From an optimization exercise on the open Yosys and OpenROAD flow, aimed at small area; shortcuts taken in it are not production practice. The RTL was checked by simulation tests, not by an equivalence proof against the original design. The series may have gaps, and a smaller design here may also do less where the tests do not look.

$ cat run.sh
#!/bin/bash
# synth_recipe.tcl (not shown) runs the flow's synth.tcl, then flattens the netlist and writes it again
# the make line also repeats each setting of config.mk as NAME=value (left out here)
make -C /OpenROAD-flow-scripts/flow DESIGN_CONFIG=/design/flow/config.mk WORK_HOME=/design/flow/orfs CLKGATE_MAP_FILE= SYNTH_SCRIPT=/design/flow/synth_recipe.tcl finish
$ cat config.mk
export PLATFORM = sky130hd
export DESIGN_NAME = Systolic_Array
export DESIGN_NICKNAME = Systolic_Array
export VERILOG_FILES = /design/flow/design.v
export SDC_FILE = /design/flow/constraint.sdc
export NUM_CORES = 4
export LEC_CHECK = 0
export CAP_MARGIN = 20
export CORE_MARGIN = 2
export CORE_UTILIZATION = 40
export SLEW_MARGIN = 20
$ cat constraint.sdc
create_clock -name core_clock -period 5.2 [get_ports {i_clk}]
set_input_delay 1.0400 -clock core_clock [delete_from_list [all_inputs] [get_ports {i_clk}]]
set_output_delay 1.0400 -clock core_clock [all_outputs]
set_load 0.01 [all_outputs]
$ cat design.v
module PE #(parameter data_width=8)
  (
    input  logic                      i_clk , i_rst,
    input  logic [data_width-1:0]     i_Left , i_Top,
    output logic [data_width-1:0]     o_right, o_down,
    output logic [(2*data_width):0]   o_Cell_Value
  );
  logic [(2*data_width)-1:0] mul;
  always @(posedge i_clk or posedge i_rst) 
    begin
      if(i_rst)
        begin
          o_right         <= 0;
          o_down          <= 0;
          o_Cell_Value    <= 0;
        end
      else 
        begin
          o_Cell_Value <= o_Cell_Value + mul;   
          o_right      <= i_Left;               
          o_down       <= i_Top;                
        end
    end
  assign mul = i_Left * i_Top;            
endmodule
module Systolic_Array #(parameter data_width=8) (
  input  logic                      i_clk     , i_rst,
  input  logic [data_width-1:0]     i_Cell_A1 , i_Cell_A4,i_Cell_A7,
  input  logic [data_width-1:0]     i_Cell_B1 , i_Cell_B2,i_Cell_B3,
  output logic [(data_width*2):0]   o_cell_1  , o_cell_2 , o_cell_3 , o_cell_4 , o_cell_5, o_cell_6 , o_cell_7, o_cell_8, o_cell_9
);
  logic [data_width-1:0] A12 , A23 , A45 , A56 , A78 , A89;
  logic [data_width-1:0] B14 , B47 , B25 , B58 , B36 , B69;
  PE PE1(i_clk,i_rst,i_Cell_A1,i_Cell_B1,A12,B14,o_cell_1);
  PE PE2(i_clk,i_rst,A12,i_Cell_B2,A23,B25,o_cell_2);
  PE PE3(i_clk,i_rst,A23,i_Cell_B3,,B36,o_cell_3);
  PE PE4(i_clk,i_rst,i_Cell_A4,B14,A45,B47,o_cell_4);
  PE PE5(i_clk,i_rst,A45,B25,A56,B58,o_cell_5);
  PE PE6(i_clk,i_rst,A56,B36,,B69,o_cell_6);
  PE PE7(i_clk,i_rst,i_Cell_A7,B47,A78,,o_cell_7);
  PE PE8(i_clk,i_rst,A78,B58,A89,,o_cell_8);
  PE PE9(i_clk,i_rst,A89,B69,,,o_cell_9);
endmodule
==> run_1/io_fan.png <==
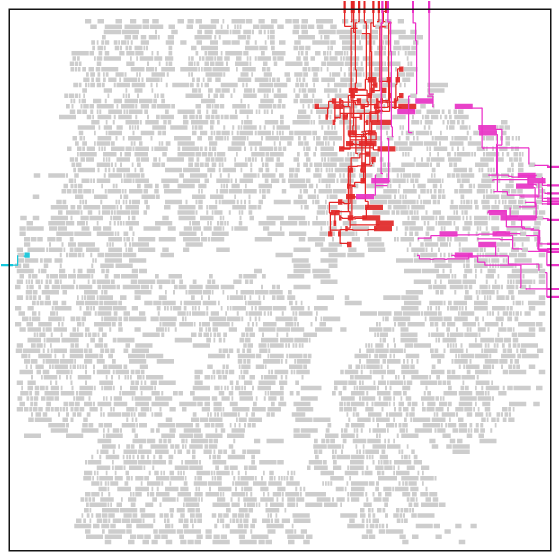
`i_Cell_A7`: shown in red, direction input, edge top, end cells 72, buffers 18, wire 1200 µm. `o_cell_8`: shown in magenta, direction output, edge 13 right, 4 top, end cells 17, buffers 17, wire 974 µm. `i_rst`: shown in cyan, direction input, edge left, end cells 1, buffers 1, wire 8.80 µm.
total I/O pin count: 203
I/O Buffers: 202

==> run_1/placement_by_type.png <==
Fill, decap, tap and diode cells in grey.
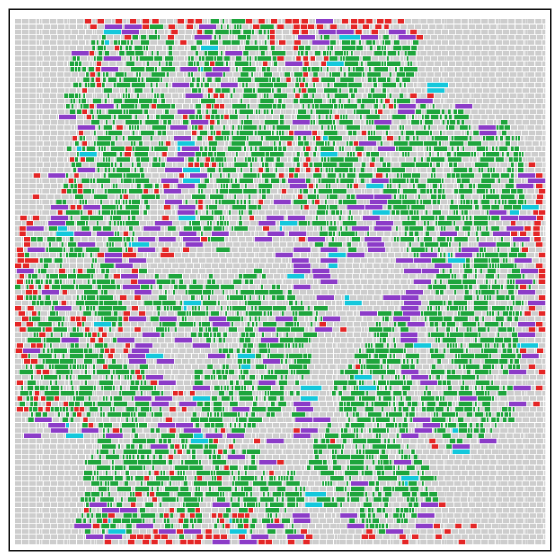
combinational and other logic: shown in green, cells 2832, share of their area 68%. flops: shown in purple, cells 249, share of their area 18%. clock drivers and dummy loads: shown in cyan, cells 62, share of their area 3.5%. other buffers and delay cells: shown in red, cells 396, share of their area 10%.
sequential share of cell area: 17.54%
Final Instance Area: 35520 µm²
row count: 99
Core Region: 73210 µm²

==> run_1/logic_types.png <==
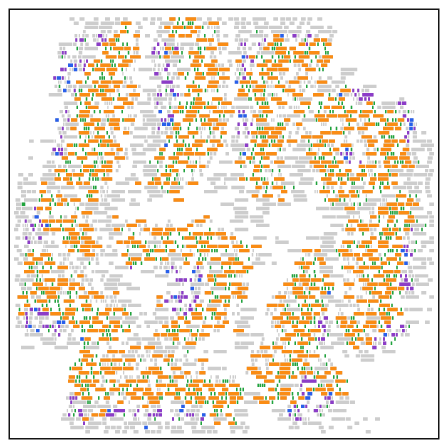
adder and majority cells: shown in orange, cells 792, where all over the die. inverters: shown in green, cells 889, where all over the die. AND-OR and OR-AND gates: shown in blue, cells 54, where all over the die. inverting AOI/OAI gates: shown in purple, cells 193, where all over the die.
post-layout instance count excluding filler cells: 4499
share of cell area taken by multi-input logic gates: 56.39%
most frequent standard cell in the layout excluding fill and tap cells: sky130_fd_sc_hd__inv_1

-- run 1: repair_timing --
item	4_1_cts	5_1_grt
gates resized for setup	0	3
endpoints found under the hold margin	0	0
setup endpoints to repair	0	2
-- run 1: layer usage --
metal	share of wire (%)	GRT usage [%]	vias to the layer above
met5	0.031	0	-
li1	-	-	10110
met4	2.0	4.245	4
met2	48	33.26	284
met1	44	25.43	10400
met3	5.3	4.394	86
-- run 1: sequential cells by signal, indices dropped and copies added (netlist names), 17 cells and up --
name,cells
PE1.o_Cell_Value,17
PE8.o_Cell_Value,17
PE9.o_Cell_Value,17
PE7.o_Cell_Value,17
PE5.o_Cell_Value,17
PE6.o_Cell_Value,17
PE3.o_Cell_Value,17
PE4.o_Cell_Value,17
PE2.o_Cell_Value,17
-- run 1: cells in the final DEF (no fill, tap or decap), types with 5 or more instances in the layout --
master	instances
sky130_fd_sc_hd__inv_1	888
sky130_fd_sc_hd__fa_1	450
sky130_fd_sc_hd__ha_1	342
sky130_fd_sc_hd__and2_1	322
sky130_fd_sc_hd__nand2_1	293
sky130_fd_sc_hd__dfrtp_1	249
sky130_fd_sc_hd__clkdlybuf4s50_1	202
sky130_fd_sc_hd__buf_4	191
sky130_fd_sc_hd__xnor2_1	82
sky130_fd_sc_hd__a21oi_1	76
sky130_fd_sc_hd__nor2_1	71
sky130_fd_sc_hd__clkbuf_16	37
sky130_fd_sc_hd__o21ai_0	33
sky130_fd_sc_hd__a21o_1	23
sky130_fd_sc_hd__xor2_1	22
sky130_fd_sc_hd__nor2b_1	21
sky130_fd_sc_hd__nand3_1	20
sky130_fd_sc_hd__o21a_1	19
sky130_fd_sc_hd__nor3_1	15
sky130_fd_sc_hd__nand2b_1	12
sky130_fd_sc_hd__o21ai_1	11
sky130_fd_sc_hd__nand4_1	9
sky130_fd_sc_hd__o21bai_1	8
sky130_fd_sc_hd__o211ai_1	7
sky130_fd_sc_hd__a31oi_1	7
sky130_fd_sc_hd__and3_1	6
sky130_fd_sc_hd__o31a_1	6
sky130_fd_sc_hd__a211oi_1	6
sky130_fd_sc_hd__clkbuf_1	6
sky130_fd_sc_hd__or4_4	5
sky130_fd_sc_hd__a31oi_4	5
sky130_fd_sc_hd__clkinvlp_4	5
sky130_fd_sc_hd__clkinv_2	5
sky130_fd_sc_hd__clkbuf_8	5
==> reports/results.ini, run 1 <==
[outcome]
outcome = no timing/DRC/antenna violations

[timing]
timing.hold.ws_ns = 0.5099
final.setup.tns_ns = 0
max_freq_mhz = 198.5
finalWorstSetupSlack_ns = 0.1631
final.period_utilization_pct = 96.86
period_needed_ns = 5.037
finalSetupViolCount = 0
worst-slew-pin-transition_ns = 0.7268
timing.max_slew.rel_slack_pct = 51.44
fin_skew_ns = 0.02467
hold_violations = 0
grt_setup_unrepaired = false
final-max-slew-violation-count = 0

[synth]
compound_gate_portion_of_the_synthesized_area_pct = 5.710
postSynthCellCount = 3108
synth_top_flop_cell = sky130_fd_sc_hd__dfrtp_1
postSynth.asyncResetShare_pct = 100.0
synthMuxAreaShare_pct = 0.1349
cell_taking_the_most_area_after_synthesis = sky130_fd_sc_hd__fa_1
synth_fa_ha_area_share_pct = 44.76
synth_fp_nets = 3950
synth_xor_xnor_area_share_pct = 3.068
synth.cell_area_um2 = 29690
number_of_flops_mapped_to_enable_cells_by_yosys = 0
synth_top_cells_by_area = sky130_fd_sc_hd__fa_1 (30%), sky130_fd_sc_hd__dfrtp_1 (21%), sky130_fd_sc_hd__ha_1 (14%)
yosys.area_share.simple_pct = 13.76
synth_top_family_by_area = adder cells
synth_top_cells_by_count = sky130_fd_sc_hd__inv_1 (889), sky130_fd_sc_hd__fa_1 (450), sky130_fd_sc_hd__ha_1 (342)
yosys.cell_count.top_type = sky130_fd_sc_hd__inv_1
synth-seq-area-share_pct = 20.99
synth.lib_cells_used.distinct = 62
synth_largest_type_area_fraction_pct = 30.34
yosys_register_bits = 249
syn-mean-instance-area_um2 = 9.553
synth.yosys.warnings = 1

[placed_design]
dp_hpwl_um = 58830
detailed_place.area_um2 = 34310
dp.cells = 4436
gp_congestion = 0.8518
place_worst_setup_slack_ns = -0.4211

[floorplan]
dieHeight_um = 276.4
num_tap_cells = 959
dieArea_um2 = 76420
chipWidth_um = 276.4
start_util_pct = 40.56

[clock_tree]
cts_post_setup_buffers_inserted = 0
cts_made_buffers = 35
cts-root-to-sink-buffers = 3
ctsRootBufferMaster = sky130_fd_sc_hd__clkbuf_16
clkSlewWorstSetupHoldPaths_ns = 0.06
worst_skew_pair.late_latency_ns = 0.56
post_cts_hold_buffers = 0
cts_sinks = 249
cts_htree_levels = 2
cts_tree = done

[detailed_routing]
drt_drc_violations_left = 0
drt_pre_antenna_iters = 5
routedWlPerCell_um = 15.71
routed_wl_um = 70680
detail-route-antenna-nets = 0
vias_per_cell = 4.640
dr_total_vias = 20880
detailed_route_iter0_violations = 726

[global_route]
grt_start_max_net_pins = 91
grt.overflow.total = 0
via_count_of_the_first_global_routing_pass = 22720
grt.total_usage_pct = 19.55
grt_pass1_wl_um = 120000
antenna_found_initial = 4

[critical_path]
cpMostUsedCell = sky130_fd_sc_hd__fa_1
r2r-start = PE7.o_right[6]
r2r_slack_ns = 0.50
timing.critical_path.depth = 16
cpPeakStageDelay_ns = 0.68
timing.reg2reg.worst_path_depth = 15
path_max_fanout = 7
crit_slowest_cell = sky130_fd_sc_hd__clkdlybuf4s50_1
worst-path-buf-inv = 4
path_class = primary input to register
setup.worst_path.start = i_Cell_B3[2]
critical_path_required_ns = 5.61
endpoint_kind = register
critPathCapture = PE3.o_Cell_Value[15]
r2r-end = PE8.o_Cell_Value[13]
cp_cell_sequence = clkdlybuf4s50_1 -> nand2_1 -> fa_1 -> fa_1 -> inv_1 -> fa_1 -> inv_1 -> fa_1 -> inv_1 -> ha_1 -> o21a_1 -> o31a_1 -> or4_4 -> a31oi_4 -> o31ai_1 -> xor2_1
cpLargestDelayFamily = adder cells
cp-start-kind = primary input
worst_ep_arrival_time_ns = 5.45

[cells_and_area]
non_clock_buffer_area_share_pct = 9.897
comb.multi_input.count = 1943
dominant_cells = multi-input combinational cells
num_antenna_cells = 1
fin_nets = 4356
layout.core_utilization_pct = 48.53
layout.clock_buffers = 48
clock_area_share_pct = 3.381
num-nonclk-inverters = 889
multi_input_area_um2 = 20030
nFlopsAndLatches = 249
n_fill_cell = 6965
final_layout_size_suffix_gt1_share_pct = 7.601
syn2layout_area_growth_pct = 19.65
ff_latch_area_um2 = 6231
n_all_buffers = 396

[flow_run]
max_cap_violations = 0

[worst_hold_path]
hold_end = PE4.o_Cell_Value[0]
hold_path.class = register to register
hold_path_depth = 1
hold_path.startpoint = PE4.o_Cell_Value[0]

--- run 2 (changed files replaced; the others as in run 1) ---
removed: run.sh
==> design.v <==
module SA_FA (input A, B, CIN, output SUM, COUT);
  assign SUM  = A ^ B ^ CIN;
  assign COUT = (A & B) | (A & CIN) | (B & CIN);
endmodule
module SA_HA (input A, B, output SUM, COUT);
  assign SUM  = A ^ B;
  assign COUT = A & B;
endmodule
module SA_NOR2 (input A, B, output Y);
  assign Y = ~(A | B);
endmodule
module SA_NAND2 (input A, B, output Y);
  assign Y = ~(A & B);
endmodule
module SA_AOI21 (input A1, A2, B1, output Y);
  assign Y = ~((A1 & A2) | B1);
endmodule
module SA_OAI21 (input A1, A2, B1, output Y);
  assign Y = ~((A1 | A2) & B1);
endmodule
module SA_XOR2 (input A, B, output X);
  assign X = A ^ B;
endmodule
module SA_XNOR2 (input A, B, output Y);
  assign Y = ~(A ^ B);
endmodule
module SA_NOR2B (input A, B_N, output Y);
  assign Y = ~(A | ~B_N);
endmodule
module SA_INV (input A, output Y);
  assign Y = ~A;
endmodule
module PE (
    input  logic        i_clk, i_rst,
    input  logic [7:0]  i_Left_n, i_Top_n,
    output logic [7:0]  o_right_n, o_down_n,
    output logic [16:0] o_Cell_Value
  );
  wire [7:0] an = i_Left_n;
  wire [7:0] bn = i_Top_n;
  wire [16:0] acc = o_Cell_Value;
  wire pp1;
  SA_NOR2 u2 (.A(an[0]), .B(bn[0]), .Y(pp1));
  wire pp3;
  SA_NOR2 u4 (.A(an[0]), .B(bn[1]), .Y(pp3));
  wire pp5;
  SA_NOR2 u6 (.A(an[0]), .B(bn[2]), .Y(pp5));
  wire pp7;
  SA_NOR2 u8 (.A(an[0]), .B(bn[3]), .Y(pp7));
  wire pp9;
  SA_NOR2 u10 (.A(an[0]), .B(bn[4]), .Y(pp9));
  wire pp11;
  SA_NOR2 u12 (.A(an[0]), .B(bn[5]), .Y(pp11));
  wire pp13;
  SA_NOR2 u14 (.A(an[0]), .B(bn[6]), .Y(pp13));
  wire pp15;
  SA_NOR2 u16 (.A(an[0]), .B(bn[7]), .Y(pp15));
  wire pp17;
  SA_NOR2 u18 (.A(an[1]), .B(bn[0]), .Y(pp17));
  wire pp19;
  SA_NOR2 u20 (.A(an[1]), .B(bn[1]), .Y(pp19));
  wire pp21;
  SA_NOR2 u22 (.A(an[1]), .B(bn[2]), .Y(pp21));
  wire pp23;
  SA_NOR2 u24 (.A(an[1]), .B(bn[3]), .Y(pp23));
  wire pp25;
  SA_NOR2 u26 (.A(an[1]), .B(bn[4]), .Y(pp25));
  wire pp27;
  SA_NOR2 u28 (.A(an[1]), .B(bn[5]), .Y(pp27));
  wire pp29;
  SA_NOR2 u30 (.A(an[1]), .B(bn[6]), .Y(pp29));
  wire pp31;
  SA_NOR2 u32 (.A(an[1]), .B(bn[7]), .Y(pp31));
  wire pp33;
  SA_NOR2 u34 (.A(an[2]), .B(bn[0]), .Y(pp33));
  wire pp35;
  SA_NOR2 u36 (.A(an[2]), .B(bn[1]), .Y(pp35));
  wire pp37;
  SA_NOR2 u38 (.A(an[2]), .B(bn[2]), .Y(pp37));
  wire pp39;
  SA_NOR2 u40 (.A(an[2]), .B(bn[3]), .Y(pp39));
  wire pp41;
  SA_NOR2 u42 (.A(an[2]), .B(bn[4]), .Y(pp41));
  wire pp43;
  SA_NOR2 u44 (.A(an[2]), .B(bn[5]), .Y(pp43));
  wire pp45;
  SA_NOR2 u46 (.A(an[2]), .B(bn[6]), .Y(pp45));
  wire pp47;
  SA_NOR2 u48 (.A(an[2]), .B(bn[7]), .Y(pp47));
  wire pp49;
  SA_NOR2 u50 (.A(an[3]), .B(bn[0]), .Y(pp49));
  wire pp51;
  SA_NOR2 u52 (.A(an[3]), .B(bn[1]), .Y(pp51));
  wire pp53;
  SA_NOR2 u54 (.A(an[3]), .B(bn[2]), .Y(pp53));
  wire pp55;
  SA_NOR2 u56 (.A(an[3]), .B(bn[3]), .Y(pp55));
  wire pp57;
  SA_NOR2 u58 (.A(an[3]), .B(bn[4]), .Y(pp57));
  wire pp59;
  SA_NOR2 u60 (.A(an[3]), .B(bn[5]), .Y(pp59));
  wire pp61;
  SA_NOR2 u62 (.A(an[3]), .B(bn[6]), .Y(pp61));
  wire pp63;
  SA_NOR2 u64 (.A(an[3]), .B(bn[7]), .Y(pp63));
  wire pp65;
  SA_NOR2 u66 (.A(an[4]), .B(bn[0]), .Y(pp65));
  wire pp67;
  SA_NOR2 u68 (.A(an[4]), .B(bn[1]), .Y(pp67));
  wire pp69;
  SA_NOR2 u70 (.A(an[4]), .B(bn[2]), .Y(pp69));
  wire pp71;
  SA_NOR2 u72 (.A(an[4]), .B(bn[3]), .Y(pp71));
  wire pp73;
  SA_NOR2 u74 (.A(an[4]), .B(bn[4]), .Y(pp73));
  wire pp75;
  SA_NOR2 u76 (.A(an[4]), .B(bn[5]), .Y(pp75));
  wire pp77;
  SA_NOR2 u78 (.A(an[4]), .B(bn[6]), .Y(pp77));
  wire pp79;
  SA_NOR2 u80 (.A(an[4]), .B(bn[7]), .Y(pp79));
  wire pp81;
  SA_NOR2 u82 (.A(an[5]), .B(bn[0]), .Y(pp81));
  wire pp83;
  SA_NOR2 u84 (.A(an[5]), .B(bn[1]), .Y(pp83));
  wire pp85;
  SA_NOR2 u86 (.A(an[5]), .B(bn[2]), .Y(pp85));
  wire pp87;
  SA_NOR2 u88 (.A(an[5]), .B(bn[3]), .Y(pp87));
  wire pp89;
  SA_NOR2 u90 (.A(an[5]), .B(bn[4]), .Y(pp89));
  wire pp91;
  SA_NOR2 u92 (.A(an[5]), .B(bn[5]), .Y(pp91));
  wire pp93;
  SA_NOR2 u94 (.A(an[5]), .B(bn[6]), .Y(pp93));
  wire pp95;
  SA_NOR2 u96 (.A(an[5]), .B(bn[7]), .Y(pp95));
  wire pp97;
  SA_NOR2 u98 (.A(an[6]), .B(bn[0]), .Y(pp97));
  wire pp99;
  SA_NOR2 u100 (.A(an[6]), .B(bn[1]), .Y(pp99));
  wire pp101;
  SA_NOR2 u102 (.A(an[6]), .B(bn[2]), .Y(pp101));
  wire pp103;
  SA_NOR2 u104 (.A(an[6]), .B(bn[3]), .Y(pp103));
  wire pp105;
  SA_NOR2 u106 (.A(an[6]), .B(bn[4]), .Y(pp105));
  wire pp107;
  SA_NOR2 u108 (.A(an[6]), .B(bn[5]), .Y(pp107));
  wire pp109;
  SA_NOR2 u110 (.A(an[6]), .B(bn[6]), .Y(pp109));
  wire pp111;
  SA_NOR2 u112 (.A(an[6]), .B(bn[7]), .Y(pp111));
  wire pp113;
  SA_NOR2 u114 (.A(an[7]), .B(bn[0]), .Y(pp113));
  wire pp115;
  SA_NOR2 u116 (.A(an[7]), .B(bn[1]), .Y(pp115));
  wire pp117;
  SA_NOR2 u118 (.A(an[7]), .B(bn[2]), .Y(pp117));
  wire pp119;
  SA_NOR2 u120 (.A(an[7]), .B(bn[3]), .Y(pp119));
  wire pp121;
  SA_NOR2 u122 (.A(an[7]), .B(bn[4]), .Y(pp121));
  wire pp123;
  SA_NOR2 u124 (.A(an[7]), .B(bn[5]), .Y(pp123));
  wire pp125;
  SA_NOR2 u126 (.A(an[7]), .B(bn[6]), .Y(pp125));
  wire pp127;
  SA_NOR2 u128 (.A(an[7]), .B(bn[7]), .Y(pp127));
  wire s129;
  wire c130;
  SA_HA u131 (.A(acc[0]), .B(pp1), .SUM(s129), .COUT(c130));
  wire s132;
  wire c133;
  SA_FA u134 (.A(acc[1]), .B(pp3), .CIN(pp17), .SUM(s132), .COUT(c133));
  wire s135;
  wire c136;
  SA_HA u137 (.A(c130), .B(s132), .SUM(s135), .COUT(c136));
  wire s138;
  wire c139;
  SA_FA u140 (.A(acc[2]), .B(pp5), .CIN(pp19), .SUM(s138), .COUT(c139));
  wire s141;
  wire c142;
  SA_FA u143 (.A(pp33), .B(c133), .CIN(s138), .SUM(s141), .COUT(c142));
  wire s144;
  wire c145;
  SA_HA u146 (.A(c136), .B(s141), .SUM(s144), .COUT(c145));
  wire s147;
  wire c148;
  SA_FA u149 (.A(acc[3]), .B(pp7), .CIN(pp21), .SUM(s147), .COUT(c148));
  wire s150;
  wire c151;
  SA_FA u152 (.A(pp35), .B(pp49), .CIN(c139), .SUM(s150), .COUT(c151));
  wire s153;
  wire c154;
  SA_FA u155 (.A(s147), .B(c142), .CIN(s150), .SUM(s153), .COUT(c154));
  wire s156;
  wire c157;
  SA_HA u158 (.A(c145), .B(s153), .SUM(s156), .COUT(c157));
  wire s159;
  wire c160;
  SA_FA u161 (.A(acc[4]), .B(pp9), .CIN(pp23), .SUM(s159), .COUT(c160));
  wire s162;
  wire c163;
  SA_FA u164 (.A(pp37), .B(pp51), .CIN(pp65), .SUM(s162), .COUT(c163));
  wire s165;
  wire c166;
  SA_FA u167 (.A(c148), .B(s159), .CIN(s162), .SUM(s165), .COUT(c166));
  wire s168;
  wire c169;
  SA_HA u170 (.A(c151), .B(s165), .SUM(s168), .COUT(c169));
  wire s171;
  wire k172;
  wire p173;
  wire g174;
  SA_HA u175 (.A(c154), .B(s168), .SUM(p173), .COUT(g174));
  SA_AOI21 u176 (.A1(p173), .A2(c157), .B1(g174), .Y(k172));
  SA_XOR2 u177 (.A(p173), .B(c157), .X(s171));
  wire s178;
  wire c179;
  SA_FA u180 (.A(acc[5]), .B(pp11), .CIN(pp25), .SUM(s178), .COUT(c179));
  wire s181;
  wire c182;
  SA_FA u183 (.A(pp39), .B(pp53), .CIN(pp67), .SUM(s181), .COUT(c182));
  wire s184;
  wire c185;
  SA_FA u186 (.A(pp81), .B(c160), .CIN(c163), .SUM(s184), .COUT(c185));
  wire s187;
  wire c188;
  SA_FA u189 (.A(s178), .B(s181), .CIN(c166), .SUM(s187), .COUT(c188));
  wire s190;
  wire c191;
  SA_HA u192 (.A(s184), .B(c169), .SUM(s190), .COUT(c191));
  wire s193;
  wire k194;
  wire kl195;
  wire ng196;
  wire p197;
  SA_NOR2 u198 (.A(s187), .B(s190), .Y(kl195));
  SA_NAND2 u199 (.A(s187), .B(s190), .Y(ng196));
  SA_NOR2B u200 (.A(kl195), .B_N(ng196), .Y(p197));
  SA_AOI21 u201 (.A1(ng196), .A2(k172), .B1(kl195), .Y(k194));
  SA_XNOR2 u202 (.A(p197), .B(k172), .Y(s193));
  wire s203;
  wire c204;
  SA_FA u205 (.A(acc[6]), .B(pp13), .CIN(pp27), .SUM(s203), .COUT(c204));
  wire s206;
  wire c207;
  SA_FA u208 (.A(pp41), .B(pp55), .CIN(pp69), .SUM(s206), .COUT(c207));
  wire s209;
  wire c210;
  SA_FA u211 (.A(pp83), .B(pp97), .CIN(c179), .SUM(s209), .COUT(c210));
  wire s212;
  wire c213;
  SA_FA u214 (.A(c182), .B(s203), .CIN(s206), .SUM(s212), .COUT(c213));
  wire s215;
  wire c216;
  SA_FA u217 (.A(c185), .B(s209), .CIN(s212), .SUM(s215), .COUT(c216));
  wire s218;
  wire c219;
  SA_HA u220 (.A(c191), .B(c188), .SUM(s218), .COUT(c219));
  wire s221;
  wire k222;
  wire p223;
  wire g224;
  SA_HA u225 (.A(s215), .B(s218), .SUM(p223), .COUT(g224));
  SA_AOI21 u226 (.A1(p223), .A2(k194), .B1(g224), .Y(k222));
  SA_XOR2 u227 (.A(p223), .B(k194), .X(s221));
  wire s228;
  wire c229;
  SA_FA u230 (.A(acc[7]), .B(pp15), .CIN(pp29), .SUM(s228), .COUT(c229));
  wire s231;
  wire c232;
  SA_FA u233 (.A(pp43), .B(pp57), .CIN(pp71), .SUM(s231), .COUT(c232));
  wire s234;
  wire c235;
  SA_FA u236 (.A(pp85), .B(pp99), .CIN(pp113), .SUM(s234), .COUT(c235));
  wire s237;
  wire c238;
  SA_FA u239 (.A(c204), .B(c207), .CIN(s228), .SUM(s237), .COUT(c238));
  wire s240;
  wire c241;
  SA_FA u242 (.A(s231), .B(s234), .CIN(c210), .SUM(s240), .COUT(c241));
  wire s243;
  wire c244;
  SA_FA u245 (.A(c213), .B(s237), .CIN(s240), .SUM(s243), .COUT(c244));
  wire s246;
  wire c247;
  SA_HA u248 (.A(c216), .B(c219), .SUM(s246), .COUT(c247));
  wire s249;
  wire k250;
  wire kl251;
  wire ng252;
  wire p253;
  SA_NOR2 u254 (.A(s243), .B(s246), .Y(kl251));
  SA_NAND2 u255 (.A(s243), .B(s246), .Y(ng252));
  SA_NOR2B u256 (.A(kl251), .B_N(ng252), .Y(p253));
  SA_AOI21 u257 (.A1(ng252), .A2(k222), .B1(kl251), .Y(k250));
  SA_XNOR2 u258 (.A(p253), .B(k222), .Y(s249));
  wire s259;
  wire c260;
  SA_FA u261 (.A(acc[8]), .B(pp31), .CIN(pp45), .SUM(s259), .COUT(c260));
  wire s262;
  wire c263;
  SA_FA u264 (.A(pp59), .B(pp73), .CIN(pp87), .SUM(s262), .COUT(c263));
  wire s265;
  wire c266;
  SA_FA u267 (.A(pp101), .B(pp115), .CIN(c229), .SUM(s265), .COUT(c266));
  wire s268;
  wire c269;
  SA_FA u270 (.A(c232), .B(c235), .CIN(s259), .SUM(s268), .COUT(c269));
  wire s271;
  wire c272;
  SA_FA u273 (.A(s262), .B(c238), .CIN(s265), .SUM(s271), .COUT(c272));
  wire s274;
  wire c275;
  SA_FA u276 (.A(s268), .B(c241), .CIN(s271), .SUM(s274), .COUT(c275));
  wire s277;
  wire c278;
  SA_HA u279 (.A(c247), .B(c244), .SUM(s277), .COUT(c278));
  wire s280;
  wire k281;
  wire p282;
  wire g283;
  SA_HA u284 (.A(s274), .B(s277), .SUM(p282), .COUT(g283));
  SA_AOI21 u285 (.A1(p282), .A2(k250), .B1(g283), .Y(k281));
  SA_XOR2 u286 (.A(p282), .B(k250), .X(s280));
  wire s287;
  wire c288;
  SA_FA u289 (.A(acc[9]), .B(pp47), .CIN(pp61), .SUM(s287), .COUT(c288));
  wire s290;
  wire c291;
  SA_FA u292 (.A(pp75), .B(pp89), .CIN(pp103), .SUM(s290), .COUT(c291));
  wire s293;
  wire c294;
  SA_FA u295 (.A(pp117), .B(c260), .CIN(c263), .SUM(s293), .COUT(c294));
  wire s296;
  wire c297;
  SA_FA u298 (.A(s287), .B(s290), .CIN(c266), .SUM(s296), .COUT(c297));
  wire s299;
  wire c300;
  SA_FA u301 (.A(c269), .B(s293), .CIN(c272), .SUM(s299), .COUT(c300));
  wire s302;
  wire c303;
  SA_FA u304 (.A(s296), .B(c275), .CIN(s299), .SUM(s302), .COUT(c303));
  wire s305;
  wire k306;
  wire kl307;
  wire ng308;
  wire p309;
  SA_NOR2 u310 (.A(c278), .B(s302), .Y(kl307));
  SA_NAND2 u311 (.A(c278), .B(s302), .Y(ng308));
  SA_NOR2B u312 (.A(kl307), .B_N(ng308), .Y(p309));
  SA_AOI21 u313 (.A1(ng308), .A2(k281), .B1(kl307), .Y(k306));
  SA_XNOR2 u314 (.A(p309), .B(k281), .Y(s305));
  wire s315;
  wire c316;
  SA_FA u317 (.A(acc[10]), .B(pp63), .CIN(pp77), .SUM(s315), .COUT(c316));
  wire s318;
  wire c319;
  SA_FA u320 (.A(pp91), .B(pp105), .CIN(pp119), .SUM(s318), .COUT(c319));
  wire s321;
  wire c322;
  SA_FA u323 (.A(c288), .B(c291), .CIN(s315), .SUM(s321), .COUT(c322));
  wire s324;
  wire c325;
  SA_FA u326 (.A(s318), .B(c294), .CIN(s321), .SUM(s324), .COUT(c325));
  wire s327;
  wire c328;
  SA_FA u329 (.A(c297), .B(s324), .CIN(c300), .SUM(s327), .COUT(c328));
  wire s330;
  wire k331;
  wire p332;
  wire g333;
  SA_HA u334 (.A(c303), .B(s327), .SUM(p332), .COUT(g333));
  SA_AOI21 u335 (.A1(p332), .A2(k306), .B1(g333), .Y(k331));
  SA_XOR2 u336 (.A(p332), .B(k306), .X(s330));
  wire s337;
  wire c338;
  SA_FA u339 (.A(acc[11]), .B(pp79), .CIN(pp93), .SUM(s337), .COUT(c338));
  wire s340;
  wire c341;
  SA_FA u342 (.A(pp107), .B(pp121), .CIN(c316), .SUM(s340), .COUT(c341));
  wire s343;
  wire c344;
  SA_FA u345 (.A(c319), .B(s337), .CIN(c322), .SUM(s343), .COUT(c344));
  wire s346;
  wire c347;
  SA_FA u348 (.A(s340), .B(c325), .CIN(s343), .SUM(s346), .COUT(c347));
  wire s349;
  wire k350;
  wire kl351;
  wire ng352;
  wire p353;
  SA_NOR2 u354 (.A(c328), .B(s346), .Y(kl351));
  SA_NAND2 u355 (.A(c328), .B(s346), .Y(ng352));
  SA_NOR2B u356 (.A(kl351), .B_N(ng352), .Y(p353));
  SA_AOI21 u357 (.A1(ng352), .A2(k331), .B1(kl351), .Y(k350));
  SA_XNOR2 u358 (.A(p353), .B(k331), .Y(s349));
  wire s359;
  wire c360;
  SA_FA u361 (.A(acc[12]), .B(pp95), .CIN(pp109), .SUM(s359), .COUT(c360));
  wire s362;
  wire c363;
  SA_FA u364 (.A(pp123), .B(c338), .CIN(s359), .SUM(s362), .COUT(c363));
  wire s365;
  wire c366;
  SA_FA u367 (.A(c341), .B(s362), .CIN(c344), .SUM(s365), .COUT(c366));
  wire s368;
  wire k369;
  wire p370;
  wire g371;
  SA_HA u372 (.A(c347), .B(s365), .SUM(p370), .COUT(g371));
  SA_AOI21 u373 (.A1(p370), .A2(k350), .B1(g371), .Y(k369));
  SA_XOR2 u374 (.A(p370), .B(k350), .X(s368));
  wire s375;
  wire c376;
  SA_FA u377 (.A(acc[13]), .B(pp111), .CIN(pp125), .SUM(s375), .COUT(c376));
  wire s378;
  wire c379;
  SA_FA u380 (.A(c360), .B(s375), .CIN(c363), .SUM(s378), .COUT(c379));
  wire s381;
  wire k382;
  wire kl383;
  wire ng384;
  wire p385;
  SA_NOR2 u386 (.A(c366), .B(s378), .Y(kl383));
  SA_NAND2 u387 (.A(c366), .B(s378), .Y(ng384));
  SA_NOR2B u388 (.A(kl383), .B_N(ng384), .Y(p385));
  SA_AOI21 u389 (.A1(ng384), .A2(k369), .B1(kl383), .Y(k382));
  SA_XNOR2 u390 (.A(p385), .B(k369), .Y(s381));
  wire s391;
  wire c392;
  SA_FA u393 (.A(acc[14]), .B(pp127), .CIN(c376), .SUM(s391), .COUT(c392));
  wire s394;
  wire k395;
  wire p396;
  wire g397;
  SA_HA u398 (.A(c379), .B(s391), .SUM(p396), .COUT(g397));
  SA_AOI21 u399 (.A1(p396), .A2(k382), .B1(g397), .Y(k395));
  SA_XOR2 u400 (.A(p396), .B(k382), .X(s394));
  wire s401;
  wire k402;
  wire kl403;
  wire ng404;
  wire p405;
  SA_NOR2 u406 (.A(acc[15]), .B(c392), .Y(kl403));
  SA_NAND2 u407 (.A(acc[15]), .B(c392), .Y(ng404));
  SA_NOR2B u408 (.A(kl403), .B_N(ng404), .Y(p405));
  SA_AOI21 u409 (.A1(ng404), .A2(k395), .B1(kl403), .Y(k402));
  SA_XNOR2 u410 (.A(p405), .B(k395), .Y(s401));
  wire s411;
  SA_XOR2 u412 (.A(acc[16]), .B(k402), .X(s411));
  wire [16:0] nxt = {s411, s401, s394, s381, s368, s349, s330, s305, s280, s249, s221, s193, s171, s156, s144, s135, s129};
  always @(posedge i_clk or posedge i_rst)
    if (i_rst) begin
      o_right_n    <= 8'hff;
      o_down_n     <= 8'hff;
      o_Cell_Value <= 17'd0;
    end else begin
      o_right_n    <= i_Left_n;
      o_down_n     <= i_Top_n;
      o_Cell_Value <= nxt;
    end
endmodule
module Systolic_Array #(parameter data_width=8) (
  input  logic                      i_clk     , i_rst,
  input  logic [data_width-1:0]     i_Cell_A1 , i_Cell_A4,i_Cell_A7,
  input  logic [data_width-1:0]     i_Cell_B1 , i_Cell_B2,i_Cell_B3,
  output logic [(data_width*2):0]   o_cell_1  , o_cell_2 , o_cell_3 , o_cell_4 , o_cell_5, o_cell_6 , o_cell_7, o_cell_8, o_cell_9
);
  wire [7:0] A1n, A4n, A7n, B1n, B2n, B3n;
  genvar k;
  for (k = 0; k < 8; k = k + 1) begin : inv
    SA_INV ia1 (.A(i_Cell_A1[k]), .Y(A1n[k]));
    SA_INV ia4 (.A(i_Cell_A4[k]), .Y(A4n[k]));
    SA_INV ia7 (.A(i_Cell_A7[k]), .Y(A7n[k]));
    SA_INV ib1 (.A(i_Cell_B1[k]), .Y(B1n[k]));
    SA_INV ib2 (.A(i_Cell_B2[k]), .Y(B2n[k]));
    SA_INV ib3 (.A(i_Cell_B3[k]), .Y(B3n[k]));
  end
  wire [7:0] A12, A23, A45, A56, A78, A89;
  wire [7:0] B14, B47, B25, B58, B36, B69;
  PE PE1 (i_clk, i_rst, A1n, B1n, A12, B14, o_cell_1);
  PE PE2 (i_clk, i_rst, A12, B2n, A23, B25, o_cell_2);
  PE PE3 (i_clk, i_rst, A23, B3n,    , B36, o_cell_3);
  PE PE4 (i_clk, i_rst, A4n, B14, A45, B47, o_cell_4);
  PE PE5 (i_clk, i_rst, A45, B25, A56, B58, o_cell_5);
  PE PE6 (i_clk, i_rst, A56, B36,    , B69, o_cell_6);
  PE PE7 (i_clk, i_rst, A7n, B47, A78,    , o_cell_7);
  PE PE8 (i_clk, i_rst, A78, B58, A89,    , o_cell_8);
  PE PE9 (i_clk, i_rst, A89, B69,    ,    , o_cell_9);
endmodule
==> flow/run.sh <==
#!/bin/bash
# Layout flow: the standard ORFS flow, with two changes:
#  - synthesis maps the design's SA_* gate modules one-to-one onto library cells
#    (flow/gatemap.tcl, run as ORFS's SYNTH_CANONICALIZE_TCL hook);
#  - ports are buffered with sky130_fd_sc_hd__buf_1.
# Each ORFS step writes its full log under orfs/logs/; make's own output goes to flow_make.log.
set -euo pipefail
W=$(pwd)
bash standard.sh \
  "SYNTH_CANONICALIZE_TCL=$W/flow/gatemap.tcl" \
  "BUFFER_PORTS_ARGS=-buffer_cell sky130_fd_sc_hd__buf_1" \
  finish > "$W/flow_make.log" 2>&1
==> flow/gatemap.tcl <==
# Map the design's gate modules (SA_*) one-to-one onto library cells of the same function.
foreach {m c} {
  SA_FA    sky130_fd_sc_hd__fa_1
  SA_HA    sky130_fd_sc_hd__ha_1
  SA_NOR2  sky130_fd_sc_hd__nor2_1
  SA_NAND2 sky130_fd_sc_hd__nand2_1
  SA_AOI21 sky130_fd_sc_hd__a21oi_1
  SA_OAI21 sky130_fd_sc_hd__o21ai_0
  SA_XOR2  sky130_fd_sc_hd__xor2_1
  SA_XNOR2 sky130_fd_sc_hd__xnor2_1
  SA_NOR2B sky130_fd_sc_hd__nor2b_1
  SA_INV   sky130_fd_sc_hd__inv_1
} {
  chtype -map $m $c
  delete $m
}
hierarchy -check -top $::env(DESIGN_NAME)
==> standard.sh <==
#!/bin/bash
# synth_recipe.tcl (not shown) runs the flow's synth.tcl, then flattens the netlist and writes it again
# the make line also repeats each setting of config.mk as NAME=value (left out here)
make -C /OpenROAD-flow-scripts/flow DESIGN_CONFIG=/design/flow/config.mk WORK_HOME=/design/flow/orfs CLKGATE_MAP_FILE= SYNTH_SCRIPT=/design/flow/synth_recipe.tcl "${@:-finish}"
==> config.mk <==
export PLATFORM = sky130hd
export DESIGN_NAME = Systolic_Array
export DESIGN_NICKNAME = Systolic_Array
export VERILOG_FILES = /design/flow/design.v
export SDC_FILE = /design/flow/constraint.sdc
export NUM_CORES = 4
export LEC_CHECK = 0
export CAP_MARGIN = 20
export CORE_MARGIN = 2
export CORE_UTILIZATION = 65
export CTS_BUF_LIST = sky130_fd_sc_hd__clkbuf_4
export GPL_TIMING_DRIVEN = 0
export SLEW_MARGIN = 20
==> run 2 against run 1 <==
Still clean on timing, DRC and antenna; register-to-register slack lost 0.17 ns; critical path depth grew 4; design area shrank 31%; count of clock-buffer cells in the layout grew 63; fmax grew 2.3%; worst setup slack gained 0.11 ns; synthesized cell count shrank 40%; worst hold slack lost 0.23 ns; synthesized area shrank 26%; highest routed layer is now met4.
==> reports/results.ini, run 2 <==
[detailed_routing]
detail-route-antenna-nets = 0  ; unchanged
vias_per_cell = 5.551  ; +20%
drt_pre_antenna_iters = 5  ; unchanged
dr_total_vias = 14700  ; -30%
drt_drc_violations_left = 0  ; unchanged
routed_wl_um = 48580  ; -31%
detailed_route_iter0_violations = 710  ; -2.2%
routedWlPerCell_um = 18.34  ; +17%

[placed_design]
buffer_ports.inserted = 202  ; unchanged
dp.cells = 2513  ; -43%
dp_hpwl_um = 37610  ; -36%
place_worst_setup_slack_ns = -0.6224  ; -0.2013 ns
detailed_place.area_um2 = 23370  ; -32%
gp_congestion = 0.9038  ; +6.1%

[clock_tree]
cts_htree_levels = 3  ; +1
clkSlewWorstSetupHoldPaths_ns = 0.07  ; about the same
cts-root-to-sink-buffers = 3  ; unchanged
ctsRootBufferMaster = sky130_fd_sc_hd__clkbuf_4
worst_skew_pair.late_latency_ns = 0.78  ; +0.22 ns
cts_tree = done
cts_made_buffers = 72  ; +110%
cts_sinks = 249  ; unchanged
post_cts_hold_buffers = 0  ; unchanged

[global_route]
via_count_of_the_first_global_routing_pass = 17050  ; -25%
antenna_found_initial = 2  ; -2
grt.overflow.total = 0  ; unchanged
grt.total_usage_pct = 30.46  ; +11 points
grt_pass1_wl_um = 84040  ; -30%
grt_start_max_net_pins = 38  ; -58%

[critical_path]
endpoint_kind = register
crit_slowest_cell = sky130_fd_sc_hd__fa_1
path_class = primary input to register
worst_ep_arrival_time_ns = 5.57  ; +0.12 ns
cp_cell_sequence = buf_1 -> inv_1 -> nor2_1 -> fa_1 -> fa_1 -> fa_1 -> ha_1 -> a21oi_1 -> a21oi_1 -> a21oi_1 -> a21oi_1 -> a21oi_2 -> a21oi_1 -> a21oi_1 -> a21oi_1 -> a21oi_1 -> a21oi_2 -> a21oi_2 -> a21oi_1 -> xor2_1
cpPeakStageDelay_ns = 0.49  ; -0.19 ns
critical_path_required_ns = 5.84  ; +0.23 ns
cpLargestDelayFamily = compound AO/OA/AOI/OAI gates
path_max_fanout = 9  ; +2
cp-start-kind = primary input
worst-path-buf-inv = 2  ; -2
cpMostUsedCell = sky130_fd_sc_hd__a21oi_1
r2r_slack_ns = 0.33  ; -0.17 ns

[synth]
synth.cell_area_um2 = 21880  ; -26%
synth_top_cells_by_area = sky130_fd_sc_hd__fa_1 (42%), sky130_fd_sc_hd__dfrtp_1 (17%), sky130_fd_sc_hd__dfstp_2 (12%)
postSynthCellCount = 1855  ; -40%
synth_fp_nets = 2499  ; -37%
synth_top_cells_by_count = sky130_fd_sc_hd__nor2_1 (630), sky130_fd_sc_hd__fa_1 (459), sky130_fd_sc_hd__dfrtp_1 (153)
synth-seq-area-share_pct = 29.02  ; +8.0 points
postSynth.asyncResetShare_pct = 100.0  ; unchanged
yosys.cell_count.top_type = sky130_fd_sc_hd__nor2_1
number_of_flops_mapped_to_enable_cells_by_yosys = 0  ; unchanged
synth.lib_cells_used.distinct = 11  ; -82%
synth_largest_type_area_fraction_pct = 41.99  ; +12 points
yosys_register_bits = 249  ; unchanged
cell_taking_the_most_area_after_synthesis = sky130_fd_sc_hd__fa_1
synth.yosys.warnings = 2  ; +1
synth_top_flop_cell = sky130_fd_sc_hd__dfrtp_1
syn-mean-instance-area_um2 = 11.80  ; +23%

[timing]
final-max-slew-violation-count = 0  ; unchanged
fin_skew_ns = 0.04121  ; +0.01654 ns
max_freq_mhz = 203.1  ; +2.3%
final.setup.tns_ns = 0  ; unchanged
finalWorstSetupSlack_ns = 0.2755  ; +0.1124 ns
period_needed_ns = 4.925  ; -0.1124 ns
worst-slew-pin-transition_ns = 0.4536  ; -0.2732 ns
timing.max_slew.rel_slack_pct = 69.72  ; +18 points
timing.hold.ws_ns = 0.2827  ; -0.2272 ns
hold_violations = 0  ; unchanged
finalSetupViolCount = 0  ; unchanged
final.period_utilization_pct = 94.70  ; -2.2 points

[outcome]
outcome = no timing/DRC/antenna violations

[cells_and_area]
syn2layout_area_growth_pct = 11.74
final_layout_size_suffix_gt1_share_pct = 11.83  ; +4.2 points
final_instance_area_um2 = 24450  ; -31%
final_cell_mix = sky130_fd_sc_hd__nor2_1 (630), sky130_fd_sc_hd__fa_1 (459), sky130_fd_sc_hd__buf_1 (202)
multi_input_area_um2 = 15450  ; -23%
fin_nets = 2785  ; -36%
ff_latch_area_um2 = 6351  ; +1.9%
n_fill_cell = 2446  ; -65%

[floorplan]
dieArea_um2 = 35150  ; -54%
design.portCount = 203  ; unchanged
dieHeight_um = 187.5  ; -32%
start_util_pct = 65.59  ; +25 points
design.core.area_um2 = 33360  ; -54%
rows = 67  ; -32%
chipWidth_um = 187.5  ; -32%

[flow_run]
max_cap_violations = 0  ; unchanged

[worst_hold_path]
hold_path.class = primary input to asynchronous set/reset pin

==> run 2: worst register-to-register path: cells and delay by family (launching register included) <==
family / cells / cell delay [ns]
xor+xnor: 1 / 0.15
flops: 1 / 0.64
simple gates: 1 / 0.09
fa+ha+maj: 4 / 1.69
compound gates: 12 / 2.19
==> run 2: per-stage QoR <==
step           util (%)
2_1_floorplan         -
3_3_place_gp      69.55
3_5_place_dp      70.03
4_1_cts           72.91
5_1_grt           73.29
6_report          73.29
==> run 2: area by class of cell <==
cell class | instances | share of cell area [%]
tap | 448 | 2.292
clock inverter | 19 | 0.5168
antenna | 3 | 0.03070
multi-input combinational | 1557 | 63.18
sequential | 249 | 25.97
clock buffer | 111 | 3.408
timing repair buffer | 212 | 3.817
inverter | 49 | 0.7828
==> run 2: per-layer routing <==
layer | wire [µm] | GRT usage, %
met1 | 19610 | 40.99
met2 | 24110 | 49.29
met3 | 2995 | 6.473
met4 | 1857 | 12.33
met5 | 0 | 0
==> run 2: cell families after synthesis <==
kind of cell,Yosys count,share of synthesized area [%]
adder cells (fa/ha/maj),594,49.71
AO/OA/AOI/OAI,108,2.470
XOR/XNOR,117,4.683
flip-flops,249,29.02
buffers and inverters,49,0.8405
AND/OR/NAND/NOR,738,13.28
==> run 2: final timing paths <==
path | to | cells after the start | start
hold / removal | PE2.o_Cell_Value[6] | 2 | i_rst
setup / recovery | PE4.o_Cell_Value[16] | 20 | i_Cell_A4[0]
hold reg to reg | PE8.o_right_n[2] | 0 | PE7.o_right_n[2]
max in group asynchronous | PE7.o_right_n[6] | 6 | i_rst
setup reg to reg | PE7.o_Cell_Value[16] | 18 | PE4.o_down_n[2]
min in group core_clock | PE8.o_right_n[2] | 0 | PE7.o_right_n[2]
==> run 2: timing repair <==
action	4_1_cts	5_1_grt
endpoints found under the setup margin	0	13
gates resized for setup	0	37
setup buffers	0	2
endpoints found under the hold margin	0	0
==> run_2/io_fan.png <==
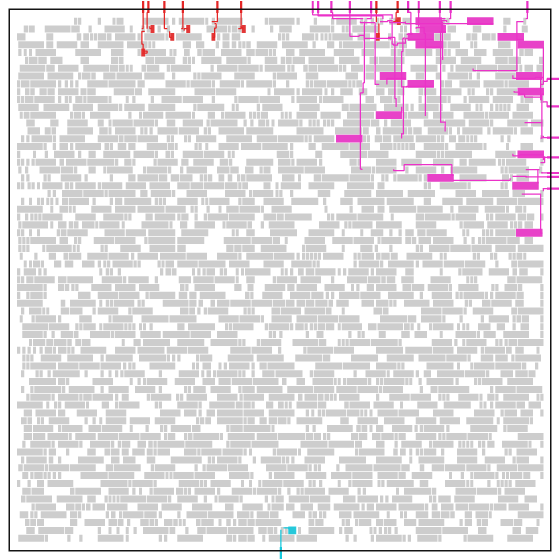

==> run_2/logic_types.png <==
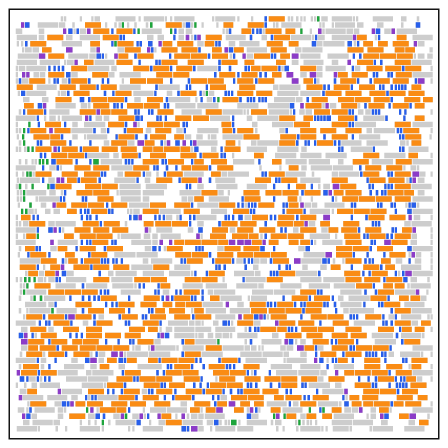
NOR gates: shown in blue, cells 684, where all over the die. inverters: shown in green, cells 49, where all over the die. inverting AOI/OAI gates: shown in purple, cells 108, where all over the die. adder and majority cells: shown in orange, cells 594, where all over the die.
most frequent standard cell in the layout excluding fill and tap cells: sky130_fd_sc_hd__nor2_1
share of cell area taken by multi-input logic gates: 63.18%
post-layout instance count excluding filler cells: 2648

## Run 3: what changed since run 2
--- a/config.mk
+++ b/config.mk
@@ -10,4 +10,3 @@
 export CORE_UTILIZATION = 65
-export CTS_BUF_LIST = sky130_fd_sc_hd__clkbuf_4
-export GPL_TIMING_DRIVEN = 0
+export CTS_BUF_LIST = sky130_fd_sc_hd__clkbuf_2 sky130_fd_sc_hd__clkbuf_4 sky130_fd_sc_hd__clkbuf_8
 export SLEW_MARGIN = 20
==> run_3/wires.png <==
Bar = 50 µm.
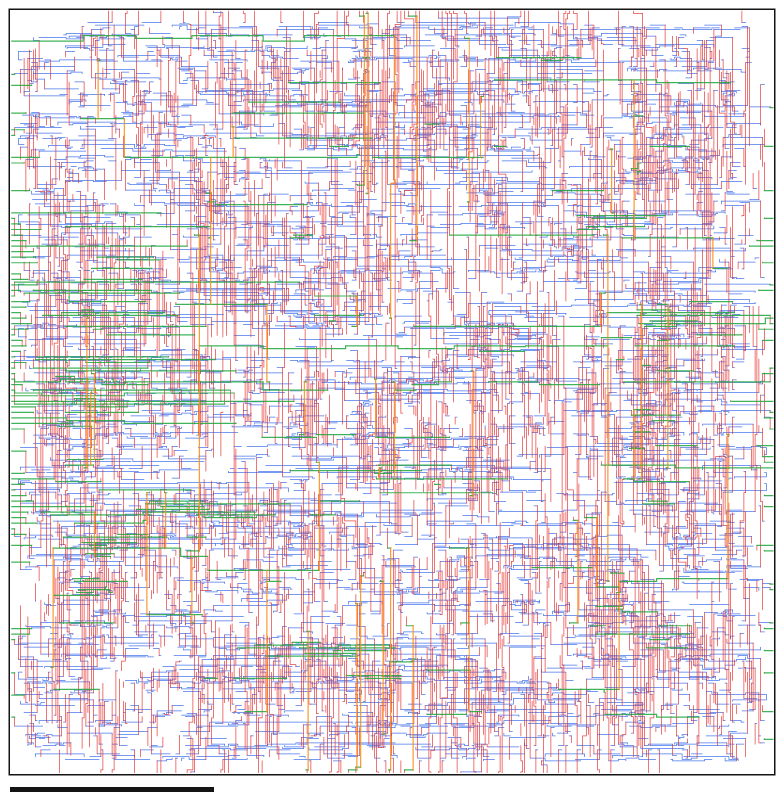
metal 1: shown in blue, wire length 19500 µm. metal 2: shown in red, wire length 24.8 mm. metal 4: shown in orange, wire length 1410 µm. metal 3: shown in green, wire length 3550 µm.
Vias: 14.94k
overall global routing resource usage: 30.71%
WL final: 49200 µm

==> run_3/worst_path.png <==
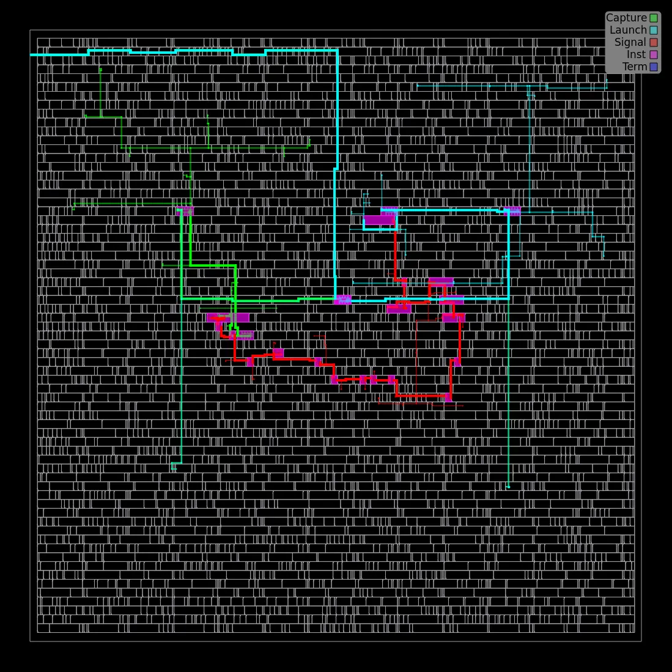
Final WS setup: 0.3214 ns
post-layout instance count excluding filler cells: 2721
Min Clock Period, post-route: 4.879 ns

==> run 3 against run 2 <==
Register-to-register slack about the same; fmax increased by 0.94%; synthesized cell count unchanged; sequential share of layout area decreased by 0.91 points; critical endpoint is now PE5.o_Cell_Value[16]; design area increased by 3.6%; routed wire length increased by 1.3%; synthesized area unchanged; critical path depth decreased by 2; worst hold slack improved by 0.13 ns; still clean.
==> reports/results.ini, run 3 <==
[outcome]
outcome = no timing/DRC/antenna violations

[critical_path]
cp_cell_sequence = nor2_1 -> fa_1 -> fa_1 -> fa_1 -> ha_1 -> a21oi_1 -> a21oi_1 -> a21oi_1 -> a21oi_1 -> a21oi_1 -> a21oi_1 -> a21oi_1 -> a21oi_1 -> a21oi_2 -> a21oi_1 -> a21oi_1 -> a21oi_1 -> xor2_1
cpMostUsedCell = sky130_fd_sc_hd__a21oi_1
critPathCapture = PE5.o_Cell_Value[16]
setup.worst_path.start = PE4.o_right_n[0]
worst_ep_arrival_time_ns = 5.34  ; -0.23 ns
cp-start-kind = register
r2r-end = PE5.o_Cell_Value[16]
r2r_slack_ns = 0.32  ; about the same
timing.critical_path.depth = 18  ; -10%
crit_slowest_cell = sky130_fd_sc_hd__dfstp_2
path_max_fanout = 9  ; unchanged
worst-path-buf-inv = 0  ; -2
cpLargestDelayFamily = compound AO/OA/AOI/OAI gates
endpoint_kind = register
r2r-start = PE4.o_right_n[0]
path_class = register to register
cpPeakStageDelay_ns = 0.64  ; +0.15 ns
critical_path_required_ns = 5.66  ; -0.18 ns
timing.reg2reg.worst_path_depth = 18  ; unchanged

[floorplan]
chipWidth_um = 187.5  ; unchanged
design.portCount = 203  ; unchanged
rows = 67  ; unchanged
dieArea_um2 = 35150  ; unchanged
design.core.area_um2 = 33360  ; unchanged
start_util_pct = 65.59  ; unchanged
dieHeight_um = 187.5  ; unchanged

[cells_and_area]
num_antenna_cells = 0  ; -3
most_frequent_standard_cell_in_the_layout_excluding_fill_and_tap_cells = sky130_fd_sc_hd__nor2_1
syn2layout_area_growth_pct = 15.80
fin_nets = 2880  ; +3.4%
final_cell_mix = sky130_fd_sc_hd__nor2_1 (630), sky130_fd_sc_hd__fa_1 (459), sky130_fd_sc_hd__buf_1 (202)
final_layout_size_suffix_gt1_share_pct = 14.43  ; +2.6 points

[placed_design]
dp_hpwl_um = 39740  ; +5.7%
place_worst_setup_slack_ns = -0.2502  ; +0.3722 ns
dp.cells = 2636  ; +4.9%
buffer_ports.inserted = 202  ; unchanged
gp_congestion = 0.9432  ; +4.4%

[clock_tree]
cts-root-to-sink-buffers = 3  ; unchanged
ctsRootBufferMaster = sky130_fd_sc_hd__clkbuf_8
cts_sinks = 249  ; unchanged
cts_htree_levels = 2  ; -1
cts_post_setup_buffers_inserted = 0  ; unchanged
clkSlewWorstSetupHoldPaths_ns = 0.06  ; about the same
cts_tree = done
cts_made_buffers = 46  ; -36%
post_cts_hold_buffers = 0  ; unchanged
worst_skew_pair.late_latency_ns = 0.60  ; -0.18 ns
post_cts_resized = 0  ; unchanged

[global_route]
grt.overflow.total = 0  ; unchanged
grt_pass1_wl_um = 84750  ; +0.85%
antenna_found_initial = 0  ; -2
via_count_of_the_first_global_routing_pass = 17180  ; +0.79%
grt_start_max_net_pins = 166  ; +340%

[synth]
synth_fp_nets = 2499  ; unchanged
synth_top_cells_by_count = sky130_fd_sc_hd__nor2_1 (630), sky130_fd_sc_hd__fa_1 (459), sky130_fd_sc_hd__dfrtp_1 (153)
postSynthCellCount = 1855  ; unchanged
synth.cell_area_um2 = 21880  ; unchanged
synth.lib_cells_used.distinct = 11  ; unchanged
synth_top_cells_by_area = sky130_fd_sc_hd__fa_1 (42%), sky130_fd_sc_hd__dfrtp_1 (17%), sky130_fd_sc_hd__dfstp_2 (12%)
synth.yosys.warnings = 2  ; unchanged
synth_largest_type_area_fraction_pct = 41.99  ; unchanged
synth_top_flop_cell = sky130_fd_sc_hd__dfrtp_1
postSynth.asyncResetShare_pct = 100.0  ; unchanged
number_of_flops_mapped_to_enable_cells_by_yosys = 0  ; unchanged
cell_taking_the_most_area_after_synthesis = sky130_fd_sc_hd__fa_1
yosys_register_bits = 249  ; unchanged
syn-mean-instance-area_um2 = 11.80  ; unchanged
yosys.cell_count.top_type = sky130_fd_sc_hd__nor2_1
synth-seq-area-share_pct = 29.02  ; unchanged

[timing]
final.period_utilization_pct = 93.82  ; -0.88 points
grt_setup_unrepaired = false
max_freq_mhz = 205.0  ; +0.94%
worst-slew-pin-transition_ns = 0.8937  ; +0.4401 ns
finalSetupViolCount = 0  ; unchanged
hold_violations = 0  ; unchanged
timing.max_slew.rel_slack_pct = 40.42  ; -29 points
fin_skew_ns = 0.02655  ; -0.01466 ns
final-max-slew-violation-count = 0  ; unchanged

[detailed_routing]
drt_drc_violations_left = 0  ; unchanged
drt_pre_antenna_iters = 6  ; +1
routedWlPerCell_um = 18.08  ; -1.4%
detail-route-antenna-nets = 0  ; unchanged
detailed_route_iter0_violations = 802  ; +13%
vias_per_cell = 5.490  ; -1.1%

[flow_run]
max_cap_violations = 0  ; unchanged

[worst_hold_path]
hold_path.class = register to register
hold_path.startpoint = PE7.o_right_n[2]
hold_end = PE8.o_right_n[2]
hold_path_depth = 0

==> run 3: changes by cell type in the layout (fill, tap and decap cells not counted) <==
cell	delta
sky130_fd_sc_hd__clkinvlp_4	+2
sky130_fd_sc_hd__clkbuf_4	-100
sky130_fd_sc_hd__clkbuf_8	+54
sky130_fd_sc_hd__bufinv_16	+4
sky130_fd_sc_hd__inv_2	-10
sky130_fd_sc_hd__a21oi_1	+12
sky130_fd_sc_hd__buf_4	+128
sky130_fd_sc_hd__clkinv_2	+9
sky130_fd_sc_hd__diode_2	-3
sky130_fd_sc_hd__inv_1	+10
sky130_fd_sc_hd__a21oi_2	-12
sky130_fd_sc_hd__clkinv_1	-14
sky130_fd_sc_hd__buf_12	-7
==> run 3: area by class of cell <==
class	instances	area (µm²)
tap	448	560.5
multi-input combinational	1557	15400
fill	2325	8023
sequential	249	6351
clock inverter	20	257.7
clock buffer	65	825.8
inverter	49	187.7
timing repair buffer	333	1754
==> run 3: cell families after synthesis <==
| kind of cell | Yosys count | share of synthesized area [%] |
|---|---|---|
| AOI/OAI and AO/OA | 108 | 2.470 |
| xor gates and xnor gates | 117 | 4.683 |
| adders and majority gates | 594 | 49.71 |
| buffers and inverters | 49 | 0.8405 |
| DFF | 249 | 29.02 |
| and+or+nand+nor | 738 | 13.28 |
==> run 3: stage by stage <==
step                instance area (µm²)  hold WS [ns]  util, %  TNS, ns
global route                      25340        0.4156    75.95        0
detailed placement                24200        0.4086    72.54   -1.195
finish                            25340        0.4176    75.95        0
global placement                  24200        0.4109    72.54  -0.5715
floorplan                         21890        0.3958        -        0
CTS                               25290        0.4171    75.79        0
==> run 3: layer usage <==
layer / vias up / share of wire [%] / global-route usage [%]
li1: 6598 / - / -
met3: 106 / 7.2 / 6.454
met1: 7704 / 40 / 41.09
met5: - / 0 / 0
met4: 0 / 2.9 / 9.903
met2: 530 / 50 / 51.19
## Run 4: what changed since run 3
--- a/config.mk
+++ b/config.mk
@@ -9,4 +9,3 @@
 export CORE_MARGIN = 2
-export CORE_UTILIZATION = 65
-export CTS_BUF_LIST = sky130_fd_sc_hd__clkbuf_2 sky130_fd_sc_hd__clkbuf_4 sky130_fd_sc_hd__clkbuf_8
+export CORE_UTILIZATION = 55
 export SLEW_MARGIN = 20
==> run_4/placement_by_type.png <==
Fill, decap, tap and diode cells in grey.
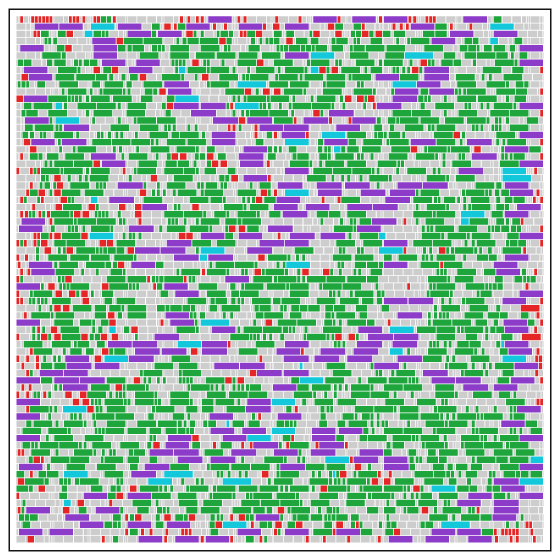
flops: shown in purple, cells 249, share of their area 25%. combinational and other logic: shown in green, cells 1606, share of their area 62%. clock drivers and dummy loads: shown in cyan, cells 56, share of their area 4.5%. other buffers and delay cells: shown in red, cells 349, share of their area 7.6%.
Core Region: 39460 µm²
Util after Layout: 64.88%
row count: 73
Final Instance Area: 25600 µm²
sequential share of cell area: 24.81%

==> run_4/io_fan.png <==
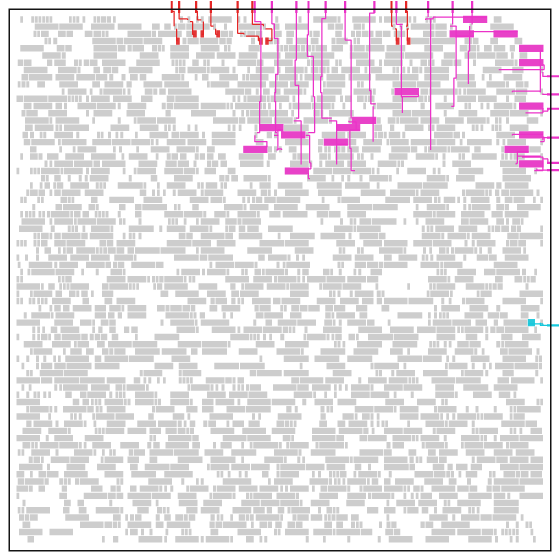
`i_rst`: shown in cyan, direction input, edge right, end cells 1, buffers 1, wire 9.70 µm. `o_cell_8`: shown in magenta, direction output, edge 11 top, 6 right, end cells 17, buffers 17, wire 789 µm. `i_Cell_A7`: shown in red, direction input, edge top, end cells 8, buffers 8, wire 105 µm.

==> run 4 against run 3 <==
Fmax rose by 0.72%; count of clock-buffer cells in the layout fell by 28; synthesized area did not move; flip-flop and latch count did not move; synthesized cell count did not move; first-iteration DRC count fell by 21%; clock skew fell by 0.0041 ns; core utilization fell by 11 points; critical path type unchanged; critical endpoint unchanged; largest cell class unchanged.
==> reports/results.ini, run 4 <==
[cells_and_area]
syn2layout_area_growth_pct = 16.99
most_frequent_standard_cell_in_the_layout_excluding_fill_and_tap_cells = sky130_fd_sc_hd__nor2_1
ff_latch_area_um2 = 6351  ; unchanged
num_antenna_cells = 0  ; unchanged
multi_input_area_um2 = 15390  ; about the same
n_fill_cell = 3233  ; +39%
final_layout_size_suffix_gt1_share_pct = 13.63  ; -0.80 points
fin_nets = 2880  ; unchanged
final_cell_mix = sky130_fd_sc_hd__nor2_1 (630), sky130_fd_sc_hd__fa_1 (459), sky130_fd_sc_hd__buf_1 (202)

[placed_design]
gp_congestion = 0.9104  ; -3.5%
place_worst_setup_slack_ns = -0.1854  ; +0.06481 ns
dp_hpwl_um = 40830  ; +2.7%
buffer_ports.inserted = 202  ; unchanged

[synth]
yosys_register_bits = 249  ; unchanged
compound_gate_portion_of_the_synthesized_area_pct = 2.470  ; unchanged
postSynth.asyncResetShare_pct = 100.0  ; unchanged
cell_taking_the_most_area_after_synthesis = sky130_fd_sc_hd__fa_1
synth_top_flop_cell = sky130_fd_sc_hd__dfrtp_1
synth_fa_ha_area_share_pct = 49.71  ; unchanged
number_of_flops_mapped_to_enable_cells_by_yosys = 0  ; unchanged
postSynthCellCount = 1855  ; unchanged
yosys.area_share.simple_pct = 13.28  ; unchanged
synth_top_cells_by_count = sky130_fd_sc_hd__nor2_1 (630), sky130_fd_sc_hd__fa_1 (459), sky130_fd_sc_hd__dfrtp_1 (153)
synth.lib_cells_used.distinct = 11  ; unchanged
syn-mean-instance-area_um2 = 11.80  ; unchanged
synth_top_cells_by_area = sky130_fd_sc_hd__fa_1 (42%), sky130_fd_sc_hd__dfrtp_1 (17%), sky130_fd_sc_hd__dfstp_2 (12%)
synth_fp_nets = 2499  ; unchanged
synth_largest_type_area_fraction_pct = 41.99  ; unchanged
synth-seq-area-share_pct = 29.02  ; unchanged
synthMuxAreaShare_pct = 0  ; unchanged
yosys.cell_count.top_type = sky130_fd_sc_hd__nor2_1
synth_top_family_by_area = adder cells
synth.yosys.warnings = 2  ; unchanged
synth_xor_xnor_area_share_pct = 4.683  ; unchanged
synth.cell_area_um2 = 21880  ; unchanged

[detailed_routing]
wire_length_on_met1_um = 20920  ; +7.4%
dr_total_vias = 14800  ; -0.90%
routed_wl_um = 50890  ; +3.4%
routedWlPerCell_um = 18.27  ; +1.0%
detailed_route_iter0_violations = 631  ; -21%
vias_per_cell = 5.315  ; -3.2%
detailroute.wirelength.met3_um = 3137  ; -12%
detail-route-antenna-nets = 0  ; unchanged
drt_pre_antenna_iters = 5  ; -1
detailroute.wirelength.met2_um = 25580  ; +3.2%
drt_drc_violations_left = 0  ; unchanged
routed.top_layer = met4

[global_route]
antenna_found_initial = 0  ; unchanged
grt_start_max_net_pins = 131  ; -21%
grt.met1_usage_pct = 36.41  ; -4.7 points
grt_pass1_wl_um = 86350  ; +1.9%
grt_most_used_layer = met2
gr_met3_demand_resource_pct = 4.043  ; -2.4 points
grt.overflow.total = 0  ; unchanged
globalRouteMet2Util_pct = 44.75  ; -6.4 points
grt.total_usage_pct = 26.58  ; -4.1 points
via_count_of_the_first_global_routing_pass = 16970  ; -1.2%

[timing]
timing.max_slew.rel_slack_pct = 52.89  ; +12 points
period_needed_ns = 4.844  ; -0.03511 ns
final.period_utilization_pct = 93.14  ; -0.68 points
finalWorstSetupSlack_ns = 0.3565  ; +0.03511 ns
hold_violations = 0  ; unchanged
fin_skew_ns = 0.02246  ; -0.004093 ns
grt_setup_unrepaired = false
max_freq_mhz = 206.5  ; +0.72%
final-max-slew-violation-count = 0  ; unchanged
finalSetupViolCount = 0  ; unchanged
worst-slew-pin-transition_ns = 0.7067  ; -0.1870 ns

[critical_path]
endpoint_kind = register
path_class = register to register
cp-start-kind = register
critical_path_required_ns = 5.66  ; about the same
path_max_fanout = 9  ; unchanged
worst_ep_arrival_time_ns = 5.30  ; -0.04 ns

[clock_tree]
post_cts_hold_buffers = 0  ; unchanged
cts_made_buffers = 30  ; -35%
cts_sinks = 249  ; unchanged
worst_skew_pair.late_latency_ns = 0.58  ; -0.02 ns
cts_htree_levels = 1  ; -1
ctsRootBufferMaster = sky130_fd_sc_hd__clkbuf_16
cts-root-to-sink-buffers = 3  ; unchanged
clkSlewWorstSetupHoldPaths_ns = 0.06  ; about the same
cts_tree = done

[floorplan]
chipWidth_um = 203.5  ; +8.5%
start_util_pct = 55.46  ; -10 points
design.portCount = 203  ; unchanged
dieArea_um2 = 41400  ; +18%
dieHeight_um = 203.5  ; +8.5%

[worst_hold_path]
hold_path.class = register to register

[outcome]
outcome = no timing/DRC/antenna violations

[flow_run]
max_cap_violations = 0  ; unchanged

[run 4: area by class of cell]
cell class                      count  share of cell area [%]
Tap cell                          525                   2.566
Clock inverter                     19                   1.197
Clock buffer                       37                   3.196
Timing Repair Buffer              349                   7.370
Sequential cell                   249                   24.81
Inverter                           49                  0.7331
Multi-Input combinational cell   1557                   60.13
[run 4: path summary, 6_finish.rpt]
check	startpoint	end	slack [ns]	depth (start not counted)
min in group asynchronous	i_rst	PE9.o_Cell_Value[7]	0.63	3
worst min register to register	PE2.o_down_n[2]	PE5.o_down_n[2]	0.40	0
worst max-delay path	PE4.o_right_n[0]	PE5.o_Cell_Value[16]	0.36	18
max in group asynchronous	i_rst	PE2.o_Cell_Value[13]	3.96	3
worst min-delay path	PE2.o_down_n[2]	PE5.o_down_n[2]	0.40	0
worst max register to register	PE4.o_right_n[0]	PE5.o_Cell_Value[16]	0.36	18
[run 4: repair_timing]
action                     in CTS  in global routing
buffers inserted                0                  0
setup endpoints to repair       0                  5
gates resized for setup         0                 12
[run 4: worst max-delay path, cell delays in order (launching register included)]
cell	delay, ns
sky130_fd_sc_hd__dfstp_2	0.65
sky130_fd_sc_hd__nor2_1	0.10
sky130_fd_sc_hd__fa_1	0.47
sky130_fd_sc_hd__fa_1	0.42
sky130_fd_sc_hd__fa_1	0.42
sky130_fd_sc_hd__ha_1	0.33
sky130_fd_sc_hd__a21oi_1	0.23
sky130_fd_sc_hd__a21oi_1	0.16
sky130_fd_sc_hd__a21oi_2	0.23
sky130_fd_sc_hd__a21oi_2	0.11
sky130_fd_sc_hd__a21oi_2	0.20
sky130_fd_sc_hd__a21oi_1	0.13
sky130_fd_sc_hd__a21oi_1	0.25
sky130_fd_sc_hd__a21oi_1	0.14
sky130_fd_sc_hd__a21oi_1	0.24
sky130_fd_sc_hd__a21oi_1	0.14
sky130_fd_sc_hd__a21oi_1	0.23
sky130_fd_sc_hd__a21oi_1	0.11
sky130_fd_sc_hd__xor2_1	0.15
[run 4: stage by stage]
step                std cells  hold slack, ns  setup TNS, ns  area (µm²)
floorplan                1855          0.3958              0       21890
global placement         2729          0.4132        -0.2216       24430
detailed placement       2729          0.4105         -1.071       24430
CTS                      2785          0.4052              0       25560
global route             2785          0.4169              0       25600
finish                   2785          0.4027              0       25600
## Run 5: what changed since run 4
==> flow/run.sh (replaced) <==
#!/bin/bash
# Layout flow: the standard ORFS flow, with these changes:
#  - synthesis maps the design's SA_* gate modules one-to-one onto library cells
#    (flow/gatemap.tcl, run as ORFS's SYNTH_CANONICALIZE_TCL hook);
#  - ports are buffered with sky130_fd_sc_hd__buf_1;
#  - clock tree: clkbuf_8 buffers, larger sink clusters, no dummy loads.
# Each ORFS step writes its full log under orfs/logs/; make's own output goes to flow_make.log.
set -euo pipefail
W=$(pwd)
bash standard.sh \
  "SYNTH_CANONICALIZE_TCL=$W/flow/gatemap.tcl" \
  "BUFFER_PORTS_ARGS=-buffer_cell sky130_fd_sc_hd__buf_1" \
  "CTS_ARGS=-sink_clustering_enable -repair_clock_nets -buf_list sky130_fd_sc_hd__clkbuf_8 -sink_clustering_size 15 -sink_clustering_max_diameter 60 -dont_use_dummy_load" \
  finish > "$W/flow_make.log" 2>&1
--- a/config.mk
+++ b/config.mk
@@ -9,3 +9,4 @@
 export CORE_MARGIN = 2
-export CORE_UTILIZATION = 55
+export CORE_UTILIZATION = 70
+export GPL_TIMING_DRIVEN = 0
 export SLEW_MARGIN = 20
==> run 5 against run 4 <==
Still clean on timing, DRC and antenna; clock skew grew 0.025 ns; via count is 2.0% lower; final cell count down 11%; worst hold slack got worse by 0.00091 ns; design area is 6.8% lower; worst setup slack got worse by 0.063 ns; critical path type unchanged; critical endpoint is now PE9.o_Cell_Value[16].
==> reports/results.ini, run 5 <==
[timing]
final-max-slew-violation-count = 0  ; unchanged
final.setup.tns_ns = 0  ; unchanged
hold_violations = 0  ; unchanged
max_freq_mhz = 203.8  ; -1.3%
timing.max_slew.rel_slack_pct = 72.10  ; +19 points
fin_skew_ns = 0.04718  ; +0.02473 ns
worst-slew-pin-transition_ns = 0.4176  ; -0.2890 ns
finalSetupViolCount = 0  ; unchanged
final.period_utilization_pct = 94.36  ; +1.2 points

[synth]
synthMuxAreaShare_pct = 0  ; unchanged
synth.lib_cells_used.distinct = 11  ; unchanged
compound_gate_portion_of_the_synthesized_area_pct = 2.470  ; unchanged
synth_largest_type_area_fraction_pct = 41.99  ; unchanged
number_of_flops_mapped_to_enable_cells_by_yosys = 0  ; unchanged
synth-seq-area-share_pct = 29.02  ; unchanged
yosys.area_share.simple_pct = 13.28  ; unchanged
postSynthCellCount = 1855  ; unchanged
synth_top_cells_by_area = sky130_fd_sc_hd__fa_1 (42%), sky130_fd_sc_hd__dfrtp_1 (17%), sky130_fd_sc_hd__dfstp_2 (12%)
yosys_register_bits = 249  ; unchanged
synth_top_cells_by_count = sky130_fd_sc_hd__nor2_1 (630), sky130_fd_sc_hd__fa_1 (459), sky130_fd_sc_hd__dfrtp_1 (153)
syn-mean-instance-area_um2 = 11.80  ; unchanged
synth.yosys.warnings = 2  ; unchanged
synth.cell_area_um2 = 21880  ; unchanged
synth_top_flop_cell = sky130_fd_sc_hd__dfrtp_1
synth_top_family_by_area = adder cells
yosys.cell_count.top_type = sky130_fd_sc_hd__nor2_1
postSynth.asyncResetShare_pct = 100.0  ; unchanged
synth_xor_xnor_area_share_pct = 4.683  ; unchanged
synth_fa_ha_area_share_pct = 49.71  ; unchanged
cell_taking_the_most_area_after_synthesis = sky130_fd_sc_hd__fa_1
synth_fp_nets = 2499  ; unchanged

[detailed_routing]
detail-route-antenna-nets = 0  ; unchanged
drt_pre_antenna_iters = 5  ; unchanged
drt_drc_violations_left = 0  ; unchanged
dr_total_vias = 14510  ; -2.0%
detailed_route_iter0_violations = 898  ; +42%
detailroute.wirelength.met3_um = 3183  ; +1.5%
routed_wl_um = 47720  ; -6.2%
detailroute.wirelength.met2_um = 24480  ; -4.3%
routedWlPerCell_um = 19.15  ; +4.8%
routed.top_layer = met4
wire_length_on_met1_um = 18600  ; -11%
vias_per_cell = 5.822  ; +9.5%

[cells_and_area]
layout.clock_buffers = 29  ; -22%
non_clock_buffer_area_share_pct = 3.945  ; -3.4 points
most_frequent_standard_cell_in_the_layout_excluding_fill_and_tap_cells = sky130_fd_sc_hd__nor2_1
dominant_cells = multi-input combinational cells
num-nonclk-inverters = 49  ; unchanged
final_layout_size_suffix_gt1_share_pct = 9.494  ; -4.1 points
comb.multi_input.count = 1557  ; unchanged
num_antenna_cells = 0  ; unchanged
sequential_share_of_cell_area_pct = 26.63  ; +1.8 points
nFlopsAndLatches = 249  ; unchanged
syn2layout_area_growth_pct = 8.988
n_fill_cell = 2028  ; -37%
n_all_buffers = 212  ; -39%
clock_area_share_pct = 1.673  ; -2.7 points
final_cell_mix = sky130_fd_sc_hd__nor2_1 (630), sky130_fd_sc_hd__fa_1 (459), sky130_fd_sc_hd__buf_1 (202)
fin_nets = 2742  ; -4.8%
ff_latch_area_um2 = 6351  ; unchanged
multi_input_area_um2 = 15470  ; +0.51%

[placed_design]
dp.cells = 2461  ; -9.8%
gp_congestion = 0.8884  ; -2.4%
buffer_ports.inserted = 202  ; unchanged
dp_hpwl_um = 37960  ; -7.0%

[floorplan]
rows = 64  ; -12%
chipWidth_um = 180.8  ; -11%
design.portCount = 203  ; unchanged
dieArea_um2 = 32690  ; -21%
start_util_pct = 71.35  ; +16 points
dieHeight_um = 180.8  ; -11%
num_tap_cells = 396  ; -25%
design.core.area_um2 = 30670  ; -22%

[global_route]
grt.total_usage_pct = 31.29  ; +4.7 points
grt_pass1_wl_um = 81610  ; -5.5%
grt_start_max_net_pins = 36  ; -73%
globalRouteMet2Util_pct = 52.68  ; +7.9 points
grt.met1_usage_pct = 42.47  ; +6.1 points
grt_most_used_layer = met2
via_count_of_the_first_global_routing_pass = 16590  ; -2.3%
gr_met3_demand_resource_pct = 5.362  ; +1.3 points
grt.overflow.total = 0  ; unchanged
antenna_found_initial = 0  ; unchanged

[critical_path]
critPathCapture = PE9.o_Cell_Value[16]
r2r-end = PE9.o_Cell_Value[16]
path_max_fanout = 8  ; -1
r2r_slack_ns = 0.29  ; -0.06 ns
cp-start-kind = register
r2r-start = PE6.o_down_n[2]
endpoint_kind = register
setup.worst_path.start = PE6.o_down_n[2]
timing.reg2reg.worst_path_depth = 18  ; unchanged
path_class = register to register
worst_ep_arrival_time_ns = 5.38  ; +0.08 ns
critical_path_required_ns = 5.67  ; about the same

[worst_hold_path]
hold_path.class = register to register

[clock_tree]
cts_htree_levels = 1  ; unchanged
worst_skew_pair.late_latency_ns = 0.61  ; +0.03 ns
cts-root-to-sink-buffers = 3  ; unchanged
cts_sinks = 249  ; unchanged
clkSlewWorstSetupHoldPaths_ns = 0.09  ; +0.03 ns
post_cts_hold_buffers = 0  ; unchanged
ctsRootBufferMaster = sky130_fd_sc_hd__clkbuf_8
cts_tree = done
cts_made_buffers = 29  ; -3.3%

[flow_run]
max_cap_violations = 0  ; unchanged

[outcome]
outcome = no timing/DRC/antenna violations

## run 5: cell counts after synthesis
No cell type changed its count.
## run 5: stage by stage
step	cell area [µm²]	setup slack (ns)	hold slack [ns]	utilization [%]
after CTS	23710	0.01657	0.3692	77.30
final	23850	0.2933	0.4017	77.77
after global placement	23140	-0.5564	0.4223	75.45
after floorplan	21890	0.1366	0.3958	-
after detailed placement	23310	-0.6224	0.4244	76.00
after global routing	23850	-0.01149	0.3929	77.77
## run 5: how the worst min path moves through the flow
stage,startpoint,endpoint,slack (ns),cells after the start
6_report,PE4.o_right_n[3],PE5.o_right_n[3],0.40,0
5_1_grt,PE4.o_right_n[3],PE5.o_right_n[3],0.39,0
4_1_cts,i_rst,PE3.o_Cell_Value[6],0.37,2
3_5_place_dp,PE3.o_down_n[0],PE6.o_down_n[0],0.42,0
3_3_place_gp,PE3.o_down_n[0],PE6.o_down_n[0],0.42,0
2_1_floorplan,PE1.o_down_n[0],PE4.o_down_n[0],0.40,0
## run 5: cells by family (layout without fill, tap and decap cells)
group | Yosys count | in the layout
simple gates | 738 | 738
fa+ha+maj | 594 | 594
flops | 249 | 249
xor+xnor | 117 | 117
compound gates | 108 | 108
buf+inv | 49 | 290
## run 5: worst max-delay path: stages, from the launching register on
cell	delay, ns
sky130_fd_sc_hd__dfstp_2	0.64
sky130_fd_sc_hd__nor2_1	0.09
sky130_fd_sc_hd__fa_1	0.48
sky130_fd_sc_hd__fa_1	0.42
sky130_fd_sc_hd__fa_1	0.42
sky130_fd_sc_hd__ha_1	0.36
sky130_fd_sc_hd__a21oi_2	0.23
sky130_fd_sc_hd__a21oi_1	0.13
sky130_fd_sc_hd__a21oi_1	0.25
sky130_fd_sc_hd__a21oi_1	0.14
sky130_fd_sc_hd__a21oi_1	0.23
sky130_fd_sc_hd__a21oi_1	0.14
sky130_fd_sc_hd__a21oi_2	0.27
sky130_fd_sc_hd__a21oi_2	0.11
sky130_fd_sc_hd__a21oi_2	0.19
sky130_fd_sc_hd__a21oi_1	0.12
sky130_fd_sc_hd__a21oi_1	0.25
sky130_fd_sc_hd__a21oi_1	0.13
sky130_fd_sc_hd__xor2_1	0.16
## run 5: timing repair
item,4_1_cts,5_1_grt
setup buffers,0,2
setup endpoints to repair,0,16
gates resized for setup,0,63
==> run_5/worst_path.png <==
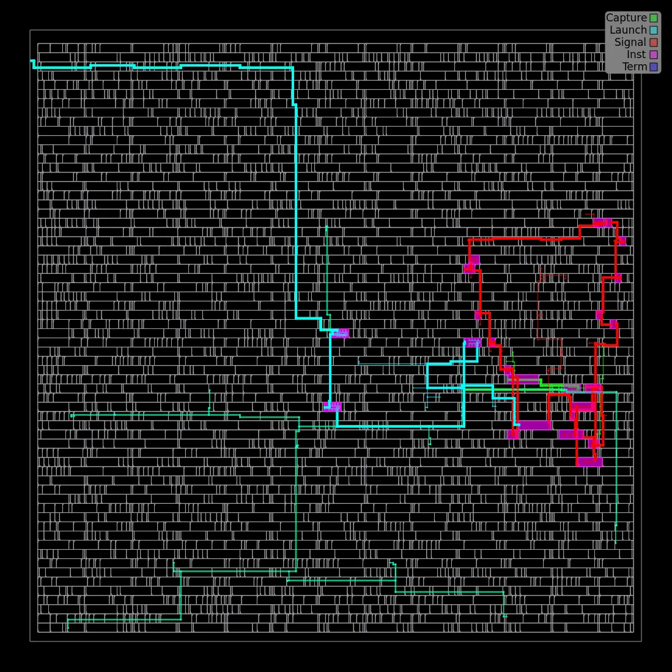
Min Clock Period, post-route: 4.907 ns
Util after Layout: 77.77%
post-layout instance count excluding filler cells: 2492
Final WS setup: 0.2933 ns

==> run_5/logic_types.png <==
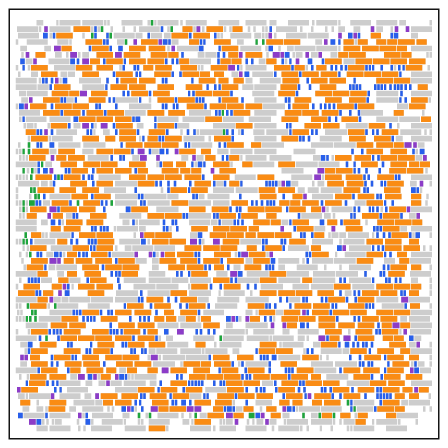
share of cell area taken by multi-input logic gates: 64.87%

## Run 6: what changed since run 5
==> flow/run.sh (replaced) <==
#!/bin/bash
# Layout flow: the standard ORFS flow, with these changes:
#  - synthesis maps the design's SA_* gate modules one-to-one onto library cells
#    (flow/gatemap.tcl, run as ORFS's SYNTH_CANONICALIZE_TCL hook);
#  - ports are buffered with sky130_fd_sc_hd__buf_1;
#  - clock tree: clkbuf_4 buffers, larger sink clusters, no dummy loads.
# Each ORFS step writes its full log under orfs/logs/; make's own output goes to flow_make.log.
set -euo pipefail
W=$(pwd)
bash standard.sh \
  "SYNTH_CANONICALIZE_TCL=$W/flow/gatemap.tcl" \
  "BUFFER_PORTS_ARGS=-buffer_cell sky130_fd_sc_hd__buf_1" \
  "CTS_ARGS=-sink_clustering_enable -repair_clock_nets -buf_list sky130_fd_sc_hd__clkbuf_4 -sink_clustering_size 10 -sink_clustering_max_diameter 50 -dont_use_dummy_load" \
  finish > "$W/flow_make.log" 2>&1
==> run_6/worst_path.png <==
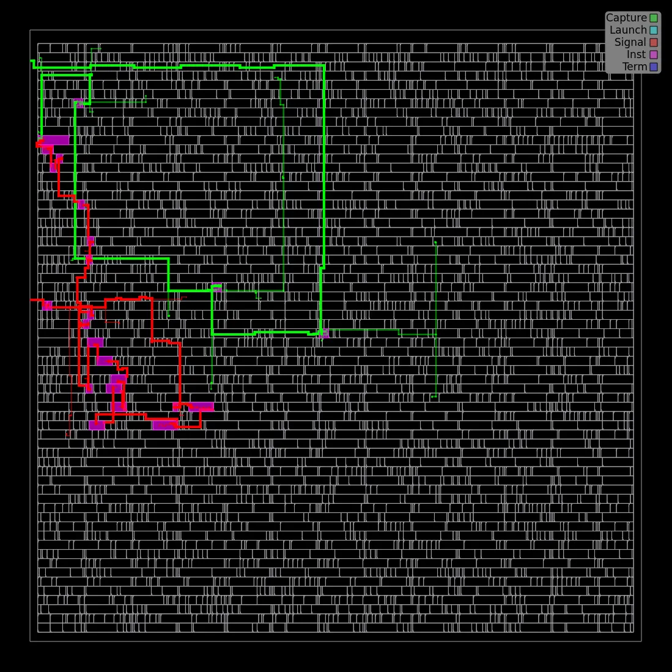
Min Clock Period, post-route: 4.954 ns
post-layout instance count excluding filler cells: 2512
Final WS setup: 0.2461 ns

==> run 6 against run 5 <==
Still clean on timing, DRC and antenna; clock skew up 0.017 ns; register-to-register slack gained 0.03 ns; first-iteration DRC count fell by 0.33%; synthesized area is the same; final cell count rose by 0.80%; sequential share of layout area is 0.070 points higher; count of clock-buffer cells in the layout grew 9; critical endpoint is now PE1.o_Cell_Value[16]; largest cell class unchanged.
==> reports/results.ini, run 6 <==
[detailed_routing]
detailed_route_iter0_violations = 895  ; -0.33%
vias_per_cell = 5.804  ; -0.31%
drt_pre_antenna_iters = 6  ; +1
routedWlPerCell_um = 19.10  ; -0.25%
drt_drc_violations_left = 0  ; unchanged
detail-route-antenna-nets = 0  ; unchanged

[synth]
synth.lib_cells_used.distinct = 11  ; unchanged
postSynthCellCount = 1855  ; unchanged
synth.cell_area_um2 = 21880  ; unchanged
synth_top_cells_by_area = sky130_fd_sc_hd__fa_1 (42%), sky130_fd_sc_hd__dfrtp_1 (17%), sky130_fd_sc_hd__dfstp_2 (12%)
synth-seq-area-share_pct = 29.02  ; unchanged
cell_taking_the_most_area_after_synthesis = sky130_fd_sc_hd__fa_1
synth_top_cells_by_count = sky130_fd_sc_hd__nor2_1 (630), sky130_fd_sc_hd__fa_1 (459), sky130_fd_sc_hd__dfrtp_1 (153)
yosys_register_bits = 249  ; unchanged
synth.yosys.warnings = 2  ; unchanged
yosys.cell_count.top_type = sky130_fd_sc_hd__nor2_1
synth_fp_nets = 2499  ; unchanged
synth_top_flop_cell = sky130_fd_sc_hd__dfrtp_1
postSynth.asyncResetShare_pct = 100.0  ; unchanged
number_of_flops_mapped_to_enable_cells_by_yosys = 0  ; unchanged
syn-mean-instance-area_um2 = 11.80  ; unchanged
synth_largest_type_area_fraction_pct = 41.99  ; unchanged

[timing]
timing.max_slew.rel_slack_pct = 71.20  ; -0.90 points
final.setup.tns_ns = 0  ; unchanged
final.period_utilization_pct = 95.27  ; +0.91 points
timing.hold.ws_ns = 0.3651  ; -0.03659 ns
fin_skew_ns = 0.06459  ; +0.01741 ns
worst-slew-pin-transition_ns = 0.4315  ; +0.01386 ns
final-max-slew-violation-count = 0  ; unchanged
grt_setup_unrepaired = false
max_freq_mhz = 201.9  ; -0.95%
hold_violations = 0  ; unchanged
finalSetupViolCount = 0  ; unchanged

[clock_tree]
cts_tree = done
worst_skew_pair.late_latency_ns = 0.68  ; +0.07 ns
ctsRootBufferMaster = sky130_fd_sc_hd__clkbuf_4
clkSlewWorstSetupHoldPaths_ns = 0.09  ; about the same
post_cts_hold_buffers = 0  ; unchanged
cts_sinks = 249  ; unchanged
cts_htree_levels = 2  ; +1
cts_made_buffers = 38  ; +31%
cts-root-to-sink-buffers = 3  ; unchanged

[cells_and_area]
syn2layout_area_growth_pct = 8.702
final_layout_size_suffix_gt1_share_pct = 9.645  ; +0.15 points
final_instance_area_um2 = 23790  ; -0.26%
final_cell_mix = sky130_fd_sc_hd__nor2_1 (630), sky130_fd_sc_hd__fa_1 (459), sky130_fd_sc_hd__buf_1 (202)
most_frequent_standard_cell_in_the_layout_excluding_fill_and_tap_cells = sky130_fd_sc_hd__nor2_1
fin_nets = 2761  ; +0.69%
ff_latch_area_um2 = 6351  ; unchanged
multi_input_area_um2 = 15450  ; -0.17%
n_fill_cell = 2054  ; +1.3%
layout.core_utilization_pct = 77.56  ; -0.20 points

[floorplan]
start_util_pct = 71.35  ; unchanged
dieHeight_um = 180.8  ; unchanged
design.portCount = 203  ; unchanged
dieArea_um2 = 32690  ; unchanged
rows = 64  ; unchanged
design.core.area_um2 = 30670  ; unchanged
chipWidth_um = 180.8  ; unchanged

[critical_path]
worst-path-buf-inv = 2  ; +2
cpMostUsedCell = sky130_fd_sc_hd__a21oi_1
cp-start-kind = primary input
cpPeakStageDelay_ns = 0.57  ; -0.07 ns
path_max_fanout = 9  ; +1
endpoint_kind = register
cpLargestDelayFamily = adder cells
crit_slowest_cell = sky130_fd_sc_hd__fa_1
critical_path_required_ns = 5.73  ; +0.06 ns
cp_cell_sequence = buf_1 -> inv_2 -> nor2_1 -> fa_1 -> fa_1 -> ha_1 -> ha_1 -> ha_1 -> ha_1 -> ha_1 -> ha_1 -> a21oi_1 -> a21oi_1 -> a21oi_1 -> a21oi_1 -> a21oi_1 -> a21oi_1 -> a21oi_1 -> a21oi_1 -> xor2_1
worst_ep_arrival_time_ns = 5.48  ; +0.10 ns
path_class = primary input to register

[outcome]
outcome = no timing/DRC/antenna violations

[worst_hold_path]
hold_path.class = primary input to asynchronous set/reset pin

[global_route]
grt.overflow.total = 0  ; unchanged
antenna_found_initial = 1  ; +1
via_count_of_the_first_global_routing_pass = 16710  ; +0.71%
grt_start_max_net_pins = 36  ; unchanged
grt_pass1_wl_um = 81720  ; +0.13%

[placed_design]
buffer_ports.inserted = 202  ; unchanged
gp_congestion = 0.8884  ; unchanged
place_worst_setup_slack_ns = -0.6224  ; unchanged
detailed_place.area_um2 = 23310  ; unchanged
dp_hpwl_um = 37960  ; unchanged

[flow_run]
max_cap_violations = 0  ; unchanged

==> run_6/wires.png <==
Bar = 50 µm.
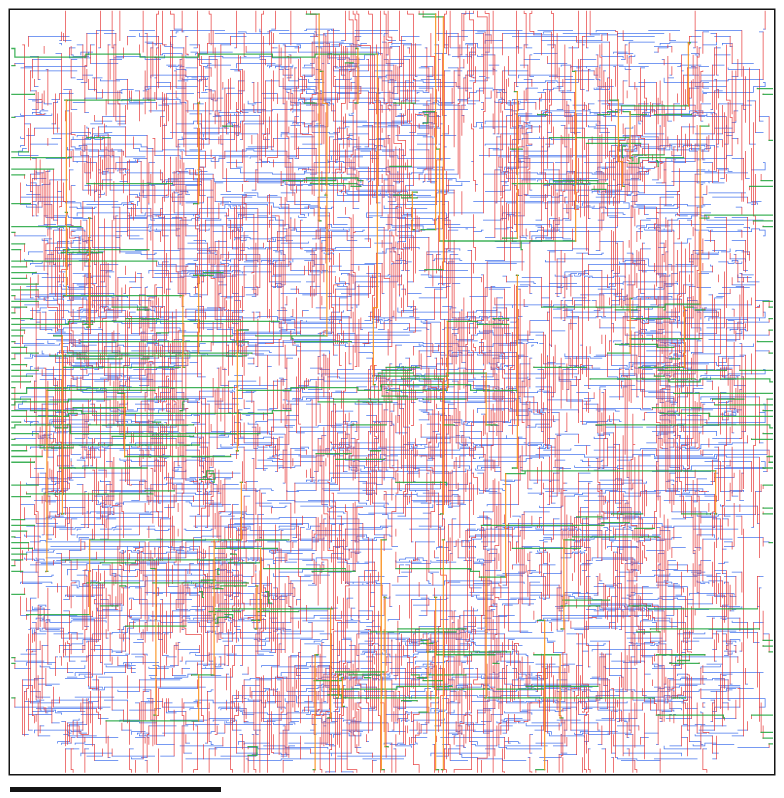
metal 2: shown in red, wire length 24.6 mm. metal 3: shown in green, wire length 3100 µm. metal 4: shown in orange, wire length 1440 µm. metal 1: shown in blue, wire length 18800 µm.
Vias: 14.58k
WL final: 47980 µm
overall global routing resource usage: 31.46%

-- run 6: cell counts after synthesis --
Identical to the previous run, type by type.
-- run 6: final timing paths --
check,startpoint,to,slack [ns],cells past startpoint
setup / recovery,i_Cell_B1[2],PE1.o_Cell_Value[16],0.25,20
hold / removal,i_rst,PE3.o_Cell_Value[8],0.37,2
setup reg to reg,PE2.o_down_n[2],PE5.o_Cell_Value[16],0.32,18
hold reg to reg,PE3.o_down_n[0],PE6.o_down_n[0],0.41,0
max in group asynchronous,i_rst,PE7.o_right_n[6],3.61,6
min in group core_clock,PE3.o_down_n[0],PE6.o_down_n[0],0.41,0
-- run 6: timing repair --
item	CTS	global route
setup buffers	0	12
resized for setup	0	49
setup endpoints to repair	0	14
hold endpoints to repair	0	0
-- run 6: kinds of logic after synthesis --
family,after synthesis,share of synthesized area [%]
adders and majority gates,594,49.71
and+or+nand+nor,738,13.28
xor gates and xnor gates,117,4.683
AOI/OAI and AO/OA,108,2.470
DFF,249,29.02
buffers and inverters,49,0.8405
-- run 6: routing by layer --
layer / track usage, % / wire length, µm / share of wire [%]
met5: 0 / 0 / 0
met4: 9.839 / 1440 / 3.0
met3: 5.704 / 3099 / 6.5
met2: 53.16 / 24600 / 51
met1: 42.22 / 18840 / 39
-- run 6: cell type report --
cell class              instances  share of cell area (%)
multi-input cells            1557                   64.93
flip-flops and latches        249                   26.70
repair buffers                222                   4.271
clock buffers                  38                   1.199
well taps                     396                   2.083
inverters                      49                  0.8048
diodes                          1                 0.01052
-- run 6: through the flow --
stage | cells
CTS | 2499
global route | 2512
floorplan | 1855
finish | 2512
global placement | 2453
detailed placement | 2461
## Run 7: what changed since run 6
==> flow/run.sh (replaced) <==
#!/bin/bash
# Layout flow: the standard ORFS flow (standard.sh), with these changes:
#  - synthesis maps the design's SA_* gate modules one-to-one onto library cells
#    (flow/gatemap.tcl, run as ORFS's SYNTH_CANONICALIZE_TCL hook);
#  - ports are buffered with sky130_fd_sc_hd__buf_1;
#  - clock tree: clkbuf_4 buffers, sink clusters of up to CLUSTER sinks, no dummy loads;
#  - the largest buffers and inverters are added to the platform's don't-use list, so that
#    repair builds the reset tree from smaller buffers.
# Each ORFS step writes its full log under orfs/logs/; make's own output goes to flow_make.log.
set -euo pipefail
W=$(pwd)
CLUSTER=10
DIAMETER=50
PLAT_DU=$(make -s -C "$FLOW_HOME" DESIGN_CONFIG="$W/config.mk" WORK_HOME="$W/orfs" print-DONT_USE_CELLS | sed -n 's/^DONT_USE_CELLS: //p')
EXTRA_DU="sky130_fd_sc_hd__buf_8 sky130_fd_sc_hd__buf_12 sky130_fd_sc_hd__buf_16 sky130_fd_sc_hd__bufbuf_8 sky130_fd_sc_hd__bufbuf_16 sky130_fd_sc_hd__bufinv_8 sky130_fd_sc_hd__bufinv_16 sky130_fd_sc_hd__inv_12 sky130_fd_sc_hd__inv_16 sky130_fd_sc_hd__clkinv_16 sky130_fd_sc_hd__clkbuf_16"
bash standard.sh \
  "SYNTH_CANONICALIZE_TCL=$W/flow/gatemap.tcl" \
  "BUFFER_PORTS_ARGS=-buffer_cell sky130_fd_sc_hd__buf_1" \
  "CTS_ARGS=-sink_clustering_enable -repair_clock_nets -buf_list sky130_fd_sc_hd__clkbuf_4 -sink_clustering_size $CLUSTER -sink_clustering_max_diameter $DIAMETER -dont_use_dummy_load" \
  "DONT_USE_CELLS=$PLAT_DU $EXTRA_DU" \
  finish > "$W/flow_make.log" 2>&1
--- a/config.mk
+++ b/config.mk
@@ -9,3 +9,3 @@
 export CORE_MARGIN = 2
-export CORE_UTILIZATION = 70
+export CORE_UTILIZATION = 78
 export GPL_TIMING_DRIVEN = 0
==> run_7/io_fan.png <==
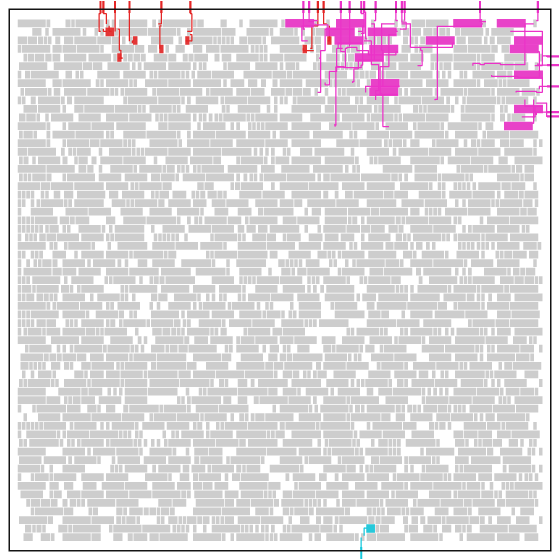
`i_rst`: shown in cyan, direction input, edge bottom, end cells 1, buffers 1, wire 6.90 µm. `i_Cell_A7`: shown in red, direction input, edge top, end cells 8, buffers 8, wire 97.5 µm. `o_cell_8`: shown in magenta, direction output, edge 12 top, 5 right, end cells 17, buffers 17, wire 580 µm.

==> run 7 against run 6 <==
Still clean on timing, DRC and antenna; count of clock-buffer cells in the layout is the same; synthesized cell count is the same; register-to-register slack lost 0.11 ns; first-iteration DRC count grew 21%; fmax shrank 0.72%; critical endpoint is now PE6.o_Cell_Value[16]; largest cell class unchanged; highest routed layer unchanged.
==> reports/results.ini, run 7 <==
[outcome]
outcome = no timing/DRC/antenna violations

[synth]
synth_largest_type_area_fraction_pct = 41.99  ; unchanged
synth-seq-area-share_pct = 29.02  ; unchanged
number_of_flops_mapped_to_enable_cells_by_yosys = 0  ; unchanged
yosys.cell_count.top_type = sky130_fd_sc_hd__nor2_1
synth_top_cells_by_count = sky130_fd_sc_hd__nor2_1 (630), sky130_fd_sc_hd__fa_1 (459), sky130_fd_sc_hd__dfrtp_1 (153)
postSynthCellCount = 1855  ; unchanged
synth_top_cells_by_area = sky130_fd_sc_hd__fa_1 (42%), sky130_fd_sc_hd__dfrtp_1 (17%), sky130_fd_sc_hd__dfstp_2 (12%)
synth.cell_area_um2 = 21880  ; unchanged
synth.yosys.warnings = 2  ; unchanged
yosys_register_bits = 249  ; unchanged
cell_taking_the_most_area_after_synthesis = sky130_fd_sc_hd__fa_1
synth_top_flop_cell = sky130_fd_sc_hd__dfrtp_1
syn-mean-instance-area_um2 = 11.80  ; unchanged
synth_fp_nets = 2499  ; unchanged
synth.lib_cells_used.distinct = 11  ; unchanged
postSynth.asyncResetShare_pct = 100.0  ; unchanged

[global_route]
grt_pass1_wl_um = 81390  ; -0.40%
grt_start_max_net_pins = 38  ; +5.6%
via_count_of_the_first_global_routing_pass = 17030  ; +1.9%
grt.overflow.total = 0  ; unchanged
antenna_found_initial = 2  ; +1

[timing]
fin_skew_ns = 0.05800  ; -0.006593 ns
finalSetupViolCount = 0  ; unchanged
final-max-slew-violation-count = 0  ; unchanged
worst-slew-pin-transition_ns = 0.6631  ; +0.2316 ns
final.setup.tns_ns = 0  ; unchanged
max_freq_mhz = 200.4  ; -0.72%
final.period_utilization_pct = 95.96  ; +0.69 points
timing.hold.ws_ns = 0.4174  ; +0.05225 ns
timing.max_slew.rel_slack_pct = 55.70  ; -16 points
finalWorstSetupSlack_ns = 0.2102  ; -0.03592 ns
period_needed_ns = 4.990  ; +0.03592 ns
hold_violations = 0  ; unchanged

[clock_tree]
cts_tree = done
cts_htree_levels = 2  ; unchanged
cts-root-to-sink-buffers = 3  ; unchanged
worst_skew_pair.late_latency_ns = 0.68  ; about the same
cts_sinks = 249  ; unchanged
ctsRootBufferMaster = sky130_fd_sc_hd__clkbuf_4
cts_made_buffers = 38  ; unchanged
clkSlewWorstSetupHoldPaths_ns = 0.11  ; +0.02 ns

[critical_path]
r2r-start = PE3.o_down_n[3]
critical_path_required_ns = 5.78  ; +0.05 ns
path_class = register to register
setup.worst_path.start = PE3.o_down_n[3]
endpoint_kind = register
cp-start-kind = register
worst_ep_arrival_time_ns = 5.57  ; +0.09 ns
path_max_fanout = 9  ; unchanged

[cells_and_area]
layoutNonFillerInstCount = 2495  ; -0.68%
n_all_buffers = 223  ; +0.45%
layout.clock_buffers = 38  ; unchanged
nFlopsAndLatches = 249  ; unchanged
final_instance_area_um2 = 23670  ; -0.49%
syn2layout_area_growth_pct = 8.171
fin_nets = 2762  ; +0.036%
clock_area_share_pct = 1.205  ; +0.0059 points
final_layout_size_suffix_gt1_share_pct = 9.924  ; +0.28 points
num-nonclk-inverters = 49  ; unchanged
multi_input_area_um2 = 15460  ; about the same
num_antenna_cells = 1  ; unchanged
sequential_share_of_cell_area_pct = 26.83  ; +0.13 points
comb.multi_input.count = 1557  ; unchanged
final_cell_mix = sky130_fd_sc_hd__nor2_1 (630), sky130_fd_sc_hd__fa_1 (459), sky130_fd_sc_hd__buf_1 (202)
non_clock_buffer_area_share_pct = 3.832  ; -0.44 points
layout.core_utilization_pct = 85.44  ; +7.9 points
multi_input_area_share_pct = 65.32  ; +0.38 points
n_fill_cell = 1481  ; -28%
most_frequent_standard_cell_in_the_layout_excluding_fill_and_tap_cells = sky130_fd_sc_hd__nor2_1
dominant_cells = multi-input combinational cells
ff_latch_area_um2 = 6351  ; unchanged

[detailed_routing]
vias_per_cell = 6.087  ; +4.9%
drt_pre_antenna_iters = 6  ; unchanged
detail-route-antenna-nets = 0  ; unchanged
detailed_route_iter0_violations = 1082  ; +21%
drt_drc_violations_left = 0  ; unchanged

[flow_run]
max_cap_violations = 0  ; unchanged

[floorplan]
dieHeight_um = 171.5  ; -5.1%
design.portCount = 203  ; unchanged
rows = 61  ; -4.7%
design.core.area_um2 = 27710  ; -9.7%
start_util_pct = 78.99  ; +7.6 points
chipWidth_um = 171.5  ; -5.1%
dieArea_um2 = 29410  ; -10%
num_tap_cells = 378  ; -4.5%

[placed_design]
dp.cells = 2442  ; -0.77%
buffer_ports.inserted = 202  ; unchanged
place_worst_setup_slack_ns = -0.6975  ; -0.07505 ns
dp_hpwl_um = 38390  ; +1.1%
detailed_place.area_um2 = 23200  ; -0.48%
gp_congestion = 0.9536  ; +7.3%

[worst_hold_path]
hold_path.startpoint = PE2.o_down_n[0]
hold_path.class = register to register

==> run_7/wires.png <==
Bar = 50 µm.
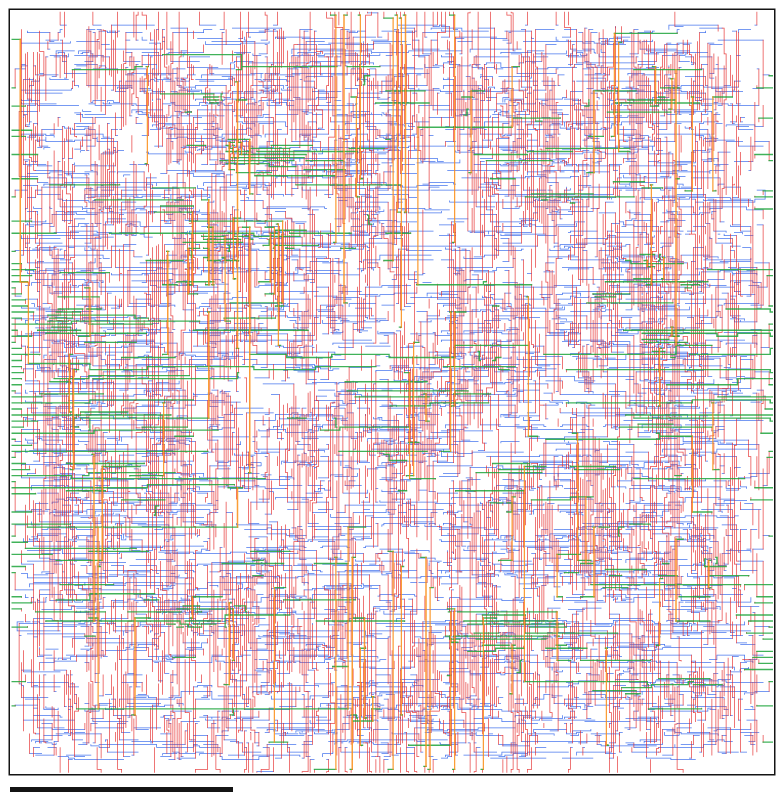
metal 4: shown in orange, wire length 2290 µm. metal 2: shown in red, wire length 25.5 mm. metal 1: shown in blue, wire length 18000 µm. metal 3: shown in green, wire length 3780 µm.
WL final: 49580 µm
average wire per standard cell: 19.87 µm
overall global routing resource usage: 35.84%
Vias: 15.19k

run 7: changes by cell type in the layout (fill, tap and decap cells not counted), sizes merged:
cell / before / now
buf: 222 / 223
run 7: final timing paths:
path	end	slack, ns	cells after the start
setup / recovery	PE6.o_Cell_Value[16]	0.21	18
hold / removal	PE5.o_down_n[0]	0.42	0
setup reg to reg	PE6.o_Cell_Value[16]	0.21	18
hold reg to reg	PE5.o_down_n[0]	0.42	0
max in group asynchronous	PE1.o_down_n[0]	3.27	5
min in group asynchronous	PE3.o_Cell_Value[5]	0.46	2
run 7: cells by family after synthesis:
family / after synthesis / share of synthesized area [%]
DFF: 249 / 29.02
and+or+nand+nor: 738 / 13.28
AOI/OAI and AO/OA: 108 / 2.470
adders and majority gates: 594 / 49.71
buffers and inverters: 49 / 0.8405
xor gates and xnor gates: 117 / 4.683
run 7: layer usage:
layer  GRT usage (%)  part of all wire [%]  vias to the layer above
met1           46.36                    36                     7878
met5               0                     0                        -
met3           6.466                   7.6                      194
met2           60.64                    51                      777
li1                -                     -                     6338
met4           15.36                   4.6                        0
run 7: worst max-delay path: stages (launching register included):
cell	delay (ns)
sky130_fd_sc_hd__dfstp_2	0.67
sky130_fd_sc_hd__nor2_1	0.12
sky130_fd_sc_hd__fa_1	0.46
sky130_fd_sc_hd__fa_1	0.51
sky130_fd_sc_hd__ha_1	0.20
sky130_fd_sc_hd__ha_1	0.18
sky130_fd_sc_hd__ha_1	0.20
sky130_fd_sc_hd__ha_1	0.19
sky130_fd_sc_hd__ha_1	0.31
sky130_fd_sc_hd__ha_1	0.33
sky130_fd_sc_hd__a21oi_1	0.10
sky130_fd_sc_hd__a21oi_1	0.29
sky130_fd_sc_hd__a21oi_2	0.13
sky130_fd_sc_hd__a21oi_1	0.29
sky130_fd_sc_hd__a21oi_1	0.16
sky130_fd_sc_hd__a21oi_1	0.27
sky130_fd_sc_hd__a21oi_1	0.15
sky130_fd_sc_hd__a21oi_1	0.20
sky130_fd_sc_hd__xor2_1	0.16
run 7: what timing repair did:
item                       4_1_cts  5_1_grt
setup endpoints to repair        0       14
resized for setup                0       54
hold buffers                     0        0
buffers inserted                 0       14
## Run 8: what changed since run 7
--- a/config.mk
+++ b/config.mk
@@ -9,3 +9,3 @@
 export CORE_MARGIN = 2
-export CORE_UTILIZATION = 78
+export CORE_UTILIZATION = 85
 export GPL_TIMING_DRIVEN = 0
==> run 8 against run 7 <==
The flow now stops in global routing (5_1_grt); synthesized area unchanged; synthesized cell count unchanged.
==> reports/results.ini, run 8 <==
[placed_design]
dp_hpwl_um = 44680  ; +16%
place_worst_setup_slack_ns = -0.7279  ; -0.03048 ns
gp_congestion = 0.9307  ; -2.4%
detailed_place.area_um2 = 23140  ; -0.26%
dp.cells = 2394  ; -2.0%
buffer_ports.inserted = 202  ; unchanged

[synth]
synth.cell_area_um2 = 21880  ; unchanged
synth.yosys.warnings = 2  ; unchanged
synth_fp_nets = 2499  ; unchanged
cell_taking_the_most_area_after_synthesis = sky130_fd_sc_hd__fa_1
synth-seq-area-share_pct = 29.02  ; unchanged
yosys_register_bits = 249  ; unchanged
postSynthCellCount = 1855  ; unchanged
synth_top_flop_cell = sky130_fd_sc_hd__dfrtp_1
syn-mean-instance-area_um2 = 11.80  ; unchanged
postSynth.asyncResetShare_pct = 100.0  ; unchanged
synth_top_cells_by_area = sky130_fd_sc_hd__fa_1 (42%), sky130_fd_sc_hd__dfrtp_1 (17%), sky130_fd_sc_hd__dfstp_2 (12%)
number_of_flops_mapped_to_enable_cells_by_yosys = 0  ; unchanged
yosys.cell_count.top_type = sky130_fd_sc_hd__nor2_1
synth_top_cells_by_count = sky130_fd_sc_hd__nor2_1 (630), sky130_fd_sc_hd__fa_1 (459), sky130_fd_sc_hd__dfrtp_1 (153)
synth_largest_type_area_fraction_pct = 41.99  ; unchanged
synth.lib_cells_used.distinct = 11  ; unchanged

[clock_tree]
ctsRootBufferMaster = sky130_fd_sc_hd__clkbuf_4
cts_htree_levels = 2  ; unchanged
cts-root-to-sink-buffers = 3  ; unchanged
cts_made_buffers = 36  ; -5.3%
cts_sinks = 249  ; unchanged

[floorplan]
dieHeight_um = 164.5  ; -4.1%
design.portCount = 203  ; unchanged
start_util_pct = 86.65  ; +7.7 points
rows = 58  ; -4.9%
chipWidth_um = 164.5  ; -4.1%

[timing]
worst_endpoint_kind = sequential cell input
grt-worst-endpoint = PE6.o_Cell_Value[16]$_DFF_PP0_/D

[global_route]
antenna_found_initial = 10
grt_start_max_net_pins = 39

[outcome]
error_message = [ERROR GRT-0228] Horizontal edge usage exceeds the maximum allowed. (11, 15) usage=65535 limit=3200
outcome = did not finish
flow.stopped_at = global routing (5_1_grt)

[run 8: kinds of logic after synthesis]
group / synth area share [%]
AO/OA/AOI/OAI: 2.470
XOR/XNOR: 4.683
adder cells (fa/ha/maj): 49.71
buffers and inverters: 0.8405
flip-flops: 29.02
AND/OR/NAND/NOR: 13.28
[run 8: how the worst max path moves through the flow]
stage                             from                   end  slack [ns]  depth (start not counted)
after floorplan           i_Cell_A1[2]  PE1.o_Cell_Value[16]        0.14                         19
after global placement           i_rst   PE8.o_Cell_Value[6]       -0.37                          2
after detailed placement  i_Cell_B2[1]  PE2.o_Cell_Value[16]       -0.73                         20
after CTS                 i_Cell_B1[1]  PE1.o_Cell_Value[16]       0.005                         20
[run 8: what timing repair did]
item / CTS
setup endpoints to repair: 7
hold buffers: 0
gates resized for setup: 17
setup buffers: 3
pin swaps: 0
[run 8: per-stage QoR]
step	hold slack (ns)	utilization, %
after floorplan	0.3958	-
after global placement	0.4233	91.31
after detailed placement	0.4272	91.62
after CTS	0.3228	92.96
--- run 9: outline of the changes from run 8 ---
design.v: 493 -> 481 lines; modules unchanged: 11
  PE: edited, 433 -> 421 lines
--- a/flow/run.sh
+++ b/flow/run.sh
@@ -10,5 +10,5 @@
 set -euo pipefail
 W=$(pwd)
-CLUSTER=10
+CLUSTER=9
 DIAMETER=50
 PLAT_DU=$(make -s -C "$FLOW_HOME" DESIGN_CONFIG="$W/config.mk" WORK_HOME="$W/orfs" print-DONT_USE_CELLS | sed -n 's/^DONT_USE_CELLS: //p')
--- a/flow/gatemap.tcl
+++ b/flow/gatemap.tcl
@@ -6,5 +6,5 @@
   SA_NAND2 sky130_fd_sc_hd__nand2_1
   SA_AOI21 sky130_fd_sc_hd__a21oi_1
-  SA_OAI21 sky130_fd_sc_hd__o21ai_0
+  SA_OAI21 sky130_fd_sc_hd__o21ai_1
   SA_XOR2  sky130_fd_sc_hd__xor2_1
   SA_XNOR2 sky130_fd_sc_hd__xnor2_1
--- a/config.mk
+++ b/config.mk
@@ -8,5 +8,5 @@
 export CAP_MARGIN = 20
 export CORE_MARGIN = 2
-export CORE_UTILIZATION = 85
+export CORE_UTILIZATION = 81
 export GPL_TIMING_DRIVEN = 0
 export SLEW_MARGIN = 20
==> run_9/io_fan.png <==
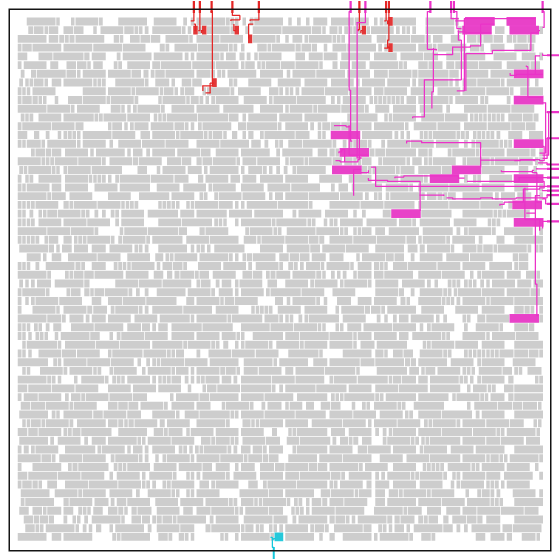
`o_cell_8`: shown in magenta, direction output, edge 11 right, 6 top, end cells 17, buffers 17, wire 821 µm. `i_Cell_A7`: shown in red, direction input, edge top, end cells 8, buffers 8, wire 98.2 µm. `i_rst`: shown in cyan, direction input, edge bottom, end cells 1, buffers 1, wire 5.30 µm.

==> run_9/wires.png <==
Bar = 50 µm.
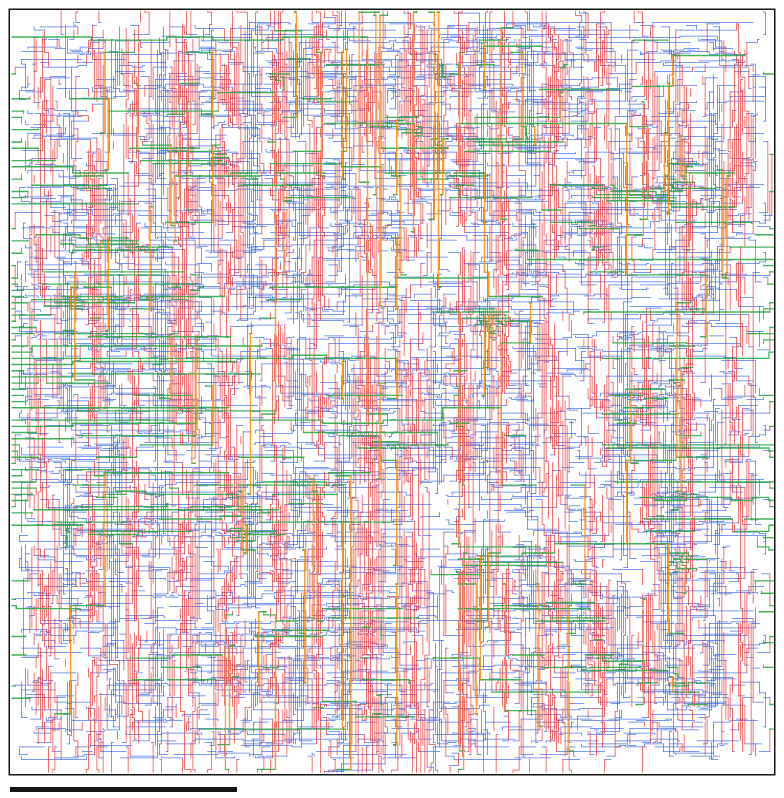
overall global routing resource usage: 38.67%
WL final: 50200 µm
Vias: 14.95k

==> run 9 against run 8 <==
The run now finishes clean; synthesized area fell by 0.31%; synthesized cell count shrank 2.9%.
==> reports/results.ini, run 9 <==
[outcome]
outcome = no timing/DRC/antenna violations

[timing]
worst-slew-pin-transition_ns = 0.4451
timing.max_slew.rel_slack_pct = 70.26
finalWorstSetupSlack_ns = 0.2426
final.period_utilization_pct = 95.34
finalSetupViolCount = 0
max_freq_mhz = 201.7

[synth]
synth_top_cells_by_area = sky130_fd_sc_hd__fa_1 (42%), sky130_fd_sc_hd__dfrtp_1 (18%), sky130_fd_sc_hd__dfstp_2 (12%)
synth.cell_area_um2 = 21820  ; -0.31%
synth_fp_nets = 2445  ; -2.2%
number_of_flops_mapped_to_enable_cells_by_yosys = 0  ; unchanged
postSynthCellCount = 1801  ; -2.9%
yosys_register_bits = 249  ; unchanged
synth.yosys.warnings = 2  ; unchanged
synth_largest_type_area_fraction_pct = 42.12  ; +0.13 points
postSynth.asyncResetShare_pct = 100.0  ; unchanged
synth_top_flop_cell = sky130_fd_sc_hd__dfrtp_1
synth_top_cells_by_count = sky130_fd_sc_hd__nor2_1 (576), sky130_fd_sc_hd__fa_1 (459), sky130_fd_sc_hd__dfrtp_1 (153)
synth.lib_cells_used.distinct = 11  ; unchanged
cell_taking_the_most_area_after_synthesis = sky130_fd_sc_hd__fa_1
synth-seq-area-share_pct = 29.11  ; +0.090 points
yosys.cell_count.top_type = sky130_fd_sc_hd__nor2_1
syn-mean-instance-area_um2 = 12.11  ; +2.7%

[clock_tree]
cts_post_setup_buffers_inserted = 0  ; -3
ctsRootBufferMaster = sky130_fd_sc_hd__clkbuf_4
cts_made_buffers = 38  ; +5.6%
cts_tree = done
cts_sinks = 249  ; unchanged
cts-root-to-sink-buffers = 3  ; unchanged
cts_htree_levels = 2  ; unchanged

[critical_path]
endpoint_kind = register
worst_ep_arrival_time_ns = 5.53
cp_cell_sequence = buf_1 -> inv_1 -> nor2_1 -> fa_1 -> fa_1 -> ha_1 -> ha_1 -> ha_1 -> ha_1 -> a21oi_2 -> o21ai_1 -> a21oi_1 -> o21ai_1 -> a21oi_2 -> o21ai_1 -> a21oi_2 -> o21ai_1 -> a21oi_2 -> o21ai_1 -> xor2_1
r2r_slack_ns = 0.25
worst-path-buf-inv = 2
cp-start-kind = primary input
path_max_fanout = 9
cpLargestDelayFamily = adder cells

[cells_and_area]
n_fill_cell = 1301
fin_nets = 2694
ff_latch_area_um2 = 6351
most_frequent_standard_cell_in_the_layout_excluding_fill_and_tap_cells = sky130_fd_sc_hd__nor2_1

[floorplan]
dieHeight_um = 168.1  ; +2.2%
design.portCount = 203  ; unchanged
rows = 60  ; +3.4%
start_util_pct = 81.63  ; -5.0 points
chipWidth_um = 168.1  ; +2.2%

[global_route]
antenna_found_initial = 1
grt_start_max_net_pins = 38

[detailed_routing]
drt_drc_violations_left = 0
drt_pre_antenna_iters = 6
detail-route-antenna-nets = 0
vias_per_cell = 6.257

[placed_design]
buffer_ports.inserted = 202  ; unchanged
gp_congestion = 0.9190  ; -1.3%
dp_hpwl_um = 39520  ; -12%
place_worst_setup_slack_ns = -0.6255  ; +0.1024 ns

[worst_hold_path]
hold_path.class = primary input to asynchronous set/reset pin

## run 9: changes by cell type after synthesis
| cell | before | now |
|---|---|---|
| sky130_fd_sc_hd__a21oi_1 | 108 | 54 |
| sky130_fd_sc_hd__o21ai_1 | 0 | 54 |
| sky130_fd_sc_hd__nor2b_1 | 54 | 0 |
| sky130_fd_sc_hd__xor2_1 | 63 | 117 |
| sky130_fd_sc_hd__nor2_1 | 630 | 576 |
## run 9: cell families after synthesis
logic type	after synthesis	share of synthesized area, %
XOR/XNOR	171	6.865
AND/OR/NAND/NOR	630	10.84
buffers and inverters	49	0.8431
adder cells (fa/ha/maj)	594	49.86
flip-flops	249	29.11
AO/OA/AOI/OAI	108	2.478
## run 9: per-stage QoR
step                      utilization, %  cells  instance area [µm²]
after floorplan                        -   1801                21820
after global routing               87.73   2390                23450
final                              87.73   2390                23450
after CTS                          87.44   2389                23370
after detailed placement           86.37   2351                23080
after global placement             86.08   2344                23000
## run 9: routing by layer
metal | global-route usage [%] | up-vias | share of wire [%]
li1 | - | 6128 | -
met1 | 50.91 | 7790 | 36
met2 | 64.91 | 821 | 52
met3 | 6.888 | 215 | 7.9
met4 | 17.13 | 0 | 4.7
met5 | 0 | - | 0
## run 9: worst max path at each step
stage	cells after the start	end	startpoint
2_1_floorplan	16	PE1.o_Cell_Value[16]	i_Cell_A1[0]
3_3_place_gp	2	PE7.o_Cell_Value[0]	i_rst
3_5_place_dp	20	PE2.o_Cell_Value[16]	i_Cell_B2[1]
4_1_cts	20	PE2.o_Cell_Value[16]	i_Cell_B2[1]
5_1_grt	18	PE5.o_Cell_Value[16]	PE4.o_right_n[2]
6_report	20	PE7.o_Cell_Value[16]	i_Cell_A7[2]
## run 9: timing repair
item,in CTS,in global routing
gates resized for setup,0,45
hold buffers,0,0
setup endpoints to repair,0,16
## run 9: cell type report
cell class                 count  share of cell area (%)
tap                          341                   1.820
sequential                   249                   27.09
inverter                      49                  0.8005
timing repair buffer         209                   3.570
antenna                        1                 0.01067
multi-input combinational   1503                   65.49
clock buffer                  38                   1.217

==> layout pictures side by side <==
Placement by cell class.
Fill, decap, tap and diode cells in grey.
image #1
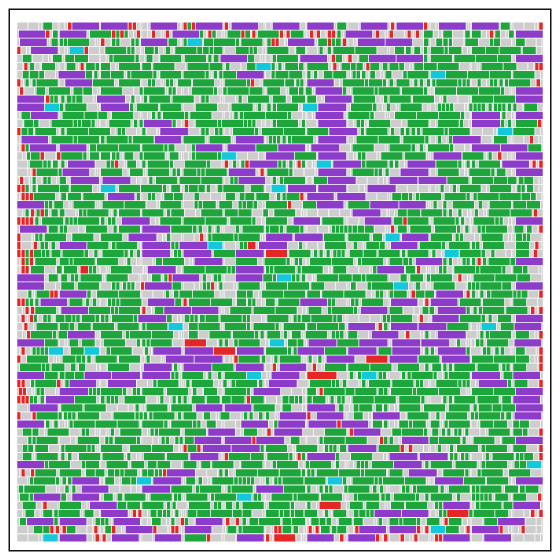
image #2
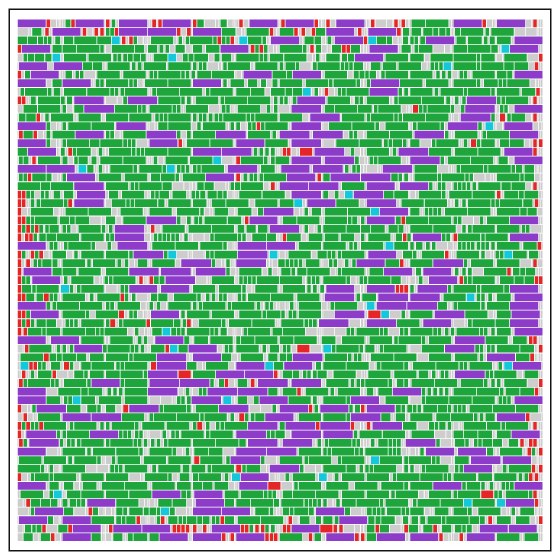
image #3
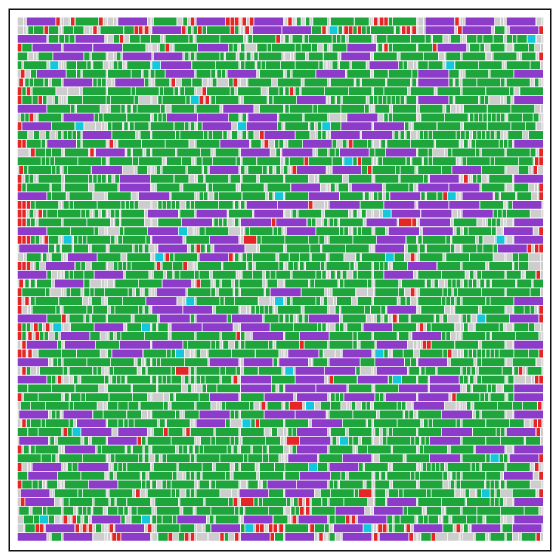
image #4
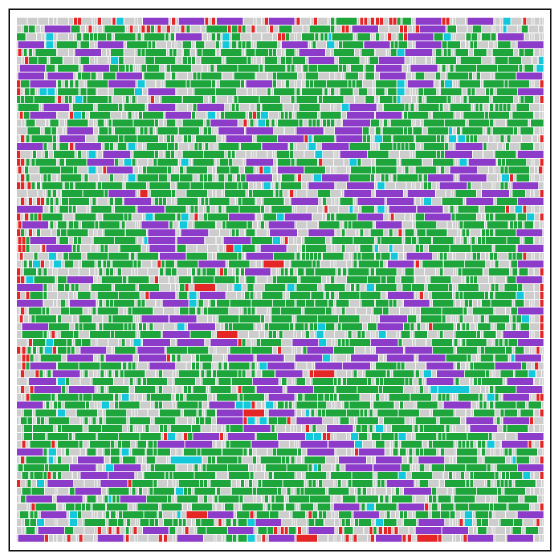
image #5
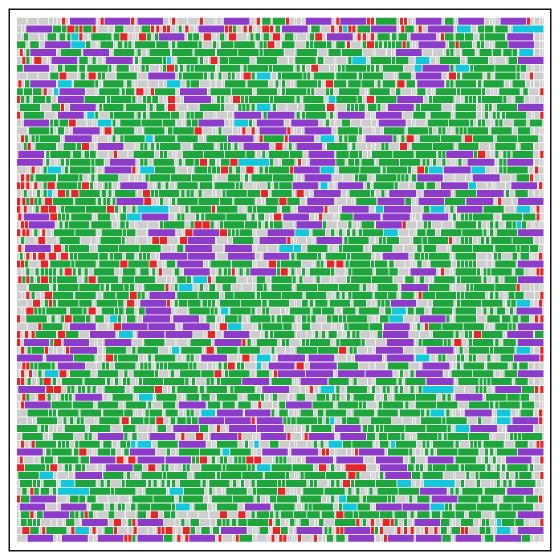
| from | picture |
|---|---|
| run 2 | image #4 |
| run 9 | image #3 |
| run 3 | image #5 |
| run 5 | image #1 |
| run 7 | image #2 |

Key to image #5:
combinational and other logic: shown in green, cells 1606, share of their area 63%. flops: shown in purple, cells 249, share of their area 26%. other buffers and delay cells: shown in red, cells 333, share of their area 7.1%. clock drivers and dummy loads: shown in cyan, cells 85, share of their area 4.4%.


## Gallery

Metal layers overlaid.
panel A
Bar = 50 µm.
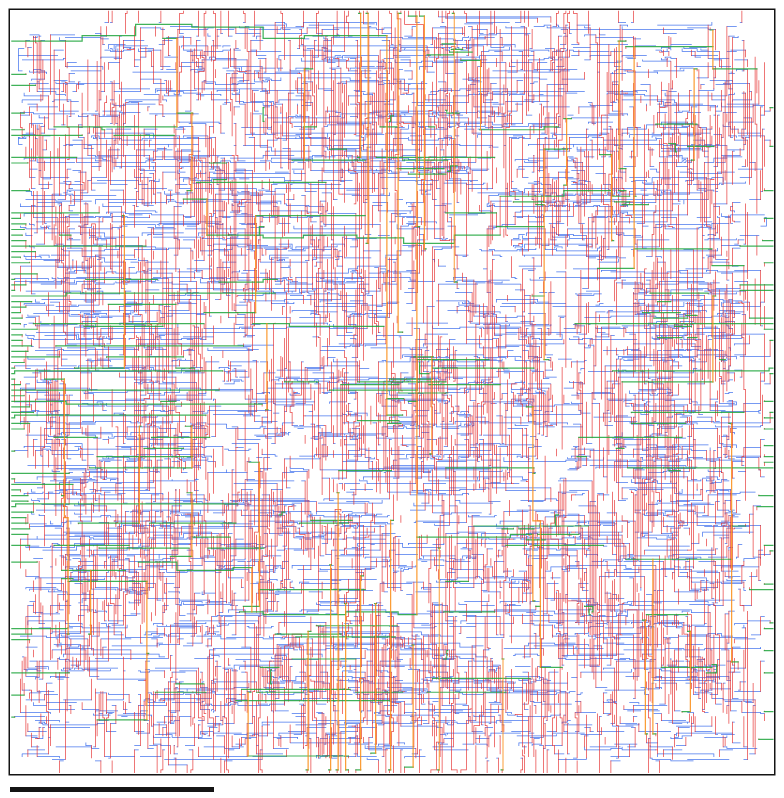
panel B
Bar = 50 µm.
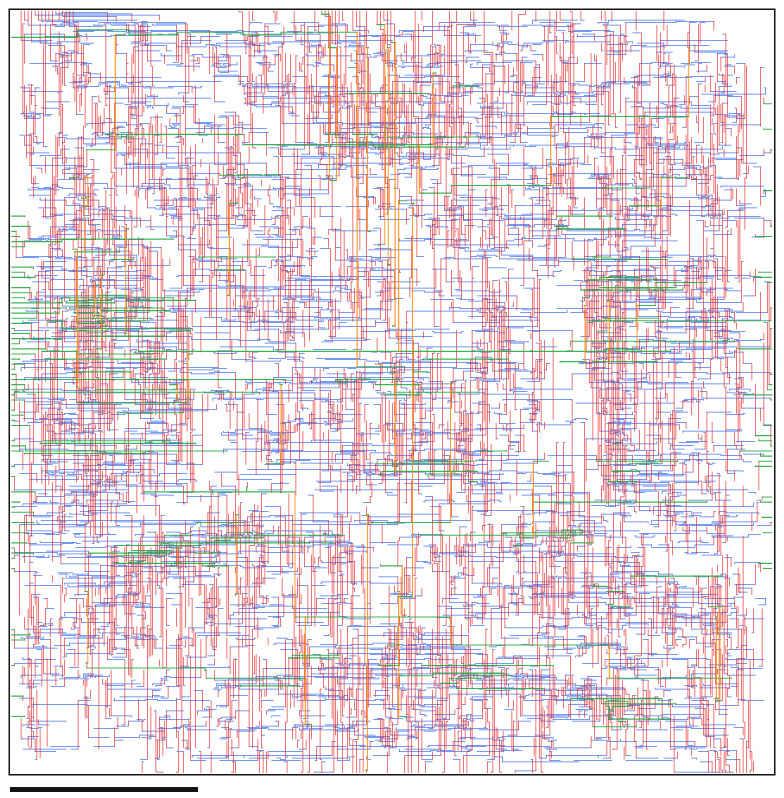
panel C
Bar = 50 µm.
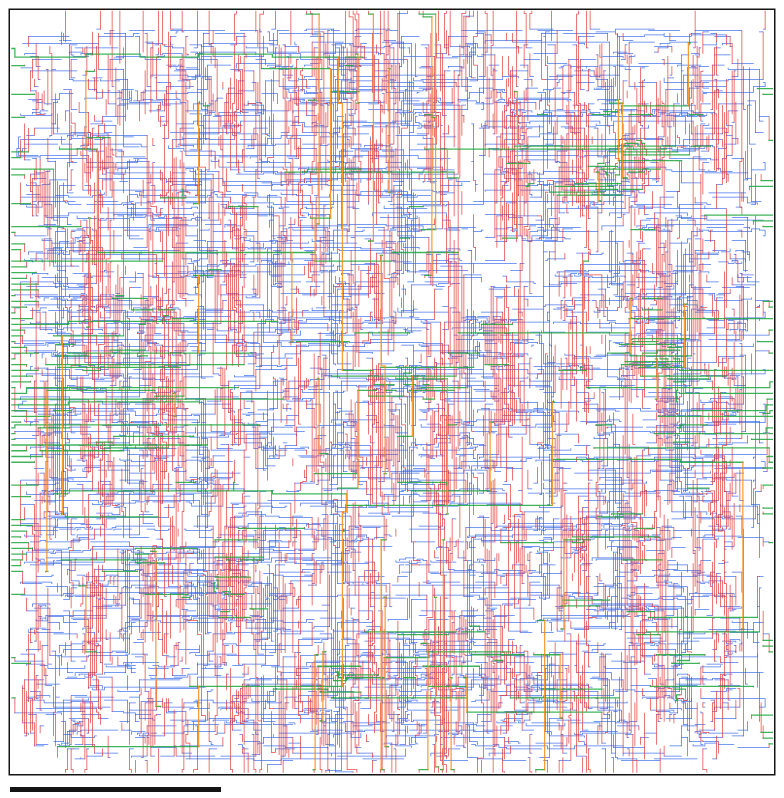
panel D
Bar = 100 µm.
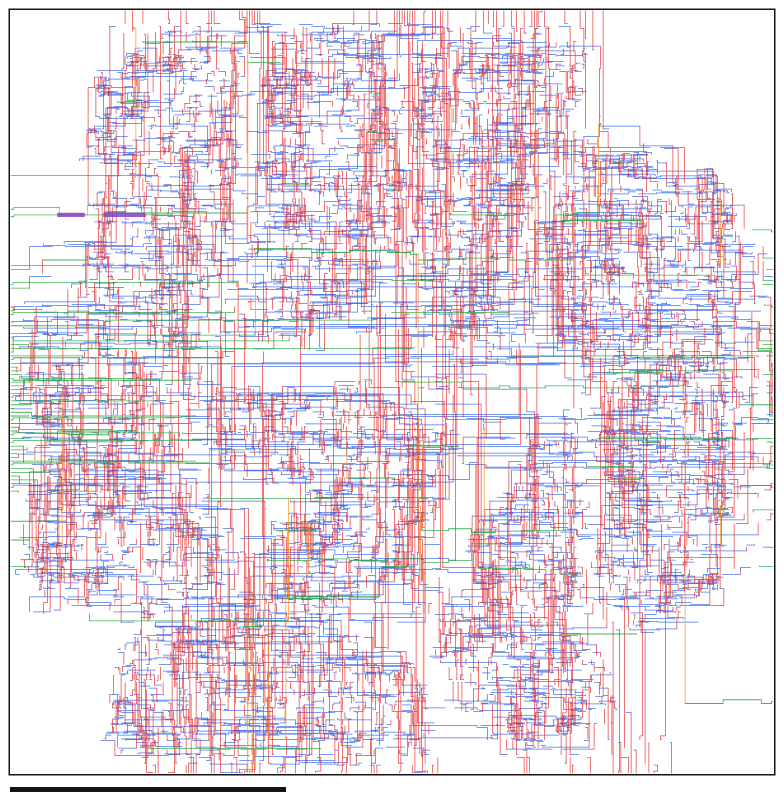
Of these, most wire: panel D
For run 1, see panel D.
For run 5, see panel C.
For run 4, see panel B.
For run 2, see panel A.

Key to panel A:
metal 1: shown in blue, wire length 19600 µm. metal 2: shown in red, wire length 24.1 mm. metal 4: shown in orange, wire length 1860 µm. metal 3: shown in green, wire length 3000 µm.

[static timing again, ports no longer ideal]
How much do the figures lean on ideal ports? The routed layouts below were timed once more, with nothing changed but the port constraints. Step 1: set_driving_cell puts a clkbuf_16 on i_clk and a buf_2 on each other input, an assumption about the parent block. Step 2 moves the port delays by t, midway between the first and last clock arrival at a register: inputs arrive t later, outputs are due t later. That takes back most of the time a late clock gives input paths. Three values: ideal ports, drivers, drivers and shift; two values: the first two.
run	t (ns)	setup slack, ns	worst setup path after step 2	clock arrival spread, ns	worst data-port slew with drivers (ns)
run 1	0.605	0.163 / 0.178 / -0.427	input to register	0.030 / 0.030	0.08
run 2	0.802	0.275 / 0.308 / -0.494	input to register	0.052 / 0.052	0.03
run 3	0.637	0.321 / 0.321 / -0.252	input to register	0.036 / 0.036	0.03
run 4	0.629	0.356 / 0.356 / -0.235	input to register	0.024 / 0.024	0.04
run 5	0.641	0.293 / 0.293 / -0.302	input to register	0.049 / 0.049	0.04
run 6	0.702	0.246 / 0.276 / -0.426	input to register	0.066 / 0.067	0.04
run 7	0.700	0.210 / 0.210 / -0.443	input to register	0.060 / 0.060	0.04
run 9	0.698	0.243 / 0.254 / -0.432	input to register	0.063 / 0.064	0.05
Met with ideal ports but missed after step 2: setup timing in every run listed. For run 2, which loses most, drivers alone change the setup slack by +0.033 ns; drivers and shift together by -0.769 ns.
